Source: an optimization exercise on an open RTL-to-GDS flow (aim: small area, a short achievable clock period and few clock cycles). Production flows keep margins and buffers that such runs may drop.
Where RTL was checked, it was by simulation tests only, not by an equivalence proof against the original.
Not every run is shown, and edits may drop behaviour that the tests do not exercise.
Only the layout flow was run in runs 2 and 3; the RTL was not checked for function there.
Power and IR drop assume default switching activity.

==> run_1/hierarchy.png <==
Bar = 100 um.
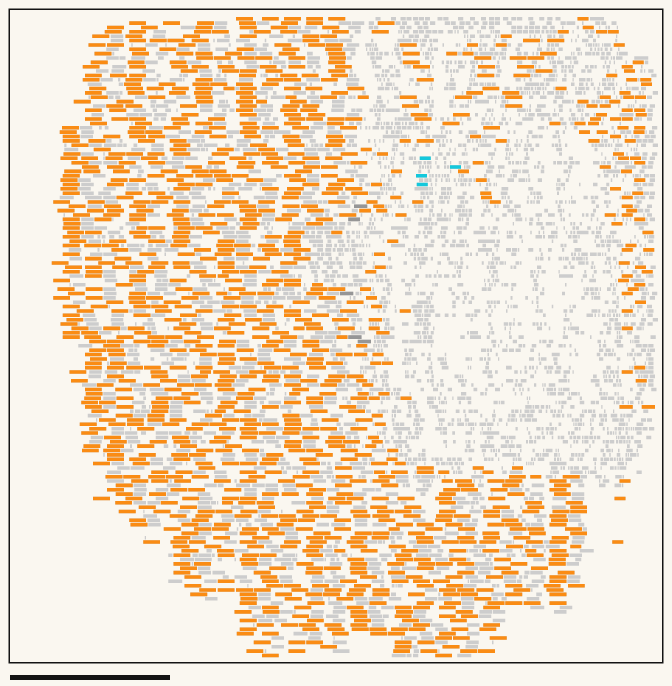
==> run_1/port_nets.png <==
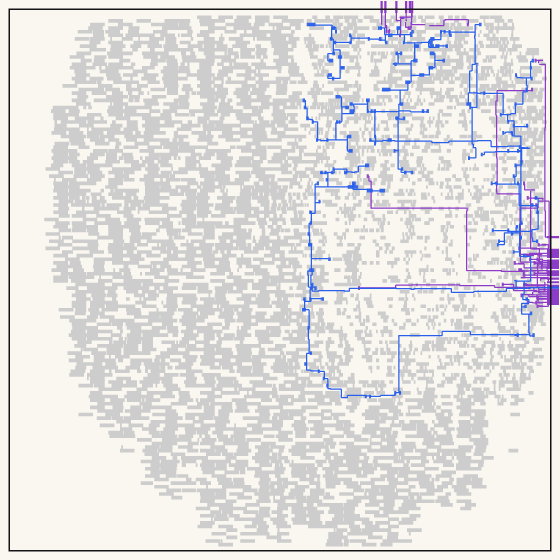
==> run_1/cell_classes.png <==
Bar = 100 um. Fill, decap, tap and diode cells in gray.
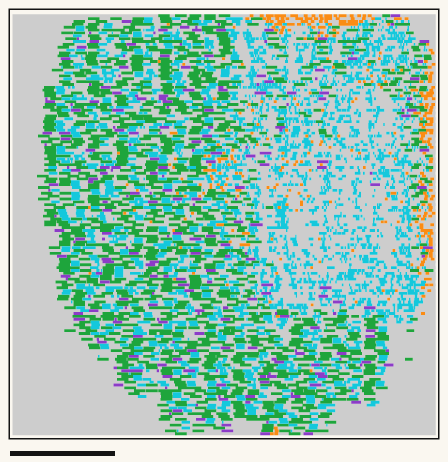
**flow/run.sh**
```bash
#!/bin/bash
# synth_recipe.tcl (not shown) runs the flow's synth.tcl, then flattens the netlist and writes it again
# the make line also repeats each setting of config.mk as NAME=value (left out here)
make -C /OpenROAD-flow-scripts/flow DESIGN_CONFIG=/design/flow/config.mk WORK_HOME=/design/flow/orfs CLKGATE_MAP_FILE= SYNTH_SCRIPT=/design/flow/synth_recipe.tcl finish
```
**flow/constraint.sdc**
```tcl
create_clock -name core_clock -period 10.0 [get_ports {clk}]
set_input_delay 2.0000 -clock core_clock [delete_from_list [all_inputs] [get_ports {clk}]]
set_output_delay 2.0000 -clock core_clock [all_outputs]
set_load 0.01 [all_outputs]
```
**flow/config.mk**
```make
export PLATFORM = sky130hd
export DESIGN_NAME = CPU
export DESIGN_NICKNAME = CPU
export VERILOG_FILES = /design/flow/design.v
export SDC_FILE = /design/flow/constraint.sdc
export NUM_CORES = 4
export LEC_CHECK = 0
export CAP_MARGIN = 20
export CORE_MARGIN = 2
export CORE_UTILIZATION = 40
export SLEW_MARGIN = 20
```
**flow/design.v**
```verilog
`timescale 1ns / 1ps
module ALU(output_data, zero, sourceA, sourceB, ALUSel);
parameter word_size = 32;
input [word_size-1:0] sourceA, sourceB;
input [2:0] ALUSel; 
output reg [word_size-1:0] output_data;
output zero;
always @(sourceA, sourceB, ALUSel) begin
	case (ALUSel)
		3'b000: output_data = sourceA + sourceB;
		3'b001: output_data = sourceA - sourceB;
		3'b010: output_data = ($signed(sourceA) < $signed(sourceB))? 1 : 0;
		3'b011: output_data = (sourceA >> sourceB);
		3'b100: output_data = (sourceA << sourceB);
		3'b101: output_data = sourceA | sourceB;
		4'b110: output_data = sourceA & sourceB;
		4'b111: output_data = sourceA ^ sourceB;
		default: output_data = 0;
	endcase
end
assign zero = (output_data == 0);
endmodule
`timescale 1ns / 1ps
module RegFile (rna,rnb,d,wn,we,clk,clrn,qa,qb);
	input 	[4:0]	rna,rnb,wn;
	input 	[31:0] 	d;
	input		we,clk,clrn;
	output 	[31:0] 	qa,qb;
	reg 	[31:0] 	register [0:31];  
	assign qa = (rna == 0)? 0 : register[rna];  
	assign qb = (rnb == 0)? 0 : register[rnb];  
	always @(posedge clk) begin
		if ((wn != 0) && (we == 1))  
			register[wn] <= d;
	end
endmodule
`timescale 1ns / 1ps
module holding_reg(output_data, input_data, write, clk, reset, resetData);
parameter word_size = 32;
input [word_size-1:0] input_data;
input [word_size-1:0] resetData;
input	write, clk, reset;
output [word_size-1:0] output_data;
reg [word_size-1:0] content;
assign output_data = content;
always @(posedge clk) begin
	if (reset) begin
		content <= resetData;
	end
	else if (write) begin
		content <= input_data;
	end
end
endmodule
`timescale 1ns / 1ps
module mux_1bit(output_data, input_data0, input_data1, select);
parameter word_size = 32;
input select;
input [word_size-1:0] input_data0, input_data1;
output reg [word_size-1:0] output_data;
always @(select or input_data0 or input_data1) begin
	case (select)
		0: output_data <= input_data0;
		1: output_data <= input_data1;
		default: output_data <= 0;
	endcase
end
endmodule
`timescale 1ns / 1ps
module mux_2bit(output_data, input_data0, input_data1, input_data2, input_data3, select);
parameter word_size = 32;
input [1:0] select;
input [word_size-1:0] input_data0, input_data1, input_data2, input_data3;
output reg [word_size-1:0] output_data;
always @(input_data0 or input_data1 or input_data2 or input_data3 or select) begin
	case (select)
		0: output_data <= input_data0;
		1: output_data <= input_data1;
		2: output_data <= input_data2;
		3: output_data <= input_data3;
		default: output_data <= 0;
	endcase
end
endmodule
`timescale 1ns / 1ps
module read_mux(output_data, input_data0, input_data1, input_data2, select);
parameter word_size = 5;
input [1:0] select;
input [word_size-1:0] input_data0, input_data1, input_data2;
output reg [word_size-1:0] output_data;
always @(select or input_data0 or input_data1 or input_data2) begin
	case (select)
		2'b00: output_data <= input_data0;
		2'b01: output_data <= input_data1;
		2'b10: output_data <= input_data2;
		default: output_data <= 0;
	endcase
end
endmodule
`timescale 1ns / 1ps
module sign_extend(input_data, output_data);
parameter word_size = 32;
parameter imm_size = 16;
input [imm_size-1:0] input_data;
output [word_size-1:0] output_data;
assign output_data = $signed(input_data);
endmodule
`timescale 1ns / 1ps
module zero_extend(input_data, output_data);
parameter word_size = 32;
parameter imm_size = 16;
input [imm_size-1:0] input_data;
output [word_size-1:0] output_data;
assign output_data = $unsigned(input_data);
endmodule
`timescale 1ns / 1ps
module sa_extend(input_data, output_data);
parameter word_size = 32;
parameter sa_size = 5;
input [sa_size-1:0] input_data;
output [word_size-1:0] output_data;
assign output_data = $unsigned(input_data);
endmodule
`timescale 1ns / 1ps
module CU(decode, clk, reset, zero, RegWre, PCWre, IRWre, ALUSrcB, ALUOp, ALUM2Reg, RegOut, DataMemRw,
     PCSrc, ExtSel, InsMemRW, WrRegData, SAExt , state, next_state, halted);
	input clk;
	input reset;
	input [5:0] decode;
	input zero;
	output reg RegWre,PCWre,IRWre,ALUSrcB,ALUM2Reg,DataMemRw,ExtSel, InsMemRW, WrRegData, SAExt;
	output reg [1:0] PCSrc;
	output reg [1:0] RegOut;
	output reg [2:0] ALUOp;
	output reg [2:0] state;
	output reg [2:0] next_state;
	output reg halted;
	parameter [2:0] sif   = 3'b000,
						 sid   = 3'b001,
						 sexe1 = 3'b110,
						 sexe2 = 3'b101,
						 sexe3 = 3'b010,
						 smem  = 3'b011,
						 swb1  = 3'b111,
						 swb2  = 3'b100;
	parameter [5:0] op_add  = 6'b000000,
						 op_sub  = 6'b000001,
						 op_addi = 6'b000010,
						 op_or   = 6'b010000,
						 op_and  = 6'b010001,
						 op_ori  = 6'b010010,
						 op_sll  = 6'b011000,
						 op_move = 6'b100000,
						 op_slt  = 6'b100111,
						 op_sw   = 6'b110000,
						 op_lw   = 6'b110001,
						 op_beq  = 6'b110100,
						 op_j    = 6'b111000,
						 op_jr   = 6'b111001,
						 op_jal  = 6'b111010,
						 op_halt = 6'b111111;
	always @(posedge clk) begin
		if (reset) begin
			state <= sif;
			halted <= 0;
		end else begin
			state <= next_state;
			if (state == sid && decode == op_halt)
				halted <= 1;
		end
	end
	always @(*) begin
		PCWre = 0;       
		IRWre = 0;       
		PCSrc = 2'b00;   
		ExtSel = 0;      
		SAExt = 0;       
		ALUSrcB = 0;     
		ALUOp = 3'b000;  
		DataMemRw = 0;   
		ALUM2Reg = 0;    
		RegOut = 2'b10;  
		RegWre = 0;      
		WrRegData = 0;   
		InsMemRW = 0;    
		next_state = state;
		if (reset) begin
			IRWre = 1;
			next_state = sif;
		end else begin
			case (state)
				sif: begin
					next_state = sid;
					IRWre = 1;
				end
				sid: begin
					case (decode)
						op_add : begin next_state = sexe1; end
						op_sub : begin next_state = sexe1; end
						op_addi: begin next_state = sexe1; ExtSel = 1; end
						op_or  : begin next_state = sexe1; end
						op_and : begin next_state = sexe1; end
						op_ori : begin next_state = sexe1; ExtSel = 1; end
						op_move: begin next_state = sexe1; end
						op_slt : begin next_state = sexe1; end
						op_sll : begin next_state = sexe1; end
						op_beq : begin next_state = sexe2; ExtSel = 1; end
						op_sw  : begin next_state = sexe3; ExtSel = 1; end
						op_lw  : begin next_state = sexe3; ExtSel = 1; end
						op_j   : begin next_state = sif; PCWre = 1; PCSrc = 2'b11; end
						op_jal : begin next_state = sif; PCWre = 1; PCSrc = 2'b11; RegOut = 2'b00; RegWre = 1; end
						op_jr  : begin next_state = sif; PCWre = 1; PCSrc = 2'b10; end
						op_halt: begin next_state = sif; end
						default: ;
					endcase
				end
				sexe1: begin
					next_state = swb1;
					WrRegData = 1;
					case (decode)
						op_add :begin ALUOp = 3'b000; end
						op_sub :begin ALUOp = 3'b001; end
						op_addi:begin ALUOp = 3'b000; ALUSrcB = 1; end
						op_or  :begin ALUOp = 3'b101; end
						op_and :begin ALUOp = 3'b110; end
						op_ori :begin ALUOp = 3'b101; ALUSrcB = 1; end
						op_move:begin ALUOp = 3'b000; end
						op_slt :begin ALUOp = 3'b010; end
						op_sll :begin ALUOp = 3'b100; ALUSrcB = 1; SAExt = 1; end
						default: ;
					endcase
				end
				sexe2: begin
					next_state = sif;
					ALUOp = 3'b001;
					PCWre = 1;
					PCSrc = zero ? 2'b01 : 2'b00;
				end
				sexe3: begin
					case (decode)
						op_sw  : begin next_state = smem; ALUOp = 3'b000; ALUSrcB = 1; end
						op_lw  : begin next_state = smem; ALUOp = 3'b000; ALUSrcB = 1; end
						default: ;
					endcase
				end
				smem: begin
					case (decode)
						op_sw  : begin next_state = sif; DataMemRw = 1; PCWre = 1; end
						op_lw  : begin next_state = swb2; ALUM2Reg = 1; end
						default: ;
					endcase
				end
				swb1: begin
					next_state = sif;
					PCWre = 1;
					WrRegData = 1;
					RegWre = 1;
					case (decode)
						op_add : begin RegOut = 2'b10; end
						op_sub : begin RegOut = 2'b10; end
						op_addi: begin RegOut = 2'b01; end
						op_or  : begin RegOut = 2'b10; end
						op_and : begin RegOut = 2'b10; end
						op_ori : begin RegOut = 2'b01; end
						op_move: begin RegOut = 2'b10; end
						op_slt : begin RegOut = 2'b10; end
						op_sll : begin RegOut = 2'b10; end
						default: ;
					endcase
				end
				swb2: begin
					next_state = sif;
					PCWre = 1;
					WrRegData = 1;
					RegWre = 1;
					RegOut = 2'b01;
				end
			endcase
		end
	end
endmodule
`timescale 1ns / 1ps
module DataPath(decode, clk, reset, zero, RegWre, PCWre, IRWre, ALUSrcB, ALUOp, ALUM2Reg, RegOut, DataMemRw,
     PCSrc, ExtSel, InsMemRW, WrRegData, SAExt, initPC, PCout,
     IMout, DMout, DAddr, DWData, DWe);
	input clk;
	input reset;
	output [5:0] decode;
	output zero;
	input RegWre,PCWre,ALUSrcB,ALUM2Reg,DataMemRw,ExtSel, InsMemRW, IRWre, WrRegData, SAExt;
	input [1:0] PCSrc;
	input [1:0] RegOut;
	input [2:0] ALUOp;
	input [31:0] initPC;
	input [31:0] IMout;       
	input [31:0] DMout;       
	output [31:0] DAddr;
	output [31:0] DWData;
	output DWe;
	parameter word_size = 32;
	parameter zero32 = 32'h0000;
	wire [word_size-1:0] PCin; 
	output [word_size-1:0] PCout;
	wire [word_size-1:0] IRout;
	wire [word_size-1:0] MDRout;
	wire [word_size-1:0] MDRin;
	wire [word_size-1:0] immZE, immSE, saSAE;
	wire [4:0] write_address;
	wire [word_size-1:0] write_data;
	wire [word_size-1:0] read_data_1, read_data_2;
	wire [word_size-1:0] Aout, Bout;
	wire [word_size-1:0] top_extend_wire;
	wire [word_size-1:0] origin_extend_wire;
	wire [word_size-1:0]	sourceB;
	wire [word_size-1:0] ALU_wire;
	wire [word_size-1:0] ALUOut_wire;
	wire [15:0] immediate;
	wire [4:0] rs, rt, rd, sa;
	wire [25:0] j_address;
	assign decode = IRout[31:26];
	assign immediate = IRout[15:0];
	assign rs = IRout[25:21];
	assign rt = IRout[20:16];
	assign rd = IRout[15:11];
	assign sa = IRout[10:6];
	assign j_address[25:0] = IRout[25:0];
	assign DAddr = ALUOut_wire;
	assign DWData = Bout;
	assign DWe = DataMemRw;
	RegFile		RF(rs, rt, write_data, write_address, RegWre,
						clk, 1'b1, read_data_1, read_data_2);
	holding_reg IR(IRout, IMout, IRWre, clk, reset, zero32);
	holding_reg	A(Aout, read_data_1, 1'b1, clk, reset, zero32);
	holding_reg B(Bout, read_data_2, 1'b1, clk, reset, zero32);
	holding_reg	ALUOut(ALUOut_wire, ALU_wire, 1'b1, clk, reset, zero32);
	holding_reg MDR(MDRout, MDRin, 1'b1, clk, reset, zero32);
	zero_extend	ZE(immediate, immZE);
	sign_extend SE(immediate, immSE);
	sa_extend   SAE(sa, saSAE);
	mux_1bit extend_mux(origin_extend_wire, immZE, immSE, ExtSel);
	mux_1bit sa_extend_mux(top_extend_wire, origin_extend_wire, saSAE,  SAExt);
	read_mux	read_sel_mux(write_address, 5'b11111, rt, rd, RegOut); 
	mux_1bit write_data_mux(write_data,PCout+4, MDRout,  WrRegData);
	mux_1bit ALUSrcB_mux(sourceB, Bout, top_extend_wire, ALUSrcB);
	mux_1bit ALUM2Reg_mux(MDRin, ALU_wire, DMout, ALUM2Reg);
	wire [31:0] jump_address;
	assign jump_address[31:28] = PCout[31:28];
	assign jump_address[27:2] = j_address[25:0];
	assign jump_address[1:0] = 2'b00;
	mux_2bit	PC_mux(PCin,
						 PCout+4,        
						 PCout+4+(immSE<<2),  
						 read_data_1,    
						 jump_address,  
						 PCSrc);
	holding_reg	PC(PCout, PCin, PCWre, clk, reset, initPC);
	ALU	mainALU(ALU_wire, zero, Aout, sourceB, ALUOp);
endmodule
`timescale 1ns / 1ps
module CPU(clk, reset, initPC,
			  imem_addr, imem_rdata,
			  dmem_addr, dmem_wdata, dmem_we, dmem_rdata,
			  halted);
	input clk, reset;
	input [31:0] initPC;
	output [31:0] imem_addr;
	input  [31:0] imem_rdata;
	output [31:0] dmem_addr;
	output [31:0] dmem_wdata;
	output dmem_we;
	input  [31:0] dmem_rdata;
	output halted;
	wire [5:0] decode;
	wire zero, RegWre,PCWre,ALUSrcB,ALUM2Reg,DataMemRw,ExtSel, InsMemRW, IRWre, WrRegData, SAExt;
	wire [1:0] PCSrc;
	wire [1:0] RegOut;
	wire [2:0] ALUOp;
	wire [2:0] state, next_state;
	wire [31:0] PCout;
	assign imem_addr = PCout;
	CU _CU(decode, clk, reset, zero, RegWre, PCWre, IRWre, ALUSrcB, ALUOp, ALUM2Reg, RegOut, DataMemRw,
     PCSrc, ExtSel, InsMemRW, WrRegData, SAExt, state, next_state, halted);
	DataPath _DataPath(decode, clk, reset, zero, RegWre, PCWre, IRWre, ALUSrcB, ALUOp, ALUM2Reg, RegOut, DataMemRw,
     PCSrc, ExtSel, InsMemRW, WrRegData, SAExt, initPC, PCout,
     imem_rdata, dmem_rdata, dmem_addr, dmem_wdata, dmem_we);
endmodule
```
==> impl_metrics.yaml, run 1 <==
run_status:
  status: "complete, no violations"
pwr:
  p_clk_mw: 5.15
  p_int_mw: 12.49
  swShare: 0.4047
  finalPower_mw: 20.97
  comb-power_mw: 9.03
  combinationalPowerShare: 0.430
cts:
  cts_buffer_depth: 3
  post_cts_resized: 0
  clkTransAtPathRegs_ns: 0.07
  cts_tree: "done"
timing:
  finalCritPeriodShare: 0.9605
  setup_ws_ns: 0.3952
  clock_skew_ns: 0.06745
  finalSetupViolations: 0
  fin_setup_tns_ns: 0
detailed_routing:
  drtPass1Iterations: 8
  dr.first_iter.drc_count: 6122
  dr.max_layer_used: "met5"
  wl_met2_mm: 113.5
  wl_per_cell_um: 35.39
placed_design:
  place_inst: 6802
  post-place-ws_ns: -0.02973
finish:
  num_antenna_cells: 2
  multi_input_area_um2: 28560
  seq_cells: 1225
  nets: 5018
  num-fill-cells: 14040
  final_cell_mix: "edfxtp_1 (1,056), mux4_2 (555), nand2_1 (337)"
  nNonClkBuffers: 375
  multi_input_area_share: 0.3812
setup_path:
  cp_cell_sequence: "buf_6, and4bb_2, o211ai_1, nand2_1, a31o_2, ha_1, a221oi_1, buf_4, o311ai_0, o211a_1, o21ai_0, a221o_1, a221oi_1, o21ai_0, buf_4, nand3b_1, or4_1, nor4_2, nand4_2, nor2_1, o21ai_0, a32o_1"
  cpMaxStageDelayCell: "o311ai_0"
  cp.depth: 22
  reg2reg_from: "_DataPath.IR.content[27]$_SDFFE_PP0N_"
grt:
  grt.busiest_layer: "met2"
  use_met1: 0.4043
  grt_util_all_layers: 0.3001
  grt_max_degree: 121
  grt_pass1_wl_mm: 345.7
synth:
  synth_cell_types: 107
  synthesis.area_um2: 64850
  syn_inst: 4559
  synth_top_family_by_area: "multiplexers"
  synthMuxAreaShare: 0.2282
floorplan:
  die-height_um: 406.7
Testbench counts for the RTL of run 1, summed over its fixed seeds: cycles 71,624.
Back to the opening pictures, hierarchy.png:
color	scope	sequential cells
cyan	`_CU`	4
orange	`_DataPath`	1,216
Layout Utilization: 0.4660
final cell count without fillers: 7,052
die area: 165,400 um2

Back to the opening pictures, port_nets.png:
color	port	direction	edge	end cells	wire
blue	`reset`	input	right	164	2,400 um
purple	`imem_rdata`	input	26 right, 6 top	32	1,550 um
number of top-level pins: 196
IO buf count: 195

Back to the opening pictures, cell_classes.png:
color	class	cells	share of their area
cyan	all other logic	3,044	40%
orange	other buffers and delay cells	375	4.7%
purple	clock drivers and dummy loads	246	6.3%
green	flops	1,225	49%
FP Rows: 147
CORE AREA: 160,800 um2

==> run_1/pins.png <==
Pins as bars across the die edge, other pins in gray.
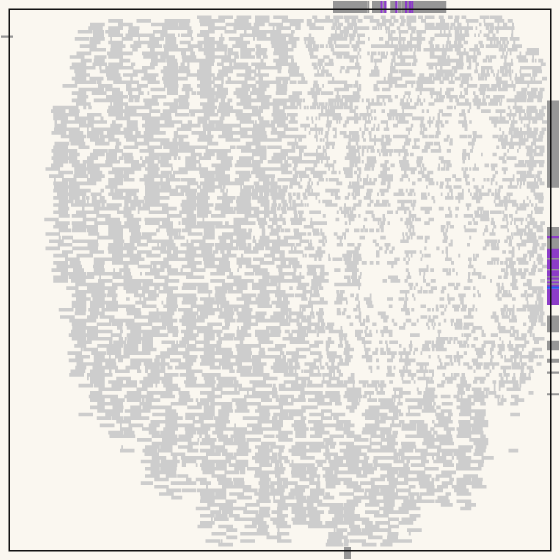

## Run 2: files that changed since run 1, shown whole
==> flow/design.v <==
`timescale 1ns / 1ps
module ALU (a, b, sa, sub, sel_or, sel_and, sel_slt, sel_sll, y);
	input [31:0] a, b;
	input [4:0] sa;
	input sub, sel_or, sel_and, sel_slt, sel_sll;
	output reg [31:0] y;
	wire [31:0] sum = a + (sub ? ~b : b) + {31'd0, sub};
	wire lt = (a[31] ^ b[31]) ? a[31] : sum[31];
	always @(*) begin
		if (sel_or) y = a | b;
		else if (sel_and) y = a & b;
		else if (sel_slt) y = {31'd0, lt};
		else if (sel_sll) y = a << sa;
		else y = sum;
	end
endmodule
`timescale 1ns / 1ps
module RegFile (clk, we, wa, wd, ra1, ra2, rd1, rd2);
	input clk, we;
	input [4:0] wa, ra1, ra2;
	input [31:0] wd;
	output reg [31:0] rd1, rd2;
	reg [31:0] register [1:31];
	integer i;
	always @(*) begin
		rd1 = 32'd0;
		rd2 = 32'd0;
		for (i = 1; i < 32; i = i + 1) begin
			rd1 = rd1 | (register[i] & {32{ra1 == i}});
			rd2 = rd2 | (register[i] & {32{ra2 == i}});
		end
	end
	always @(posedge clk)
		if (we && wa != 5'd0)
			register[wa] <= wd;
endmodule
`timescale 1ns / 1ps
module CPU(clk, reset, initPC,
			  imem_addr, imem_rdata,
			  dmem_addr, dmem_wdata, dmem_we, dmem_rdata,
			  halted);
	input clk, reset;
	input [31:0] initPC;
	output [31:0] imem_addr;
	input  [31:0] imem_rdata;
	output [31:0] dmem_addr;
	output [31:0] dmem_wdata;
	output dmem_we;
	input  [31:0] dmem_rdata;
	output reg halted;
	localparam [5:0] op_add  = 6'b000000, op_sub  = 6'b000001, op_addi = 6'b000010,
	                 op_or   = 6'b010000, op_and  = 6'b010001, op_ori  = 6'b010010,
	                 op_sll  = 6'b011000, op_move = 6'b100000, op_slt  = 6'b100111,
	                 op_sw   = 6'b110000, op_lw   = 6'b110001, op_beq  = 6'b110100,
	                 op_j    = 6'b111000, op_jr   = 6'b111001, op_jal  = 6'b111010,
	                 op_halt = 6'b111111;
	reg [31:0] PC;
	assign imem_addr = PC;
	reg [31:0] e_a, e_b;
	reg [15:0] e_imm;
	reg [4:0]  e_rd;
	reg e_we, e_lw, e_sw, e_beq, e_jr;
	reg e_useimm, e_sub, e_or, e_and, e_slt, e_sll;
	wire [31:0] srcb = e_useimm ? {16'd0, e_imm} : e_b;
	wire [31:0] alu_y;
	ALU alu(.a(e_a), .b(srcb), .sa(e_imm[10:6]), .sub(e_sub), .sel_or(e_or),
	        .sel_and(e_and), .sel_slt(e_slt), .sel_sll(e_sll), .y(alu_y));
	wire [31:0] wb = e_lw ? dmem_rdata : alu_y;
	wire [16:0] addr_lo = {1'b0, e_a[15:0]} + {1'b0, e_imm};
	wire [15:0] addr_hi1 = e_a[31:16] + 16'd1;
	assign dmem_addr  = {addr_lo[16] ? addr_hi1 : e_a[31:16], addr_lo[15:0]};
	assign dmem_wdata = e_b;
	assign dmem_we    = e_sw & ~reset;
	wire taken = e_beq & (e_a == e_b);
	wire redirect = taken | e_jr;
	wire [31:0] btarget = PC + {{14{e_imm[15]}}, e_imm, 2'b00};
	wire [31:0] ins = imem_rdata;
	wire [5:0] op = ins[31:26];
	wire [4:0] rs = ins[25:21], rt = ins[20:16], rd = ins[15:11];
	wire d_add  = op == op_add,  d_sub  = op == op_sub,  d_addi = op == op_addi;
	wire d_or   = op == op_or,   d_and  = op == op_and,  d_ori  = op == op_ori;
	wire d_sll  = op == op_sll,  d_move = op == op_move, d_slt  = op == op_slt;
	wire d_sw   = op == op_sw,   d_lw   = op == op_lw,   d_beq  = op == op_beq;
	wire d_j    = op == op_j,    d_jr   = op == op_jr,   d_jal  = op == op_jal;
	wire d_halt = op == op_halt;
	wire wr_rd = d_add | d_sub | d_or | d_and | d_sll | d_move | d_slt;
	wire wr_rt = d_addi | d_ori | d_lw;
	wire [4:0] dest = d_jal ? 5'd31 : (wr_rt ? rt : rd);
	wire [31:0] rf_a, rf_b;
	RegFile RF(.clk(clk), .we(e_we), .wa(e_rd), .wd(wb),
	           .ra1(rs), .ra2(rt), .rd1(rf_a), .rd2(rf_b));
	wire [31:0] pc4 = PC + 32'd4;
	wire fwd_a = e_we & (e_rd == rs);
	wire fwd_b = e_we & (e_rd == rt);
	wire [31:0] a_val = d_jal ? pc4 : (fwd_a ? wb : rf_a);
	wire [31:0] b_val = fwd_b ? wb : rf_b;
	wire kill = reset | redirect;
	always @(posedge clk) begin
		e_a <= a_val;
		e_b <= b_val;
		e_imm <= d_jal ? 16'd0 : ins[15:0];
		e_rd <= dest;
		e_useimm <= d_addi | d_ori | d_sw | d_lw | d_jal;
		e_sub <= d_sub | d_slt;
		e_or  <= d_or | d_ori;
		e_and <= d_and;
		e_slt <= d_slt;
		e_sll <= d_sll;
		if (kill) begin
			e_we <= 1'b0; e_lw <= 1'b0; e_sw <= 1'b0;
			e_beq <= 1'b0; e_jr <= 1'b0;
		end else begin
			e_we <= (wr_rd | wr_rt | d_jal) & (dest != 5'd0);
			e_lw <= d_lw; e_sw <= d_sw;
			e_beq <= d_beq; e_jr <= d_jr;
		end
	end
	always @(posedge clk) begin
		if (reset) PC <= initPC;
		else if (redirect) PC <= e_jr ? e_a : btarget;
		else if (d_halt) PC <= PC;
		else if (d_j | d_jal) PC <= {PC[31:28], ins[25:0], 2'b00};
		else PC <= pc4;
	end
	always @(posedge clk) begin
		if (reset) halted <= 1'b0;
		else if (d_halt & ~redirect) halted <= 1'b1;
	end
endmodule
==> flow/config.mk <==
export PLATFORM = sky130hd
export DESIGN_NAME = CPU
export DESIGN_NICKNAME = CPU
export VERILOG_FILES = /design/flow/design.v
export SDC_FILE = /design/flow/constraint.sdc
export NUM_CORES = 4
export LEC_CHECK = 0
export CAP_MARGIN = 20
export CORE_MARGIN = 2
export CORE_UTILIZATION = 45
export CTS_BUF_LIST = sky130_fd_sc_hd__clkbuf_4 sky130_fd_sc_hd__clkbuf_8
export SETUP_SLACK_MARGIN = 5
export SLEW_MARGIN = 20
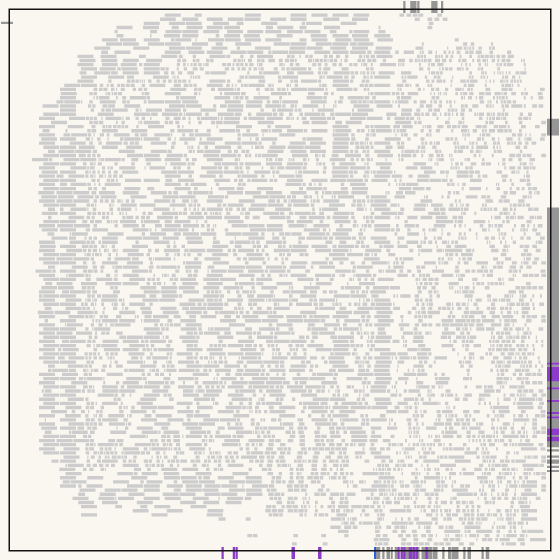
(run_2/pins.png)
Pins as bars across the die edge, other pins in gray.
color	port	pins	direction	edge
purple	`imem_rdata`	32	input	17 right, 15 bottom
blue	`reset`	1	input	bottom
all pins by edge	130 right, 54 bottom, 11 top, 1 left
Chip Width: 355.6 um
DIE HEIGHT: 355.6 um

==> run 2 against run 1 <==
  * Via count up 13%
  * Sequential power is 11% lower
  * Clock power decreased by 18%
  * First-iteration DRC count is 58% higher
  * Synthesized cell count up 1.5%
  * Wire length grew 15%
  * Clock skew shrank 0.022 ns
  * Utilization is 6.2 points higher
  * Fmax increased by 66%
  * Combinational power down 67%
  * Critical path type is now flop to output pin
  * Critical endpoint is now dmem_addr[28]
  * Largest power group is now registers
==> impl_metrics.yaml, run 2 <==
finish:
  num-fill-cells: 10520
  num_antenna_cells: 16
  final_cell_mix: "edfxtp_1 (1,024), a22oi_1 (602), nand2_1 (397)"
  utilization: 0.5277
  nets: 5065
  nNonClkBuffers: 419
  dominant_cells: "registers"
  comb.multi_input.count: 3120
  fin_cells: 6686
  multi_input_area_share: 0.3480
  seq_cells: 1121
  multi_input_area_um2: 22620
synth:
  async_reset_ff_frac: 0
  synthesis.area_um2: 55630
  syn_area_per_cell_um2: 12.02
  synthMuxAreaShare: 0.02836
  synth_cell_types: 87
  synth_top_family_by_area: "compound AO/OA/AOI/OAI gates"
  synth_compound_area_frac: 0.2073
  syn_inst: 4627
  synthXorXnorAreaFrac: 0.02425
cts:
  cts_tree: "done"
  post_cts_resized: 174
  cts_buffer_depth: 3
  clkTransAtPathRegs_ns: 0.06
setup_path:
  reg2reg_from: "e_useimm$_DFF_P_"
  cp.depth: 14
  cp_cell_sequence: "ha_4, inv_2, fa_2, nor2b_4, o31a_1, o22ai_2, o211ai_1, o311a_1, o31ai_1, buf_4, buf_4, nor3b_2, xor2_1, buf_2"
  rrSetupSlack_ns: 5.01
  crit_required_ns: 8.00
  cpMaxStageDelayCell: "dfxtp_4"
detailed_routing:
  wl_met2_mm: 117.3
  vias: 51320
  dr.first_iter.drc_count: 9647
  drtPass1Iterations: 12
  wl_per_cell_um: 43.10
pwr:
  finalPower_mw: 13.29
  p_clk_mw: 4.22
  p_int_mw: 9.035
  comb-power_mw: 3.02
  swShare: 0.3203
  combinationalPowerShare: 0.227
run_status:
  status: "complete, no violations"
timing:
  finalSetupViolations: 0
  clock_skew_ns: 0.04521
  finalCritPeriodShare: 0.5782
  fin_setup_tns_ns: 0
  setup_ws_ns: 4.218
grt:
  grt_max_degree: 70
  grt.busiest_layer: "met2"
  grt_pass1_wl_mm: 385.7
  use_met1: 0.5263
placed_design:
  place_inst: 6303
  post-place-ws_ns: 4.085
  dp_hpwl_mm: 164.6
  dpl_cell_area_um2: 60560
  place.port_buffers: 195
floorplan:
  ios: 196
  die-area_um2: 126500
  core_um2: 123200
  rows: 129
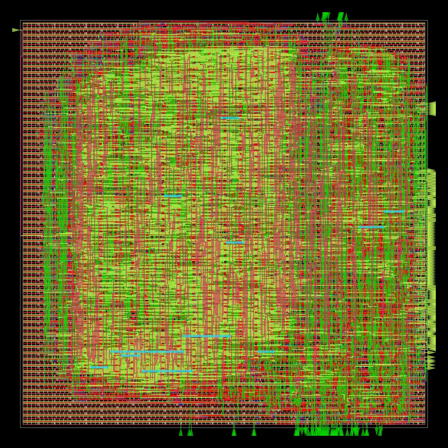
(run_2/final_routing.png)
Total GRT Usage: 0.4430
top layer in use: met5
final WL: 288.1 mm

==> run_2/cell_classes.png <==
Bar = 100 um. Fill, decap, tap and diode cells in gray.
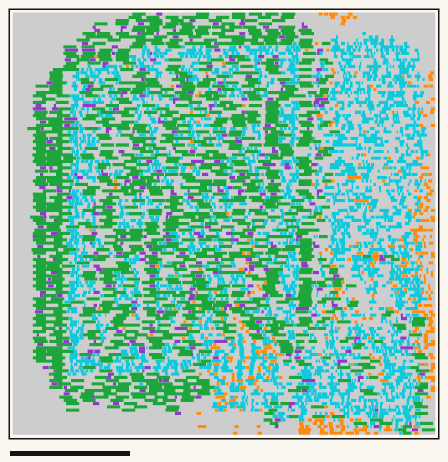

## Run 3: what changed since run 2
--- a/flow/config.mk
+++ b/flow/config.mk
@@ -9,5 +9,4 @@
 export CORE_MARGIN = 2
 export CORE_UTILIZATION = 45
-export CTS_BUF_LIST = sky130_fd_sc_hd__clkbuf_4 sky130_fd_sc_hd__clkbuf_8
 export SETUP_SLACK_MARGIN = 5
 export SLEW_MARGIN = 20
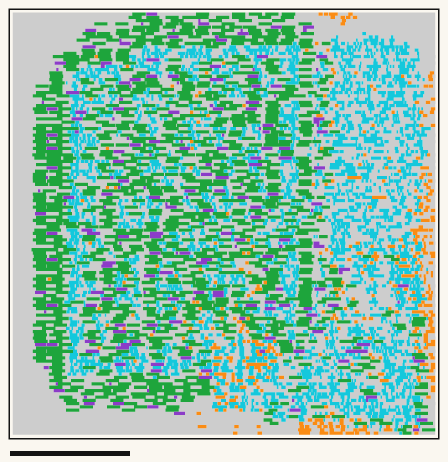
(run_3/cell_classes.png)
Bar = 100 um. Fill, decap, tap and diode cells in gray.
color	class	cells	share of their area
green	flops	1,121	51%
orange	other buffers and delay cells	445	6.1%
cyan	all other logic	3,167	36%
purple	clock drivers and dummy loads	211	6.4%
CORE AREA: 123,200 um2
Seq/total area: 0.4986
FP Rows: 129
post-route cell area: 65,660 um2

==> run 3 against run 2 <==
  * Area after synthesis unchanged
  * Sequential share of layout area down 0.51 points
  * Largest power group unchanged
  * Highest routed layer unchanged
  * Flip-flop and latch count unchanged
  * Utilization up 0.54 points
==> impl_metrics.yaml, run 3 <==
run_status:
  status: "complete, no violations"
synth:
  async_reset_ff_frac: 0
  syn_area_per_cell_um2: 12.02
  synthMuxAreaShare: 0.02836
  synthesis.area_um2: 55630
  synth_top_family_by_area: "compound AO/OA/AOI/OAI gates"
  synthXorXnorAreaFrac: 0.02425
setup_path:
  rrSetupSlack_ns: 5.08
  reg2reg_from: "e_useimm$_DFF_P_"
  cp.depth: 14
  cpMaxStageDelayCell: "dfxtp_4"
finish:
  seq_cells: 1121
  utilization: 0.5332
  multi_input_area_share: 0.3460
  multi_input_area_um2: 22720
  num-fill-cells: 10340
  nNonClkBuffers: 445
  fin_cells: 6593
  num_antenna_cells: 12
  nets: 5027
cts:
  post_cts_resized: 161
  cts_tree: "done"
grt:
  grt.busiest_layer: "met2"
  use_met1: 0.5263
  grt_max_degree: 70
placed_design:
  dp_hpwl_mm: 164.6
  place.port_buffers: 195
  post-place-ws_ns: 4.085
  place_inst: 6303
pwr:
  p_int_mw: 9.526
  combinationalPowerShare: 0.221
  swShare: 0.3071
  comb-power_mw: 3.04
detailed_routing:
  wl_per_cell_um: 43.59
  postRouteWirelength_mm: 287.4
  wl_met2_mm: 117.1
  dr.first_iter.drc_count: 9849
  drtPass1Iterations: 14
  vias: 51250
timing:
  finalCritPeriodShare: 0.5607
  finalSetupViolations: 0
  setup_ws_ns: 4.393
floorplan:
  die-height_um: 355.6
  die_w_um: 355.6
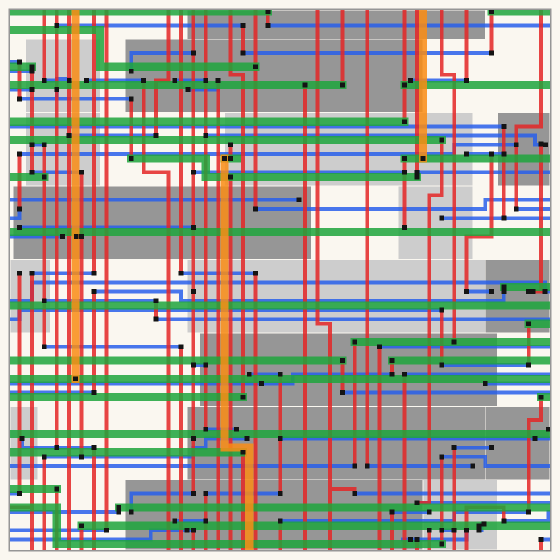
(run_3/zoom.png)
Region (79, 79) to (99, 99) um. Cells in gray, sequential cells in the stronger gray; small squares are vias.
color	layer
green	met3
orange	met4
red	met2
blue	met1
most frequent	edfxtp_1 (5), a22oi_1 (2), buf_4 (2)
sequential cells in the window	5
cells with their middle in the window	12
netlist names of flops here include	`RF.register` (5)

==> run_3/final_routing.png <==
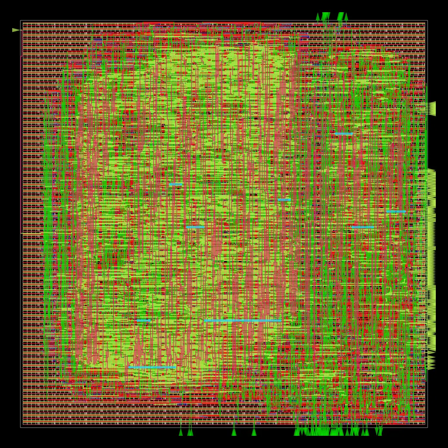

## Run 4: what changed since run 3
--- a/flow/design.v
+++ b/flow/design.v
@@ -20,15 +20,8 @@
 	input [4:0] wa, ra1, ra2;
 	input [31:0] wd;
-	output reg [31:0] rd1, rd2;
+	output [31:0] rd1, rd2;
 	reg [31:0] register [1:31];
-	integer i;
-	always @(*) begin
-		rd1 = 32'd0;
-		rd2 = 32'd0;
-		for (i = 1; i < 32; i = i + 1) begin
-			rd1 = rd1 | (register[i] & {32{ra1 == i}});
-			rd2 = rd2 | (register[i] & {32{ra2 == i}});
-		end
-	end
+	assign rd1 = (ra1 == 5'd0) ? 32'd0 : register[ra1];
+	assign rd2 = (ra2 == 5'd0) ? 32'd0 : register[ra2];
 	always @(posedge clk)
 		if (we && wa != 5'd0)
@@ -60,5 +53,5 @@
 	reg [15:0] e_imm;
 	reg [4:0]  e_rd;
-	reg e_we, e_lw, e_sw, e_beq, e_jr;
+	reg e_we, e_lw, e_sw, e_beq, e_jr, e_halt;
 	reg e_useimm, e_sub, e_or, e_and, e_slt, e_sll;
 	wire [31:0] srcb = e_useimm ? {16'd0, e_imm} : e_b;
@@ -67,7 +60,5 @@
 	        .sel_and(e_and), .sel_slt(e_slt), .sel_sll(e_sll), .y(alu_y));
 	wire [31:0] wb = e_lw ? dmem_rdata : alu_y;
-	wire [16:0] addr_lo = {1'b0, e_a[15:0]} + {1'b0, e_imm};
-	wire [15:0] addr_hi1 = e_a[31:16] + 16'd1;
-	assign dmem_addr  = {addr_lo[16] ? addr_hi1 : e_a[31:16], addr_lo[15:0]};
+	assign dmem_addr  = e_a + {16'd0, e_imm};
 	assign dmem_wdata = e_b;
 	assign dmem_we    = e_sw & ~reset;
@@ -109,9 +100,9 @@
 		if (kill) begin
 			e_we <= 1'b0; e_lw <= 1'b0; e_sw <= 1'b0;
-			e_beq <= 1'b0; e_jr <= 1'b0;
+			e_beq <= 1'b0; e_jr <= 1'b0; e_halt <= 1'b0;
 		end else begin
 			e_we <= (wr_rd | wr_rt | d_jal) & (dest != 5'd0);
 			e_lw <= d_lw; e_sw <= d_sw;
-			e_beq <= d_beq; e_jr <= d_jr;
+			e_beq <= d_beq; e_jr <= d_jr; e_halt <= d_halt;
 		end
 	end
@@ -125,5 +116,5 @@
 	always @(posedge clk) begin
 		if (reset) halted <= 1'b0;
-		else if (d_halt & ~redirect) halted <= 1'b1;
+		else if (e_halt) halted <= 1'b1;
 	end
 endmodule
--- a/flow/config.mk
+++ b/flow/config.mk
@@ -8,5 +8,4 @@
 export CAP_MARGIN = 20
 export CORE_MARGIN = 2
-export CORE_UTILIZATION = 45
-export SETUP_SLACK_MARGIN = 5
+export CORE_UTILIZATION = 40
 export SLEW_MARGIN = 20
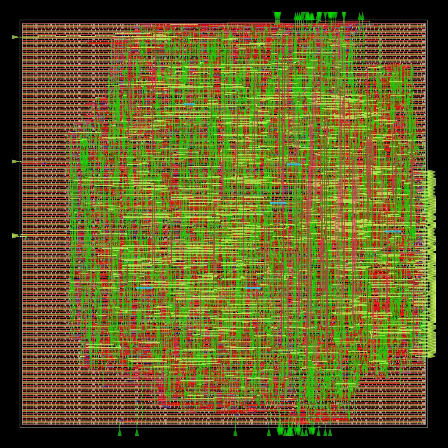
(run_4/final_routing.png)
Post-Route M1 WL: 83.09 mm
DR WL met3: 22.13 mm
metal2 WL: 104.4 mm
final WL: 221.5 mm

==> run 4 against run 3 <==
  * Worst hold slack worse by 0.090 ns
  * Still clean on timing, DRC and antenna
  * Largest cell class unchanged
  * Critical path type unchanged
  * Die area up 22%
  * Clock-buffer cell count down 9
  * Non-clock buffer count down 117
  * Largest power group unchanged
==> impl_metrics.yaml, run 4 <==
run_status:
  status: "complete, no violations"
finish:
  comb.multi_input.count: 2501
  fin_cells: 6260
  num-clock-buffers: 132
  final_area_um2: 68810
  dominant_cells: "registers"
  num_antenna_cells: 2
  nets: 4325
  multi_input_area_um2: 26420
  seq_share: 0.4755
  seq_cells: 1122
  multi_input_area_share: 0.3839
  utilization: 0.4594
  num-fill-cells: 12980
  nNonClkBuffers: 328
  final-seq-area_um2: 32720
detailed_routing:
  ant_nets: 0
  dr.max_layer_used: "met5"
  drc: 0
  drtPass1Iterations: 6
  wl_per_cell_um: 35.38
  dr.first_iter.drc_count: 4891
  vias: 40740
grt:
  grt.busiest_layer: "met2"
  met2_usage: 0.4591
  grt_overflow: 0
  grt_max_degree: 143
  grt_pass1_wl_mm: 308.2
  grt_pass1_vias: 39840
  use_met1: 0.3732
pwr:
  power_leakage_nw: 22.92
  powerSeq_mw: 6.06
  power-top-group: "registers"
  combinationalPowerShare: 0.233
  comb-power_mw: 3.19
  power_density_nw_per_um2: 198.7
  finalPower_mw: 13.67
  switchingPower_mw: 4.232
  swShare: 0.3096
  p_int_mw: 9.437
timing:
  tightest_slew_ns: 1.191
  rsz0062_at_grt: "no"
  holdWs_ns: 0.4630
  hold_violations: 0
  clock_skew_ns: 0.06054
  finalSetupViolations: 0
  slew_headroom: 0.1989
  drv_slew: 0
  setup_ws_ns: 3.332
  finalCritPeriodShare: 0.6668
  fin_setup_tns_ns: 0
setup_path:
  cp_cell_sequence: "ha_1, inv_1, fa_1, nor2b_1, o21ai_0, a21boi_0, o21a_1, o211ai_1, a31oi_1, a21oi_1, nor4_1, xor2_1, clkdlybuf4s50_1"
  cpMaxStageDelayCell: "dfxtp_1"
  reg2reg_from: "e_useimm$_DFF_P_"
  cp.depth: 13
  reg2reg_to: "RF.register[21][30]$_DFFE_PP_"
  path_delay_family: "compound AO/OA/AOI/OAI gates"
  cp_data_arrival_time_ns: 4.67
  crit_required_ns: 8.00
  rrSetupSlack_ns: 4.31
  crit_start: "e_a[0]$_DFF_P_"
  critPathMaxStageDelay_ns: 0.62
  crit_type: "flop to output pin"
  startpoint_type: "flop"
synth:
  synthTopCellsByArea: "edfxtp_1 (51%), mux4_2 (22%), mux2i_1 (3.3%)"
  synthXorXnorAreaFrac: 0.02456
  synthSimpleGateAreaFrac: 0.05732
  synth_common_cells: "edfxtp_1 (1,024), mux4_2 (587), nor2_1 (254)"
  yosysTopAreaCellShare: 0.5102
  yosysSeqAreaShare: 0.5427
  synthMuxAreaShare: 0.2598
  synth_top_family_by_area: "multiplexers"
  synthesis.area_um2: 60270
  synthAdderAreaFrac: 0.01864
  async_reset_ff_frac: 0
  syn_area_per_cell_um2: 15.11
  ys.flop_type: "edfxtp_1"
floorplan:
  initial_utilization: 0.4024
  tap_cells: 2016
  core_um2: 149800
  die-area_um2: 153800
  rows: 142
placed_design:
  post-place-ws_ns: 4.139
  dp_hpwl_mm: 141.7
  place.port_buffers: 195
  globalplace.congestion: 1.017
  place_inst: 6038
  dpl_cell_area_um2: 64940
cts:
  clkTransAtPathRegs_ns: 0.06
  insertion_delay_ns: 0.78
  cts_hold_buf: 0
  h-tree-depth: 3
  cts_tree: "done"
  cts_made_buffers: 115
  cts_sinks: 1122
  cts_buffer_depth: 3
  cts-root-buf: "clkbuf_16"
  post_cts_resized: 0
hold_path:
  hp-start: "e_halt$_SDFF_PP0_"
job:
  maxCapViolations: 0
Testbench counts for the RTL of run 4, summed over its fixed seeds: cycles 18,835.
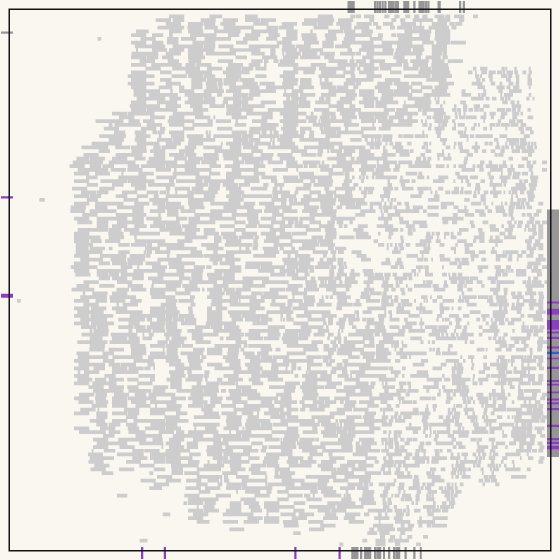
(run_4/pins.png)
Pins as bars across the die edge, other pins in gray.
Chip Width: 392.2 um
DIE HEIGHT: 392.2 um

==> run_4/zoom.png <==
Region (88, 88) to (108, 108) um. Cells in gray, sequential cells in the stronger gray; small squares are vias.
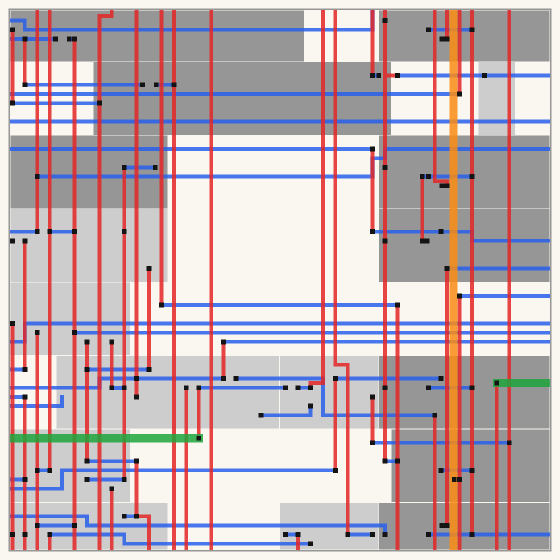

## Run 5: what changed since run 4
--- a/flow/design.v
+++ b/flow/design.v
@@ -16,15 +16,11 @@
 endmodule
 `timescale 1ns / 1ps
-module RegFile (clk, we, wa, wd, ra1, ra2, rd1, rd2);
-	input clk, we;
-	input [4:0] wa, ra1, ra2;
-	input [31:0] wd;
-	output [31:0] rd1, rd2;
-	reg [31:0] register [1:31];
-	assign rd1 = (ra1 == 5'd0) ? 32'd0 : register[ra1];
-	assign rd2 = (ra2 == 5'd0) ? 32'd0 : register[ra2];
-	always @(posedge clk)
-		if (we && wa != 5'd0)
-			register[wa] <= wd;
+module AddrGen (a, imm, y);
+	input [31:0] a;
+	input [15:0] imm;
+	output [31:0] y;
+	wire [16:0] lo = {1'b0, a[15:0]} + {1'b0, imm};
+	wire [15:0] hi1 = a[31:16] + 16'd1;
+	assign y = {lo[16] ? hi1 : a[31:16], lo[15:0]};
 endmodule
 `timescale 1ns / 1ps
@@ -53,12 +49,11 @@
 	reg [15:0] e_imm;
 	reg [4:0]  e_rd;
-	reg e_we, e_lw, e_sw, e_beq, e_jr, e_halt;
-	reg e_useimm, e_sub, e_or, e_and, e_slt, e_sll;
-	wire [31:0] srcb = e_useimm ? {16'd0, e_imm} : e_b;
+	reg e_we, e_lw, e_sw, e_beq, e_jr;
+	reg e_sub, e_or, e_and, e_slt, e_sll;
 	wire [31:0] alu_y;
-	ALU alu(.a(e_a), .b(srcb), .sa(e_imm[10:6]), .sub(e_sub), .sel_or(e_or),
+	ALU alu(.a(e_a), .b(e_b), .sa(e_imm[10:6]), .sub(e_sub), .sel_or(e_or),
 	        .sel_and(e_and), .sel_slt(e_slt), .sel_sll(e_sll), .y(alu_y));
 	wire [31:0] wb = e_lw ? dmem_rdata : alu_y;
-	assign dmem_addr  = e_a + {16'd0, e_imm};
+	AddrGen ag(.a(e_a), .imm(e_imm), .y(dmem_addr));
 	assign dmem_wdata = e_b;
 	assign dmem_we    = e_sw & ~reset;
@@ -78,12 +73,24 @@
 	wire wr_rt = d_addi | d_ori | d_lw;
 	wire [4:0] dest = d_jal ? 5'd31 : (wr_rt ? rt : rd);
-	wire [31:0] rf_a, rf_b;
-	RegFile RF(.clk(clk), .we(e_we), .wa(e_rd), .wd(wb),
-	           .ra1(rs), .ra2(rt), .rd1(rf_a), .rd2(rf_b));
+	reg [31:0] register [1:31];
+	reg [31:0] rf_a, rf_b;
+	integer i;
+	always @(*) begin
+		rf_a = 32'd0;
+		rf_b = 32'd0;
+		for (i = 1; i < 32; i = i + 1) begin
+			rf_a = rf_a | (register[i] & {32{rs == i}});
+			rf_b = rf_b | (register[i] & {32{rt == i}});
+		end
+	end
+	always @(posedge clk)
+		if (e_we && e_rd != 5'd0)
+			register[e_rd] <= wb;
 	wire [31:0] pc4 = PC + 32'd4;
 	wire fwd_a = e_we & (e_rd == rs);
 	wire fwd_b = e_we & (e_rd == rt);
 	wire [31:0] a_val = d_jal ? pc4 : (fwd_a ? wb : rf_a);
-	wire [31:0] b_val = fwd_b ? wb : rf_b;
+	wire alu_imm = d_addi | d_ori | d_jal;
+	wire [31:0] b_val = alu_imm ? {16'd0, d_jal ? 16'd0 : ins[15:0]} : (fwd_b ? wb : rf_b);
 	wire kill = reset | redirect;
 	always @(posedge clk) begin
@@ -92,5 +99,4 @@
 		e_imm <= d_jal ? 16'd0 : ins[15:0];
 		e_rd <= dest;
-		e_useimm <= d_addi | d_ori | d_sw | d_lw | d_jal;
 		e_sub <= d_sub | d_slt;
 		e_or  <= d_or | d_ori;
@@ -100,9 +106,9 @@
 		if (kill) begin
 			e_we <= 1'b0; e_lw <= 1'b0; e_sw <= 1'b0;
-			e_beq <= 1'b0; e_jr <= 1'b0; e_halt <= 1'b0;
+			e_beq <= 1'b0; e_jr <= 1'b0;
 		end else begin
 			e_we <= (wr_rd | wr_rt | d_jal) & (dest != 5'd0);
 			e_lw <= d_lw; e_sw <= d_sw;
-			e_beq <= d_beq; e_jr <= d_jr; e_halt <= d_halt;
+			e_beq <= d_beq; e_jr <= d_jr;
 		end
 	end
@@ -116,5 +122,5 @@
 	always @(posedge clk) begin
 		if (reset) halted <= 1'b0;
-		else if (e_halt) halted <= 1'b1;
+		else if (d_halt & ~redirect) halted <= 1'b1;
 	end
 endmodule
--- a/flow/config.mk
+++ b/flow/config.mk
@@ -9,3 +9,5 @@
 export CORE_MARGIN = 2
 export CORE_UTILIZATION = 40
+export SETUP_SLACK_MARGIN = 5
 export SLEW_MARGIN = 20
+export SYNTH_HIERARCHICAL = 1
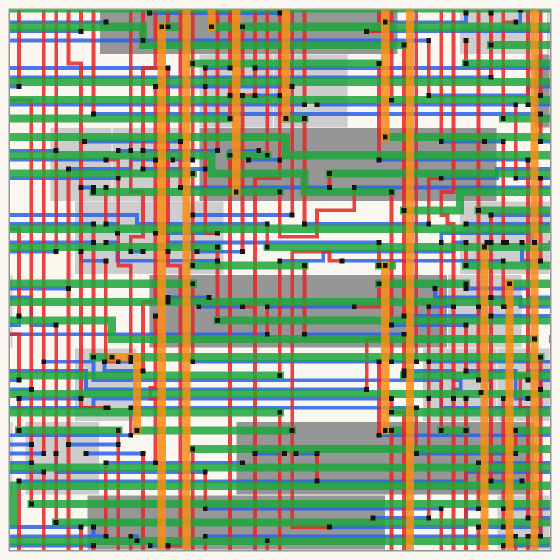
(run_5/zoom.png)
Region (85, 85) to (105, 105) um. Cells in gray, sequential cells in the stronger gray; small squares are vias.
color	layer
green	met3
red	met2
orange	met4
blue	met1
most frequent	a22oi_1 (7), edfxtp_1 (5), and3_1 (3)
sequential cells in the window	5
cells with their middle in the window	19
netlist names of flops here include	`register` (5)

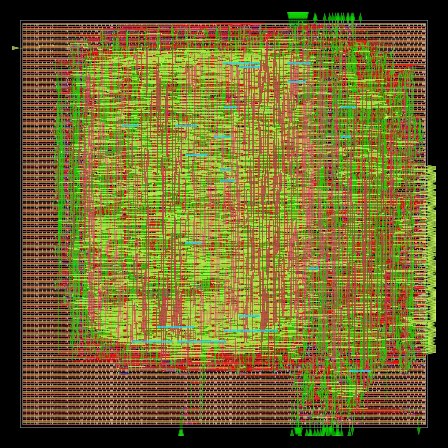
(run_5/final_routing.png)
DR WL met3: 53.95 mm
Total GRT Usage: 0.4045
Via Count: 52,170

==> run 5 against run 4 <==
  * Still clean
  * Final area shrank 4.4%
  * Combinational power is essentially flat
  * First-iteration DRC count grew to 2.6 times the previous value
  * Wire length grew 35%
  * Power grew 0.32%
  * Fmax grew 28%
  * Critical path type unchanged
  * Sequential power grew 2%
  * Largest cell class unchanged
==> impl_metrics.yaml, run 5 <==
synth:
  yosysSeqAreaShare: 0.5831
  synthSimpleGateAreaFrac: 0.1168
  synthMuxAreaShare: 0.02249
  synthAdderAreaFrac: 0.02027
  synthesis.area_um2: 56030
finish:
  seq_share: 0.4973
  multi_input_area_um2: 22930
  fin_cells: 7016
  final_area_um2: 65800
  nNonClkBuffers: 415
  multi_input_area_share: 0.3485
  final-seq-area_um2: 32720
  nets: 5214
timing:
  hold_violations: 0
  slew_headroom: 0.06385
  fin_setup_tns_ns: 0
  clock_skew_ns: 0.04265
  setup_ws_ns: 4.805
floorplan:
  die-area_um2: 143100
  initial_utilization: 0.4021
  core_um2: 139400
detailed_routing:
  wl_per_cell_um: 42.71
  wl_met2_mm: 118.7
grt:
  grt_overflow: 0
  grt_pass1_vias: 47340
  use_met1: 0.4858
  grt.busiest_layer: "met2"
job:
  maxCapViolations: 0
run_status:
  status: "complete, no violations"
setup_path:
  crit_required_ns: 8.00
  crit_type: "flop to output pin"
  cp_cell_sequence: "buf_6, ha_4, o211ai_4, a21oi_4, nand4bb_4, buf_4, buf_6, buf_6, buf_6, a211oi_4, xnor2_2, buf_2"
pwr:
  powerSeq_mw: 6.17
  power_density_nw_per_um2: 208.4
  combinationalPowerShare: 0.230
  comb-power_mw: 3.16
  power-top-group: "registers"
placed_design:
  dpl_cell_area_um2: 60830
  post-place-ws_ns: 3.931
  place.port_buffers: 195
  globalplace.congestion: 0.9732
cts:
  cts_tree: "done"
  cts_made_buffers: 112
Testbench counts for the RTL of run 5, summed over its fixed seeds: cycles 18,739.
==> run_5/cell_classes.png <==
Bar = 100 um. Fill, decap, tap and diode cells in gray.
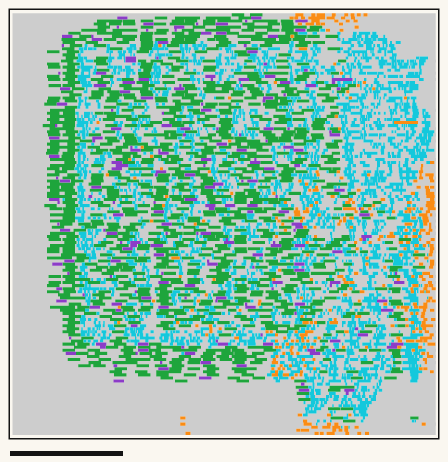

## Run 6: what changed since run 5
--- a/flow/config.mk
+++ b/flow/config.mk
@@ -9,4 +9,6 @@
 export CORE_MARGIN = 2
 export CORE_UTILIZATION = 40
+export CTS_CLUSTER_DIAMETER = 100
+export CTS_CLUSTER_SIZE = 20
 export SETUP_SLACK_MARGIN = 5
 export SLEW_MARGIN = 20
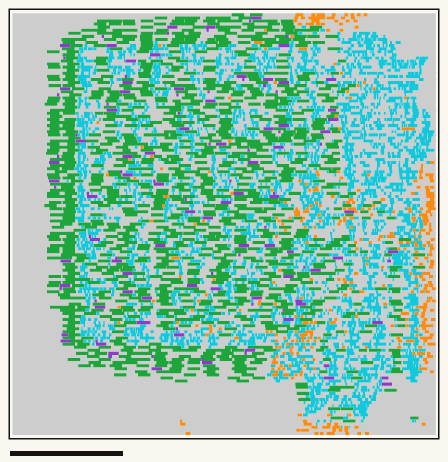
(run_6/cell_classes.png)
Bar = 100 um. Fill, decap, tap and diode cells in gray.
color	class	cells	share of their area
cyan	all other logic	3,377	38%
purple	clock drivers and dummy loads	123	3.4%
green	flops	1,120	53%
orange	other buffers and delay cells	405	5.9%
Layout Utilization: 0.4588
Seq/total area: 0.5117

==> run 6 against run 5 <==
  * Sequential share of layout area grew 1.4 points
  * Sequential power is essentially flat
  * Utilization shrank 1.3 points
  * Area after synthesis is the same
  * Final area shrank 2.8%
  * Power shrank 10%
  * Critical path type is now input pin to flop
  * Largest power group unchanged
==> impl_metrics.yaml, run 6 <==
job:
  maxCapViolations: 0
timing:
  slew_headroom: 0.1477
  clock_skew_ns: 0.04442
  rsz0062_at_grt: "yes"
  fin_setup_tns_ns: 0
  tightest_slew_ns: 1.279
  hold_violations: 0
  finalCriticalPeriod_ns: 5.141
  drv_slew: 0
  setup_ws_ns: 4.859
floorplan:
  initial_utilization: 0.4021
  die-area_um2: 143100
  core_um2: 139400
  rows: 137
  tap_cells: 1876
finish:
  fin_cells: 6918
  num-fill-cells: 12680
  multi_input_area_um2: 22870
  final-seq-area_um2: 32720
  nets: 5159
  multi_input_area_share: 0.3577
  drive_gt1_frac: 0.1166
  nNonClkBuffers: 405
  final_area_um2: 63940
cts:
  cts_hold_buf: 0
  cts_buffer_depth: 3
  cts_made_buffers: 68
  cts_tree: "done"
grt:
  use_met1: 0.4851
  grtUsageMet3: 0.1883
  grt_overflow: 0
  grt_util_all_layers: 0.4037
  grt_max_degree: 80
  grt_pass1_vias: 47040
  grt.busiest_layer: "met2"
pwr:
  seqPwrFrac: 0.500
  clockPowerShare: 0.247
  comb-power_mw: 3.12
  power-top-group: "registers"
  combinationalPowerShare: 0.253
  powerSeq_mw: 6.16
  power_density_nw_per_um2: 192.6
placed_design:
  globalplace.congestion: 0.9732
  place.port_buffers: 195
  dpl_cell_area_um2: 60830
  post-place-ws_ns: 3.931
  place_inst: 6729
detailed_routing:
  met1_length_mm: 97.80
  vias: 51480
  wl_per_cell_um: 43.07
  wl_met2_mm: 117.7
  wl_met3_mm: 53.30
synth:
  synth_most_common_cell: "edfxtp_1"
  synthAdderAreaFrac: 0.02027
  synthesis.area_um2: 56030
  synthSimpleGateAreaFrac: 0.1168
  synth_edf_count: 1024
  synthMuxAreaShare: 0.02249
  yosysSeqAreaShare: 0.5831
setup_path:
  reg2reg_to: "register[25][25]$_DFFE_PP_"
  crit_required_ns: 10.61
  crit_path_end_kind: "flop"
  crit_type: "input pin to flop"
  cp.depth: 10
  cp_cell_sequence: "clkdlybuf4s50_1, nand3b_1, nor2_4, buf_4, a22oi_1, nand2_1, nor2_1, nand4_1, o211ai_1, o21ai_0"
  worst-r2r-cell-count: 13
run_status:
  status: "complete, no violations"
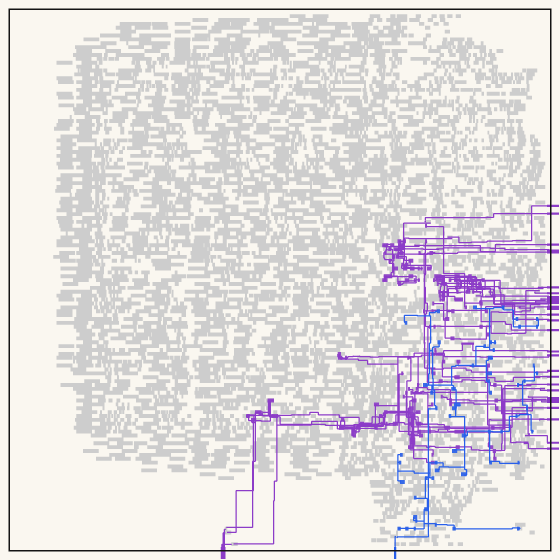
(run_6/port_nets.png)
color	port	direction	edge	end cells	wire
purple	`imem_rdata`	input	29 right, 3 bottom	147	5,850 um
blue	`reset`	input	bottom	58	1,000 um

==> run_6/pins.png <==
Pins as bars across the die edge, other pins in gray.
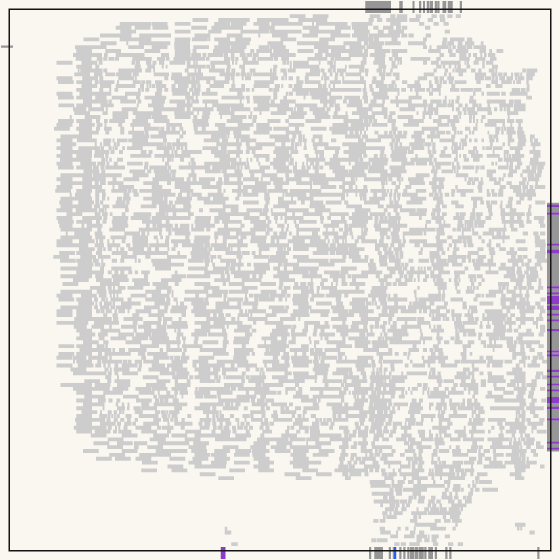

## Run 7: what changed since run 6
==> flow/flow/run.sh (new file) <==
#!/bin/bash
# Own layout flow: the standard flow (standard.sh, every step, its
# synthesis unchanged) with two changes to how the layout is optimised:
#  - the port buffers that global placement inserts are sky130_fd_sc_hd__buf_1
#    rather than the delay buffer buffer_ports picks by default (every input
#    and output port still gets its own buffer, which repair may resize);
#  - repair_timing aims for 5.3 ns of setup slack at the design's 10 ns clock.
# make's full output goes to standard_flow.log in this folder; ORFS's own
# per-step logs stay under orfs/logs.
set -euo pipefail
export BUFFER_PORTS_ARGS="-buffer_cell sky130_fd_sc_hd__buf_1"
export SETUP_SLACK_MARGIN=5.3
bash standard.sh > standard_flow.log 2>&1
==> flow/standard.sh (new file) <==
#!/bin/bash
# synth_recipe.tcl (not shown) runs the flow's synth.tcl, then flattens the netlist and writes it again
# the make line also repeats each setting of config.mk as NAME=value (left out here)
make -C /OpenROAD-flow-scripts/flow DESIGN_CONFIG=/design/flow/config.mk WORK_HOME=/design/flow/orfs CLKGATE_MAP_FILE= SYNTH_SCRIPT=/design/flow/synth_recipe.tcl "${@:-finish}"
--- a/flow/config.mk
+++ b/flow/config.mk
@@ -9,7 +9,6 @@
 export CORE_MARGIN = 2
 export CORE_UTILIZATION = 40
-export CTS_CLUSTER_DIAMETER = 100
-export CTS_CLUSTER_SIZE = 20
-export SETUP_SLACK_MARGIN = 5
+export CTS_CLUSTER_DIAMETER = 80
+export CTS_CLUSTER_SIZE = 16
 export SLEW_MARGIN = 20
 export SYNTH_HIERARCHICAL = 1
removed: flow/run.sh
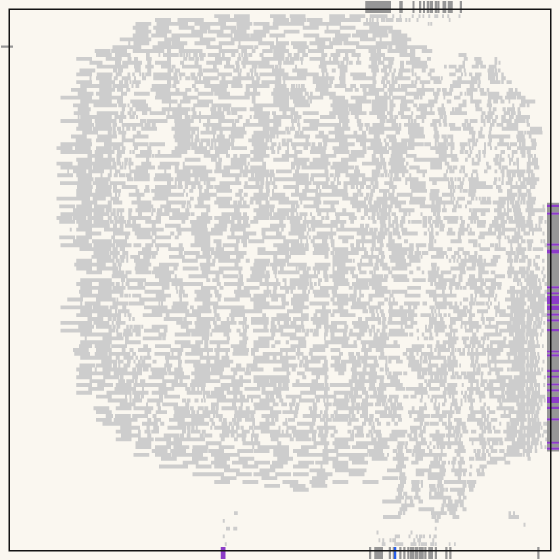
(run_7/pins.png)
Pins as bars across the die edge, other pins in gray.
color	port	pins	direction	edge
blue	`reset`	1	input	bottom
purple	`imem_rdata`	32	input	29 right, 3 bottom
DIE HEIGHT: 378.3 um
Chip Width: 378.3 um

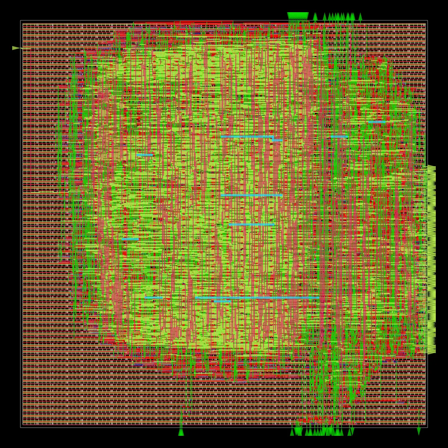
(run_7/final_routing.png)
WL per Instance: 42.37 um
Total GRT Usage: 0.3974
final WL: 295.3 mm
Post-Route M1 WL: 96.05 mm

==> run 7 against run 6 <==
  * Clock power up 12%
  * Global-route usage down 0.63 points
  * Combinational power up 3%
  * Die area unchanged
  * Critical endpoint is now e_b[15]$_DFF_P_
  * Worst hold slack about the same
  * Still clean
  * Final cell count up 0.74%
  * Synthesized cell count unchanged
  * Largest cell class unchanged
  * Critical path depth down 3
==> impl_metrics.yaml, run 7 <==
run_status:
  status: "complete, no violations"
setup_path:
  crit_required_ns: 10.50
  crit_path_end_kind: "flop"
  cp.depth: 7
  worst-r2r-cell-count: 15
  crit_type: "input pin to flop"
finish:
  nets: 5210
  final-seq-area_um2: 32720
  num-fill-cells: 12630
  drive_gt1_frac: 0.1307
  nNonClkBuffers: 438
  utilization: 0.4588
  seq_share: 0.5118
placed_design:
  dpl_cell_area_um2: 59640
  post-place-ws_ns: 4.002
  place.port_buffers: 195
  place_inst: 6732
timing:
  rsz0062_at_grt: "yes"
  tightest_slew_ns: 1.296
  slew_headroom: 0.1312
  fin_setup_tns_ns: 0
  setup_ws_ns: 5.027
  hold_violations: 0
  finalCriticalPeriod_ns: 4.973
  clock_skew_ns: 0.03406
  drv_slew: 0
job:
  maxCapViolations: 0
synth:
  synthMuxAreaShare: 0.02249
  synth_most_common_cell: "edfxtp_1"
  synthAdderAreaFrac: 0.02027
  synthSimpleGateAreaFrac: 0.1168
  synth_edf_count: 1024
grt:
  grtUsageMet3: 0.2022
  grt_max_degree: 80
  grt_overflow: 0
  grt.busiest_layer: "met2"
  use_met1: 0.4765
pwr:
  power-top-group: "registers"
  clockPowerShare: 0.266
  comb-power_mw: 3.20
  combinationalPowerShare: 0.252
  power_density_nw_per_um2: 199.0
  seqPwrFrac: 0.482
floorplan:
  rows: 137
  core_um2: 139400
  tap_cells: 1876
  die-area_um2: 143100
  initial_utilization: 0.4021
cts:
  cts_hold_buf: 0
  cts_buffer_depth: 3
  cts_tree: "done"
detailed_routing:
  wl_met3_mm: 55.32
  wl_met2_mm: 114.5
==> run_7/cell_classes.png <==
Bar = 100 um. Fill, decap, tap and diode cells in gray.
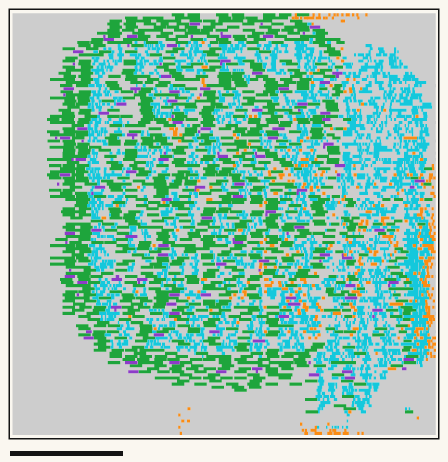

## Run 8: what changed since run 7
--- a/flow/config.mk
+++ b/flow/config.mk
@@ -9,6 +9,7 @@
 export CORE_MARGIN = 2
 export CORE_UTILIZATION = 40
-export CTS_CLUSTER_DIAMETER = 80
-export CTS_CLUSTER_SIZE = 16
+export CTS_BUF_LIST = sky130_fd_sc_hd__clkbuf_8
+export CTS_CLUSTER_DIAMETER = 70
+export CTS_CLUSTER_SIZE = 12
 export SLEW_MARGIN = 20
 export SYNTH_HIERARCHICAL = 1
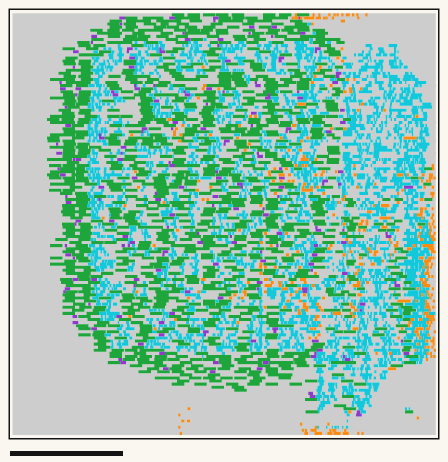
(run_8/cell_classes.png)
Bar = 100 um. Fill, decap, tap and diode cells in gray.
color	class	cells	share of their area
cyan	all other logic	3,381	38%
orange	other buffers and delay cells	424	4.6%
purple	clock drivers and dummy loads	197	3.2%
green	flops	1,120	54%
post-route cell area: 63,270 um2
CORE AREA: 139,400 um2
Seq/total area: 0.5171
Layout Utilization: 0.4540
FP Rows: 137

==> run 8 against run 7 <==
  * Power shrank 4.5%
  * First-iteration DRC count is 1.3% higher
  * Final cell count rose by 0.66%
  * Clock power fell by 17%
  * Clock skew is 0.044 ns higher
  * Clock-buffer cell count decreased by 16
  * Critical path type is now flop to output pin
  * Largest cell class unchanged
==> impl_metrics.yaml, run 8 <==
hold_path:
  hold_class: "flop to flop"
  hold_path_depth: 2
  min_to: "halted$_SDFFE_PP0P_"
placed_design:
  post-place-ws_ns: 4.002
  place_inst: 6732
  dpl_cell_area_um2: 59640
  dp_hpwl_mm: 168.0
  place.port_buffers: 195
grt:
  grt_max_degree: 80
  grt_pass1_vias: 47720
  use_met1: 0.4745
  grt.busiest_layer: "met2"
  grt_util_all_layers: 0.3992
  grt_overflow: 0
  grtUsageMet3: 0.2156
cts:
  cts_hold_buf: 0
  cts_sinks: 1120
  cts_tree: "done"
  post_cts_resized: 145
  cts_made_buffers: 111
  cts-root-buf: "clkbuf_8"
  cts_buffer_depth: 3
  postCtsSetupBuffers: 25
setup_path:
  reg2reg_to: "e_b[15]$_DFF_P_"
  cp.depth: 10
  critPathMaxStageDelay_ns: 0.42
  worst-r2r-cell-count: 14
  crit_required_ns: 8.00
  crit_path_end_kind: "output pin"
  path_delay_family: "adder cells"
  rrSetupSlack_ns: 5.35
  reg2reg_from: "e_sub$_DFF_P_"
  crit_type: "flop to output pin"
  cp_data_arrival_time_ns: 3.14
synth:
  async_reset_ff_frac: 0
  yosys_warnings: 8
  synthXorXnorAreaFrac: 0.02673
  synthSimpleGateAreaFrac: 0.1168
  synth_most_common_cell: "edfxtp_1"
  synth_edf_count: 1024
  synthAdderAreaFrac: 0.02027
  synth_top_family_by_area: "compound AO/OA/AOI/OAI gates"
  yosysSeqAreaShare: 0.5831
  synthMuxAreaShare: 0.02249
  synthesis.area_um2: 56030
  yosysTopAreaCellShare: 0.5488
  syn_inst: 4827
  syn_area_per_cell_um2: 11.61
  ys.flop_type: "edfxtp_1"
  synthTopCellsByArea: "edfxtp_1 (55%), a22oi_1 (12%), nand2_1 (3.8%)"
finish:
  largest_reg_flops: 992
  areaGrowthSynthToFinish_pct: 12.91
  multi_input_area_share: 0.3648
  nNonClkInverters: 70
  num-clock-buffers: 113
  final_cell_mix: "edfxtp_1 (1,024), a22oi_1 (860), nand2_1 (562)"
  nonClkBufAreaFrac: 0.04412
  final-seq-area_um2: 32720
  fin_cells: 7015
  nNonClkBuffers: 424
  nets: 5225
  comb.multi_input.count: 3311
  num-fill-cells: 12730
  drive_gt1_frac: 0.1328
floorplan:
  tap_cells: 1876
  die-height_um: 378.3
  initial_utilization: 0.4021
  die_w_um: 378.3
  die-area_um2: 143100
timing:
  tightest_slew_ns: 1.372
  slew_headroom: 0.08042
  finalCriticalPeriod_ns: 5.138
  rsz0062_at_grt: "yes"
  setup_ws_ns: 4.862
  drv_slew: 0
  hold_violations: 0
  clock_skew_ns: 0.07804
  finalSetupViolations: 0
  fin_setup_tns_ns: 0
detailed_routing:
  postRouteWirelength_mm: 296.5
  wl_met3_mm: 55.85
  dr.first_iter.drc_count: 13290
  drtPass1Iterations: 14
  met1_length_mm: 96.84
  wl_per_cell_um: 42.26
  wl_met2_mm: 114.3
  dr.max_layer_used: "met5"
  via_per_inst: 7.475
pwr:
  power_density_nw_per_um2: 191.9
  worst_ir_drop_vdd_v: 0.0001009
  seqPwrFrac: 0.505
  comb-power_mw: 3.19
  clockPowerShare: 0.232
  power-top-group: "registers"
  switchingPower_mw: 4.265
  swShare: 0.3512
  p_clk_mw: 2.82
  combinationalPowerShare: 0.263
  power_leakage_nw: 22.35
job:
  maxCapViolations: 0
run_status:
  status: "complete, no violations"
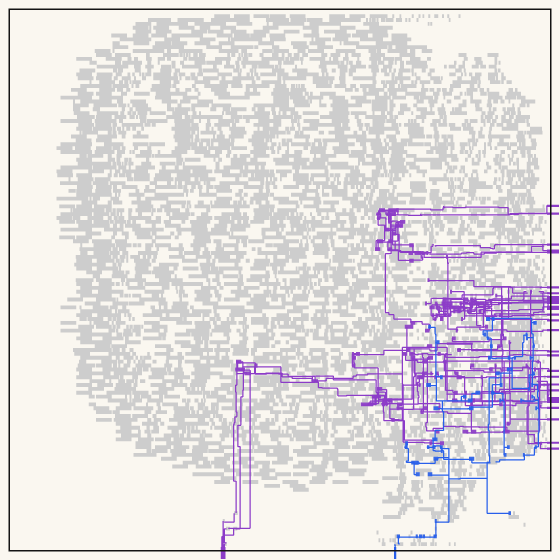
(run_8/port_nets.png)

==> run_8/zoom.png <==
Region (85, 85) to (105, 105) um. Cells in gray, sequential cells in the stronger gray; small squares are vias.
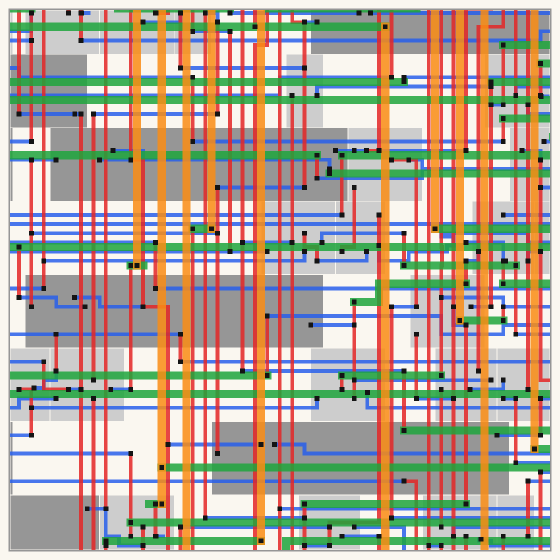

## Run 9: what changed since run 8
--- a/flow/flow/run.sh
+++ b/flow/flow/run.sh
@@ -5,9 +5,9 @@
 #    rather than the delay buffer buffer_ports picks by default (every input
 #    and output port still gets its own buffer, which repair may resize);
-#  - repair_timing aims for 5.3 ns of setup slack at the design's 10 ns clock.
+#  - repair_timing aims for 5.6 ns of setup slack at the design's 10 ns clock.
 # make's full output goes to standard_flow.log in this folder; ORFS's own
 # per-step logs stay under orfs/logs.
 set -euo pipefail
 export BUFFER_PORTS_ARGS="-buffer_cell sky130_fd_sc_hd__buf_1"
-export SETUP_SLACK_MARGIN=5.3
+export SETUP_SLACK_MARGIN=5.6
 bash standard.sh > standard_flow.log 2>&1
--- a/flow/config.mk
+++ b/flow/config.mk
@@ -9,7 +9,6 @@
 export CORE_MARGIN = 2
 export CORE_UTILIZATION = 40
-export CTS_BUF_LIST = sky130_fd_sc_hd__clkbuf_8
-export CTS_CLUSTER_DIAMETER = 70
-export CTS_CLUSTER_SIZE = 12
+export CTS_CLUSTER_DIAMETER = 100
+export CTS_CLUSTER_SIZE = 20
 export SLEW_MARGIN = 20
 export SYNTH_HIERARCHICAL = 1
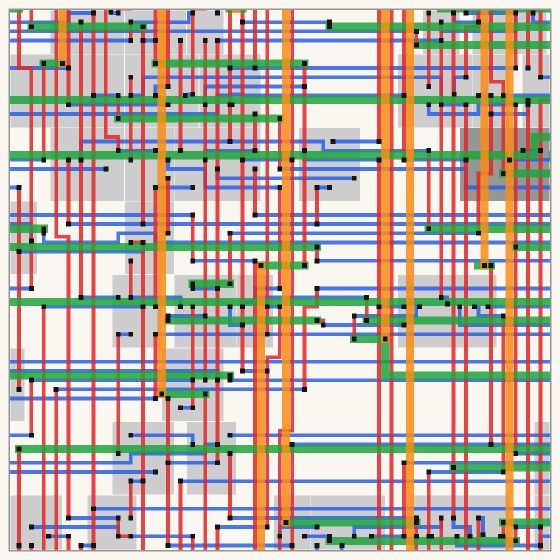
(run_9/zoom.png)
Region (85, 85) to (105, 105) um. Cells in gray, sequential cells in the stronger gray; small squares are vias.
color	layer
orange	met4
red	met2
blue	met1
green	met3
most frequent	a22oi_1 (6), nand2_1 (4), nand3_1 (4)
sequential cells in the window	0
cells with their middle in the window	29

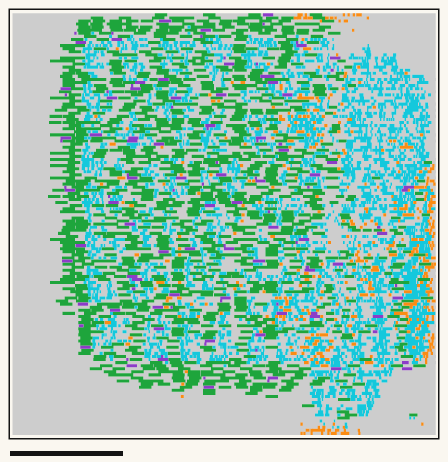
(run_9/cell_classes.png)
Bar = 100 um. Fill, decap, tap and diode cells in gray.
post-route cell area: 64,300 um2
Layout Utilization: 0.4614
Seq/total area: 0.5092

==> run 9 against run 8 <==
  * Global-route usage up 1.1 points
  * Largest cell class unchanged
  * Die area unchanged
  * Critical path depth unchanged
  * Power up 3.9%
  * Fmax up 5.9%
  * Worst hold slack worse by 0.0025 ns
  * Clock skew down 0.037 ns
  * Critical endpoint is now dmem_addr[18]
  * Non-clock buffer count up 39
  * Still clean on timing, DRC and antenna
  * Utilization up 0.74 points
  * Synthesized cell count unchanged
  * First-iteration DRC count down 1.9%
  * Sequential power about the same
==> impl_metrics.yaml, run 9 <==
grt:
  grtUsageMet3: 0.2117
  grt_pass1_vias: 47830
  grt_max_degree: 61
  grt_util_all_layers: 0.4102
  grt.busiest_layer: "met2"
pwr:
  power_density_nw_per_um2: 196.2
  p_clk_mw: 3.03
  power-top-group: "registers"
  clockPowerShare: 0.240
  seqPwrFrac: 0.485
  comb-power_mw: 3.47
  worst_ir_drop_vdd_v: 0.0001329
  power_leakage_nw: 22.49
  swShare: 0.3445
floorplan:
  die-area_um2: 143100
  tap_cells: 1876
  initial_utilization: 0.4021
  die-height_um: 378.3
  core_um2: 139400
  die_w_um: 378.3
placed_design:
  dpl_cell_area_um2: 59640
  place.port_buffers: 195
  dp_hpwl_mm: 170.5
  place_inst: 6729
timing:
  drv_slew: 0
  tightest_slew_ns: 1.334
  hold_violations: 0
  finalSetupViolations: 0
  finalCriticalPeriod_ns: 4.852
  setup_ws_ns: 5.148
  fin_setup_tns_ns: 0
synth:
  synth_edf_count: 1024
  synthesis.area_um2: 56030
  synth_top_family_by_area: "compound AO/OA/AOI/OAI gates"
  synthXorXnorAreaFrac: 0.02673
  synthAdderAreaFrac: 0.02027
  syn_area_per_cell_um2: 11.61
  syn_inst: 4827
  yosysTopAreaCellShare: 0.5488
  yosys_warnings: 8
  synthSimpleGateAreaFrac: 0.1168
  ys.flop_type: "edfxtp_1"
cts:
  cts-root-buf: "clkbuf_16"
  post_cts_resized: 268
  cts_made_buffers: 68
  cts_sinks: 1120
  postCtsSetupBuffers: 67
detailed_routing:
  drtPass1Iterations: 21
  postRouteWirelength_mm: 303.7
  via_per_inst: 7.528
  wl_met2_mm: 118.6
  wl_per_cell_um: 43.46
  dr.first_iter.drc_count: 13040
hold_path:
  min_to: "halted$_SDFFE_PP0P_"
  hold_class: "flop to flop"
setup_path:
  path_delay_family: "adder cells"
  rrSetupSlack_ns: 5.48
  critPathMaxStageDelay_ns: 0.39
  reg2reg_to: "e_b[15]$_DFF_P_"
  crit_type: "flop to output pin"
  crit_path_end_kind: "output pin"
  reg2reg_from: "e_sub$_DFF_P_"
  cp_data_arrival_time_ns: 2.85
finish:
  num-clock-buffers: 107
  nets: 5228
  comb.multi_input.count: 3316
  final_cell_mix: "edfxtp_1 (1,024), a22oi_1 (860), nand2_1 (558)"
  num-fill-cells: 12640
  areaGrowthSynthToFinish_pct: 14.75
  nNonClkInverters: 72
  nonClkBufAreaFrac: 0.05145
run_status:
  status: "complete, no violations"
job:
  maxCapViolations: 0
==> run_9/port_nets.png <==
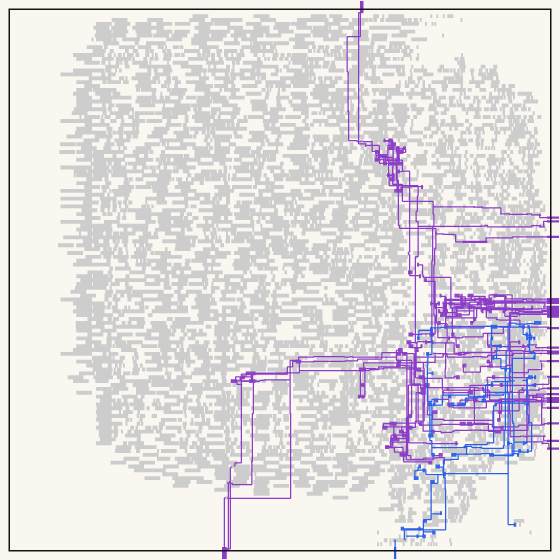

## Run 10: what changed since run 9
--- a/flow/flow/run.sh
+++ b/flow/flow/run.sh
@@ -5,9 +5,9 @@
 #    rather than the delay buffer buffer_ports picks by default (every input
 #    and output port still gets its own buffer, which repair may resize);
-#  - repair_timing aims for 5.6 ns of setup slack at the design's 10 ns clock.
+#  - repair_timing aims for 6.0 ns of setup slack at the design's 10 ns clock.
 # make's full output goes to standard_flow.log in this folder; ORFS's own
 # per-step logs stay under orfs/logs.
 set -euo pipefail
 export BUFFER_PORTS_ARGS="-buffer_cell sky130_fd_sc_hd__buf_1"
-export SETUP_SLACK_MARGIN=5.6
+export SETUP_SLACK_MARGIN=6.0
 bash standard.sh > standard_flow.log 2>&1
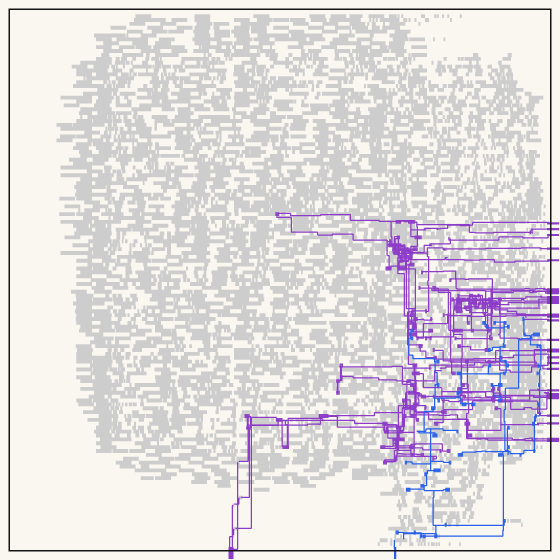
(run_10/port_nets.png)
color	port	direction	edge	end cells	wire
purple	`imem_rdata`	input	29 right, 3 bottom	148	5,960 um
blue	`reset`	input	bottom	58	1,030 um

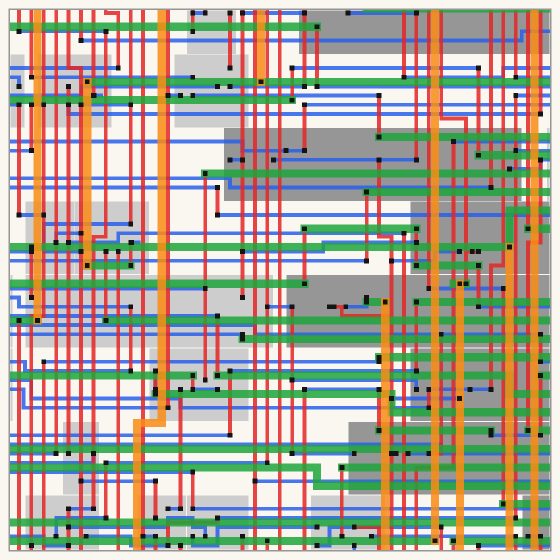
(run_10/zoom.png)
Region (85, 85) to (105, 105) um. Cells in gray, sequential cells in the stronger gray; small squares are vias.
color	layer
orange	met4
green	met3
blue	met1
red	met2
netlist names of flops here include	`register` (4)
most frequent	a22oi_1 (4), edfxtp_1 (4)
sequential cells in the window	4
cells with their middle in the window	16

==> run 10 against run 9 <==
  * Area after synthesis unchanged
  * Critical path depth down 2
  * Via count is 2.7% higher
  * First-iteration DRC count grew 0.26%
  * Global-route usage is essentially flat
  * Wire length rose by 2.5%
  * Clock skew about the same
  * Clock power shrank 2%
  * Largest cell class unchanged
  * Highest routed layer unchanged
==> impl_metrics.yaml, run 10 <==
run_status:
  status: "complete, no violations"
detailed_routing:
  dr.first_iter.drc_count: 13080
  wl_met2_mm: 119.0
  postRouteWirelength_mm: 311.1
  drc: 0
  drtPass1Iterations: 15
  via_per_inst: 7.612
  wl_per_cell_um: 43.87
synth:
  ys_seq_elements: 1120
  syn_inst: 4827
  synthTopCellsByArea: "edfxtp_1 (55%), a22oi_1 (12%), nand2_1 (3.8%)"
  syn_area_per_cell_um2: 11.61
  yosysTopAreaCellShare: 0.5488
  ys.flop_type: "edfxtp_1"
  synth_edf_count: 1024
  synthesis.area_um2: 56030
  synthMuxAreaShare: 0.02249
  async_reset_ff_frac: 0
  synth_top_family_by_area: "compound AO/OA/AOI/OAI gates"
  synthXorXnorAreaFrac: 0.02673
  synthAdderAreaFrac: 0.02027
  yosys_warnings: 8
  synthSimpleGateAreaFrac: 0.1168
finish:
  seq_share: 0.4943
  nNonClkInverters: 80
  areaGrowthSynthToFinish_pct: 18.25
  nets: 5335
  nonClkBufAreaFrac: 0.07062
  clkCellAreaFrac: 0.02987
  num_antenna_cells: 21
  fin_cells: 7093
  top_register: "register"
  num-fill-cells: 12360
  mostFrequentLayoutCell: "edfxtp_1"
  final_cell_mix: "edfxtp_1 (1,024), a22oi_1 (856), nand2_1 (557)"
  final_area_um2: 66260
  num-clock-buffers: 107
  multi_input_area_share: 0.3629
  comb.multi_input.count: 3321
  utilization: 0.4755
floorplan:
  die-height_um: 378.3
  die_w_um: 378.3
  core_um2: 139400
  initial_utilization: 0.4021
  tap_cells: 1876
  die-area_um2: 143100
timing:
  fin_setup_tns_ns: 0
  clock_skew_ns: 0.04090
  finalSetupViolations: 0
  hold_violations: 0
  drv_slew: 0
  setup_ws_ns: 5.171
  slew_headroom: 0.1093
  tightest_slew_ns: 1.326
  finalCriticalPeriod_ns: 4.829
placed_design:
  place_inst: 6736
  place.port_buffers: 195
  dpl_cell_area_um2: 59710
  dp_hpwl_mm: 168.5
setup_path:
  crit_path_end_kind: "output pin"
  cp_cell_sequence: "ha_4, fa_2, a211oi_2, o21ai_2, a31o_1, a21oi_2, xnor2_2, buf_2"
  cp_data_arrival_time_ns: 2.83
  rrSetupSlack_ns: 5.60
  cpMaxStageDelayCell: "dfxtp_4"
  startpoint_type: "flop"
  crit_type: "flop to output pin"
  path_delay_family: "compound AO/OA/AOI/OAI gates"
  critPathBufInv: 1
  reg2reg_from: "e_sub$_DFF_P_"
  reg2reg_to: "register[6][25]$_DFFE_PP_"
  critPathMaxStageDelay_ns: 0.38
  cp.depth: 8
cts:
  cts-root-buf: "clkbuf_16"
  cts_made_buffers: 67
  cts_sinks: 1120
  cts_hold_buf: 0
  cts_buffer_depth: 3
  post_cts_resized: 371
  h-tree-depth: 3
  postCtsSetupBuffers: 92
pwr:
  power_leakage_nw: 23.31
  clockPowerShare: 0.227
  finalPower_mw: 13.06
  comb-power_mw: 3.95
  power-top-group: "registers"
  worst_ir_drop_vdd_v: 0.0001416
  swShare: 0.3463
  seqPwrFrac: 0.470
  power_density_nw_per_um2: 197.1
  p_clk_mw: 2.97
grt:
  grt_pass1_wl_mm: 402.4
  grt_pass1_vias: 48260
  grt.busiest_layer: "met2"
  grtUsageMet3: 0.2164
  grt_max_degree: 60
  grt_util_all_layers: 0.4104
hold_path:
  min_to: "halted$_SDFFE_PP0P_"
  hold_class: "flop to flop"
  hp-start: "halted$_SDFFE_PP0P_"
job:
  maxCapViolations: 0

==> re-timing with driven ports <==
No port has a modelled driver above. Below, the same layouts with a new extraction and two added sets of constraints.
Step 1 assumes that a clkbuf_16 drives the clock port and a buf_2 every other input.
Step 2 moves the port delays by t, midway between the first and last clock arrival at a register: inputs arrive t later, outputs are due t later. That takes back most of the time a late clock gives input paths.
Slacks: no drivers / after step 1 / after step 2; pairs: no drivers / after step 1.
run | t (ns) | setup WS [ns] | worst setup path after step 2 | latest minus earliest clock arrival (ns) | worst data-port slew with drivers (ns)
run 1 | 0.880 | 0.395 / 0.437 / -0.443 | input to register | 0.069 / 0.068 | 0.11
run 2 | 0.968 | 4.218 / 4.145 / 3.855 | input to register | 0.054 / 0.055 | 0.10
run 3 | 0.796 | 4.393 / 4.319 / 4.039 | input to register | 0.040 / 0.040 | 0.10
run 4 | 0.831 | 3.332 / 3.247 / 4.027 | input to register | 0.061 / 0.061 | 0.08
run 5 | 0.845 | 4.805 / 4.719 / 3.997 | input to register | 0.044 / 0.043 | 0.12
run 6 | 0.747 | 4.859 / 4.835 / 4.088 | input to register | 0.044 / 0.044 | 0.12
run 7 | 0.793 | 5.027 / 4.955 / 4.291 | input to register | 0.038 / 0.038 | 0.11
run 8 | 0.975 | 4.862 / 4.780 / 4.135 | input to register | 0.083 / 0.084 | 0.11
run 9 | 0.761 | 5.148 / 5.074 / 4.618 | input to register | 0.049 / 0.050 | 0.12
run 10 | 0.762 | 5.171 / 5.095 / 5.069 | input to register | 0.041 / 0.041 | 0.12
Met with ideal ports but missed after step 2: setup timing in run 1. The setup slack of run 1, which loses most, moves by +0.042 ns with the drivers and by -0.838 ns with both steps.
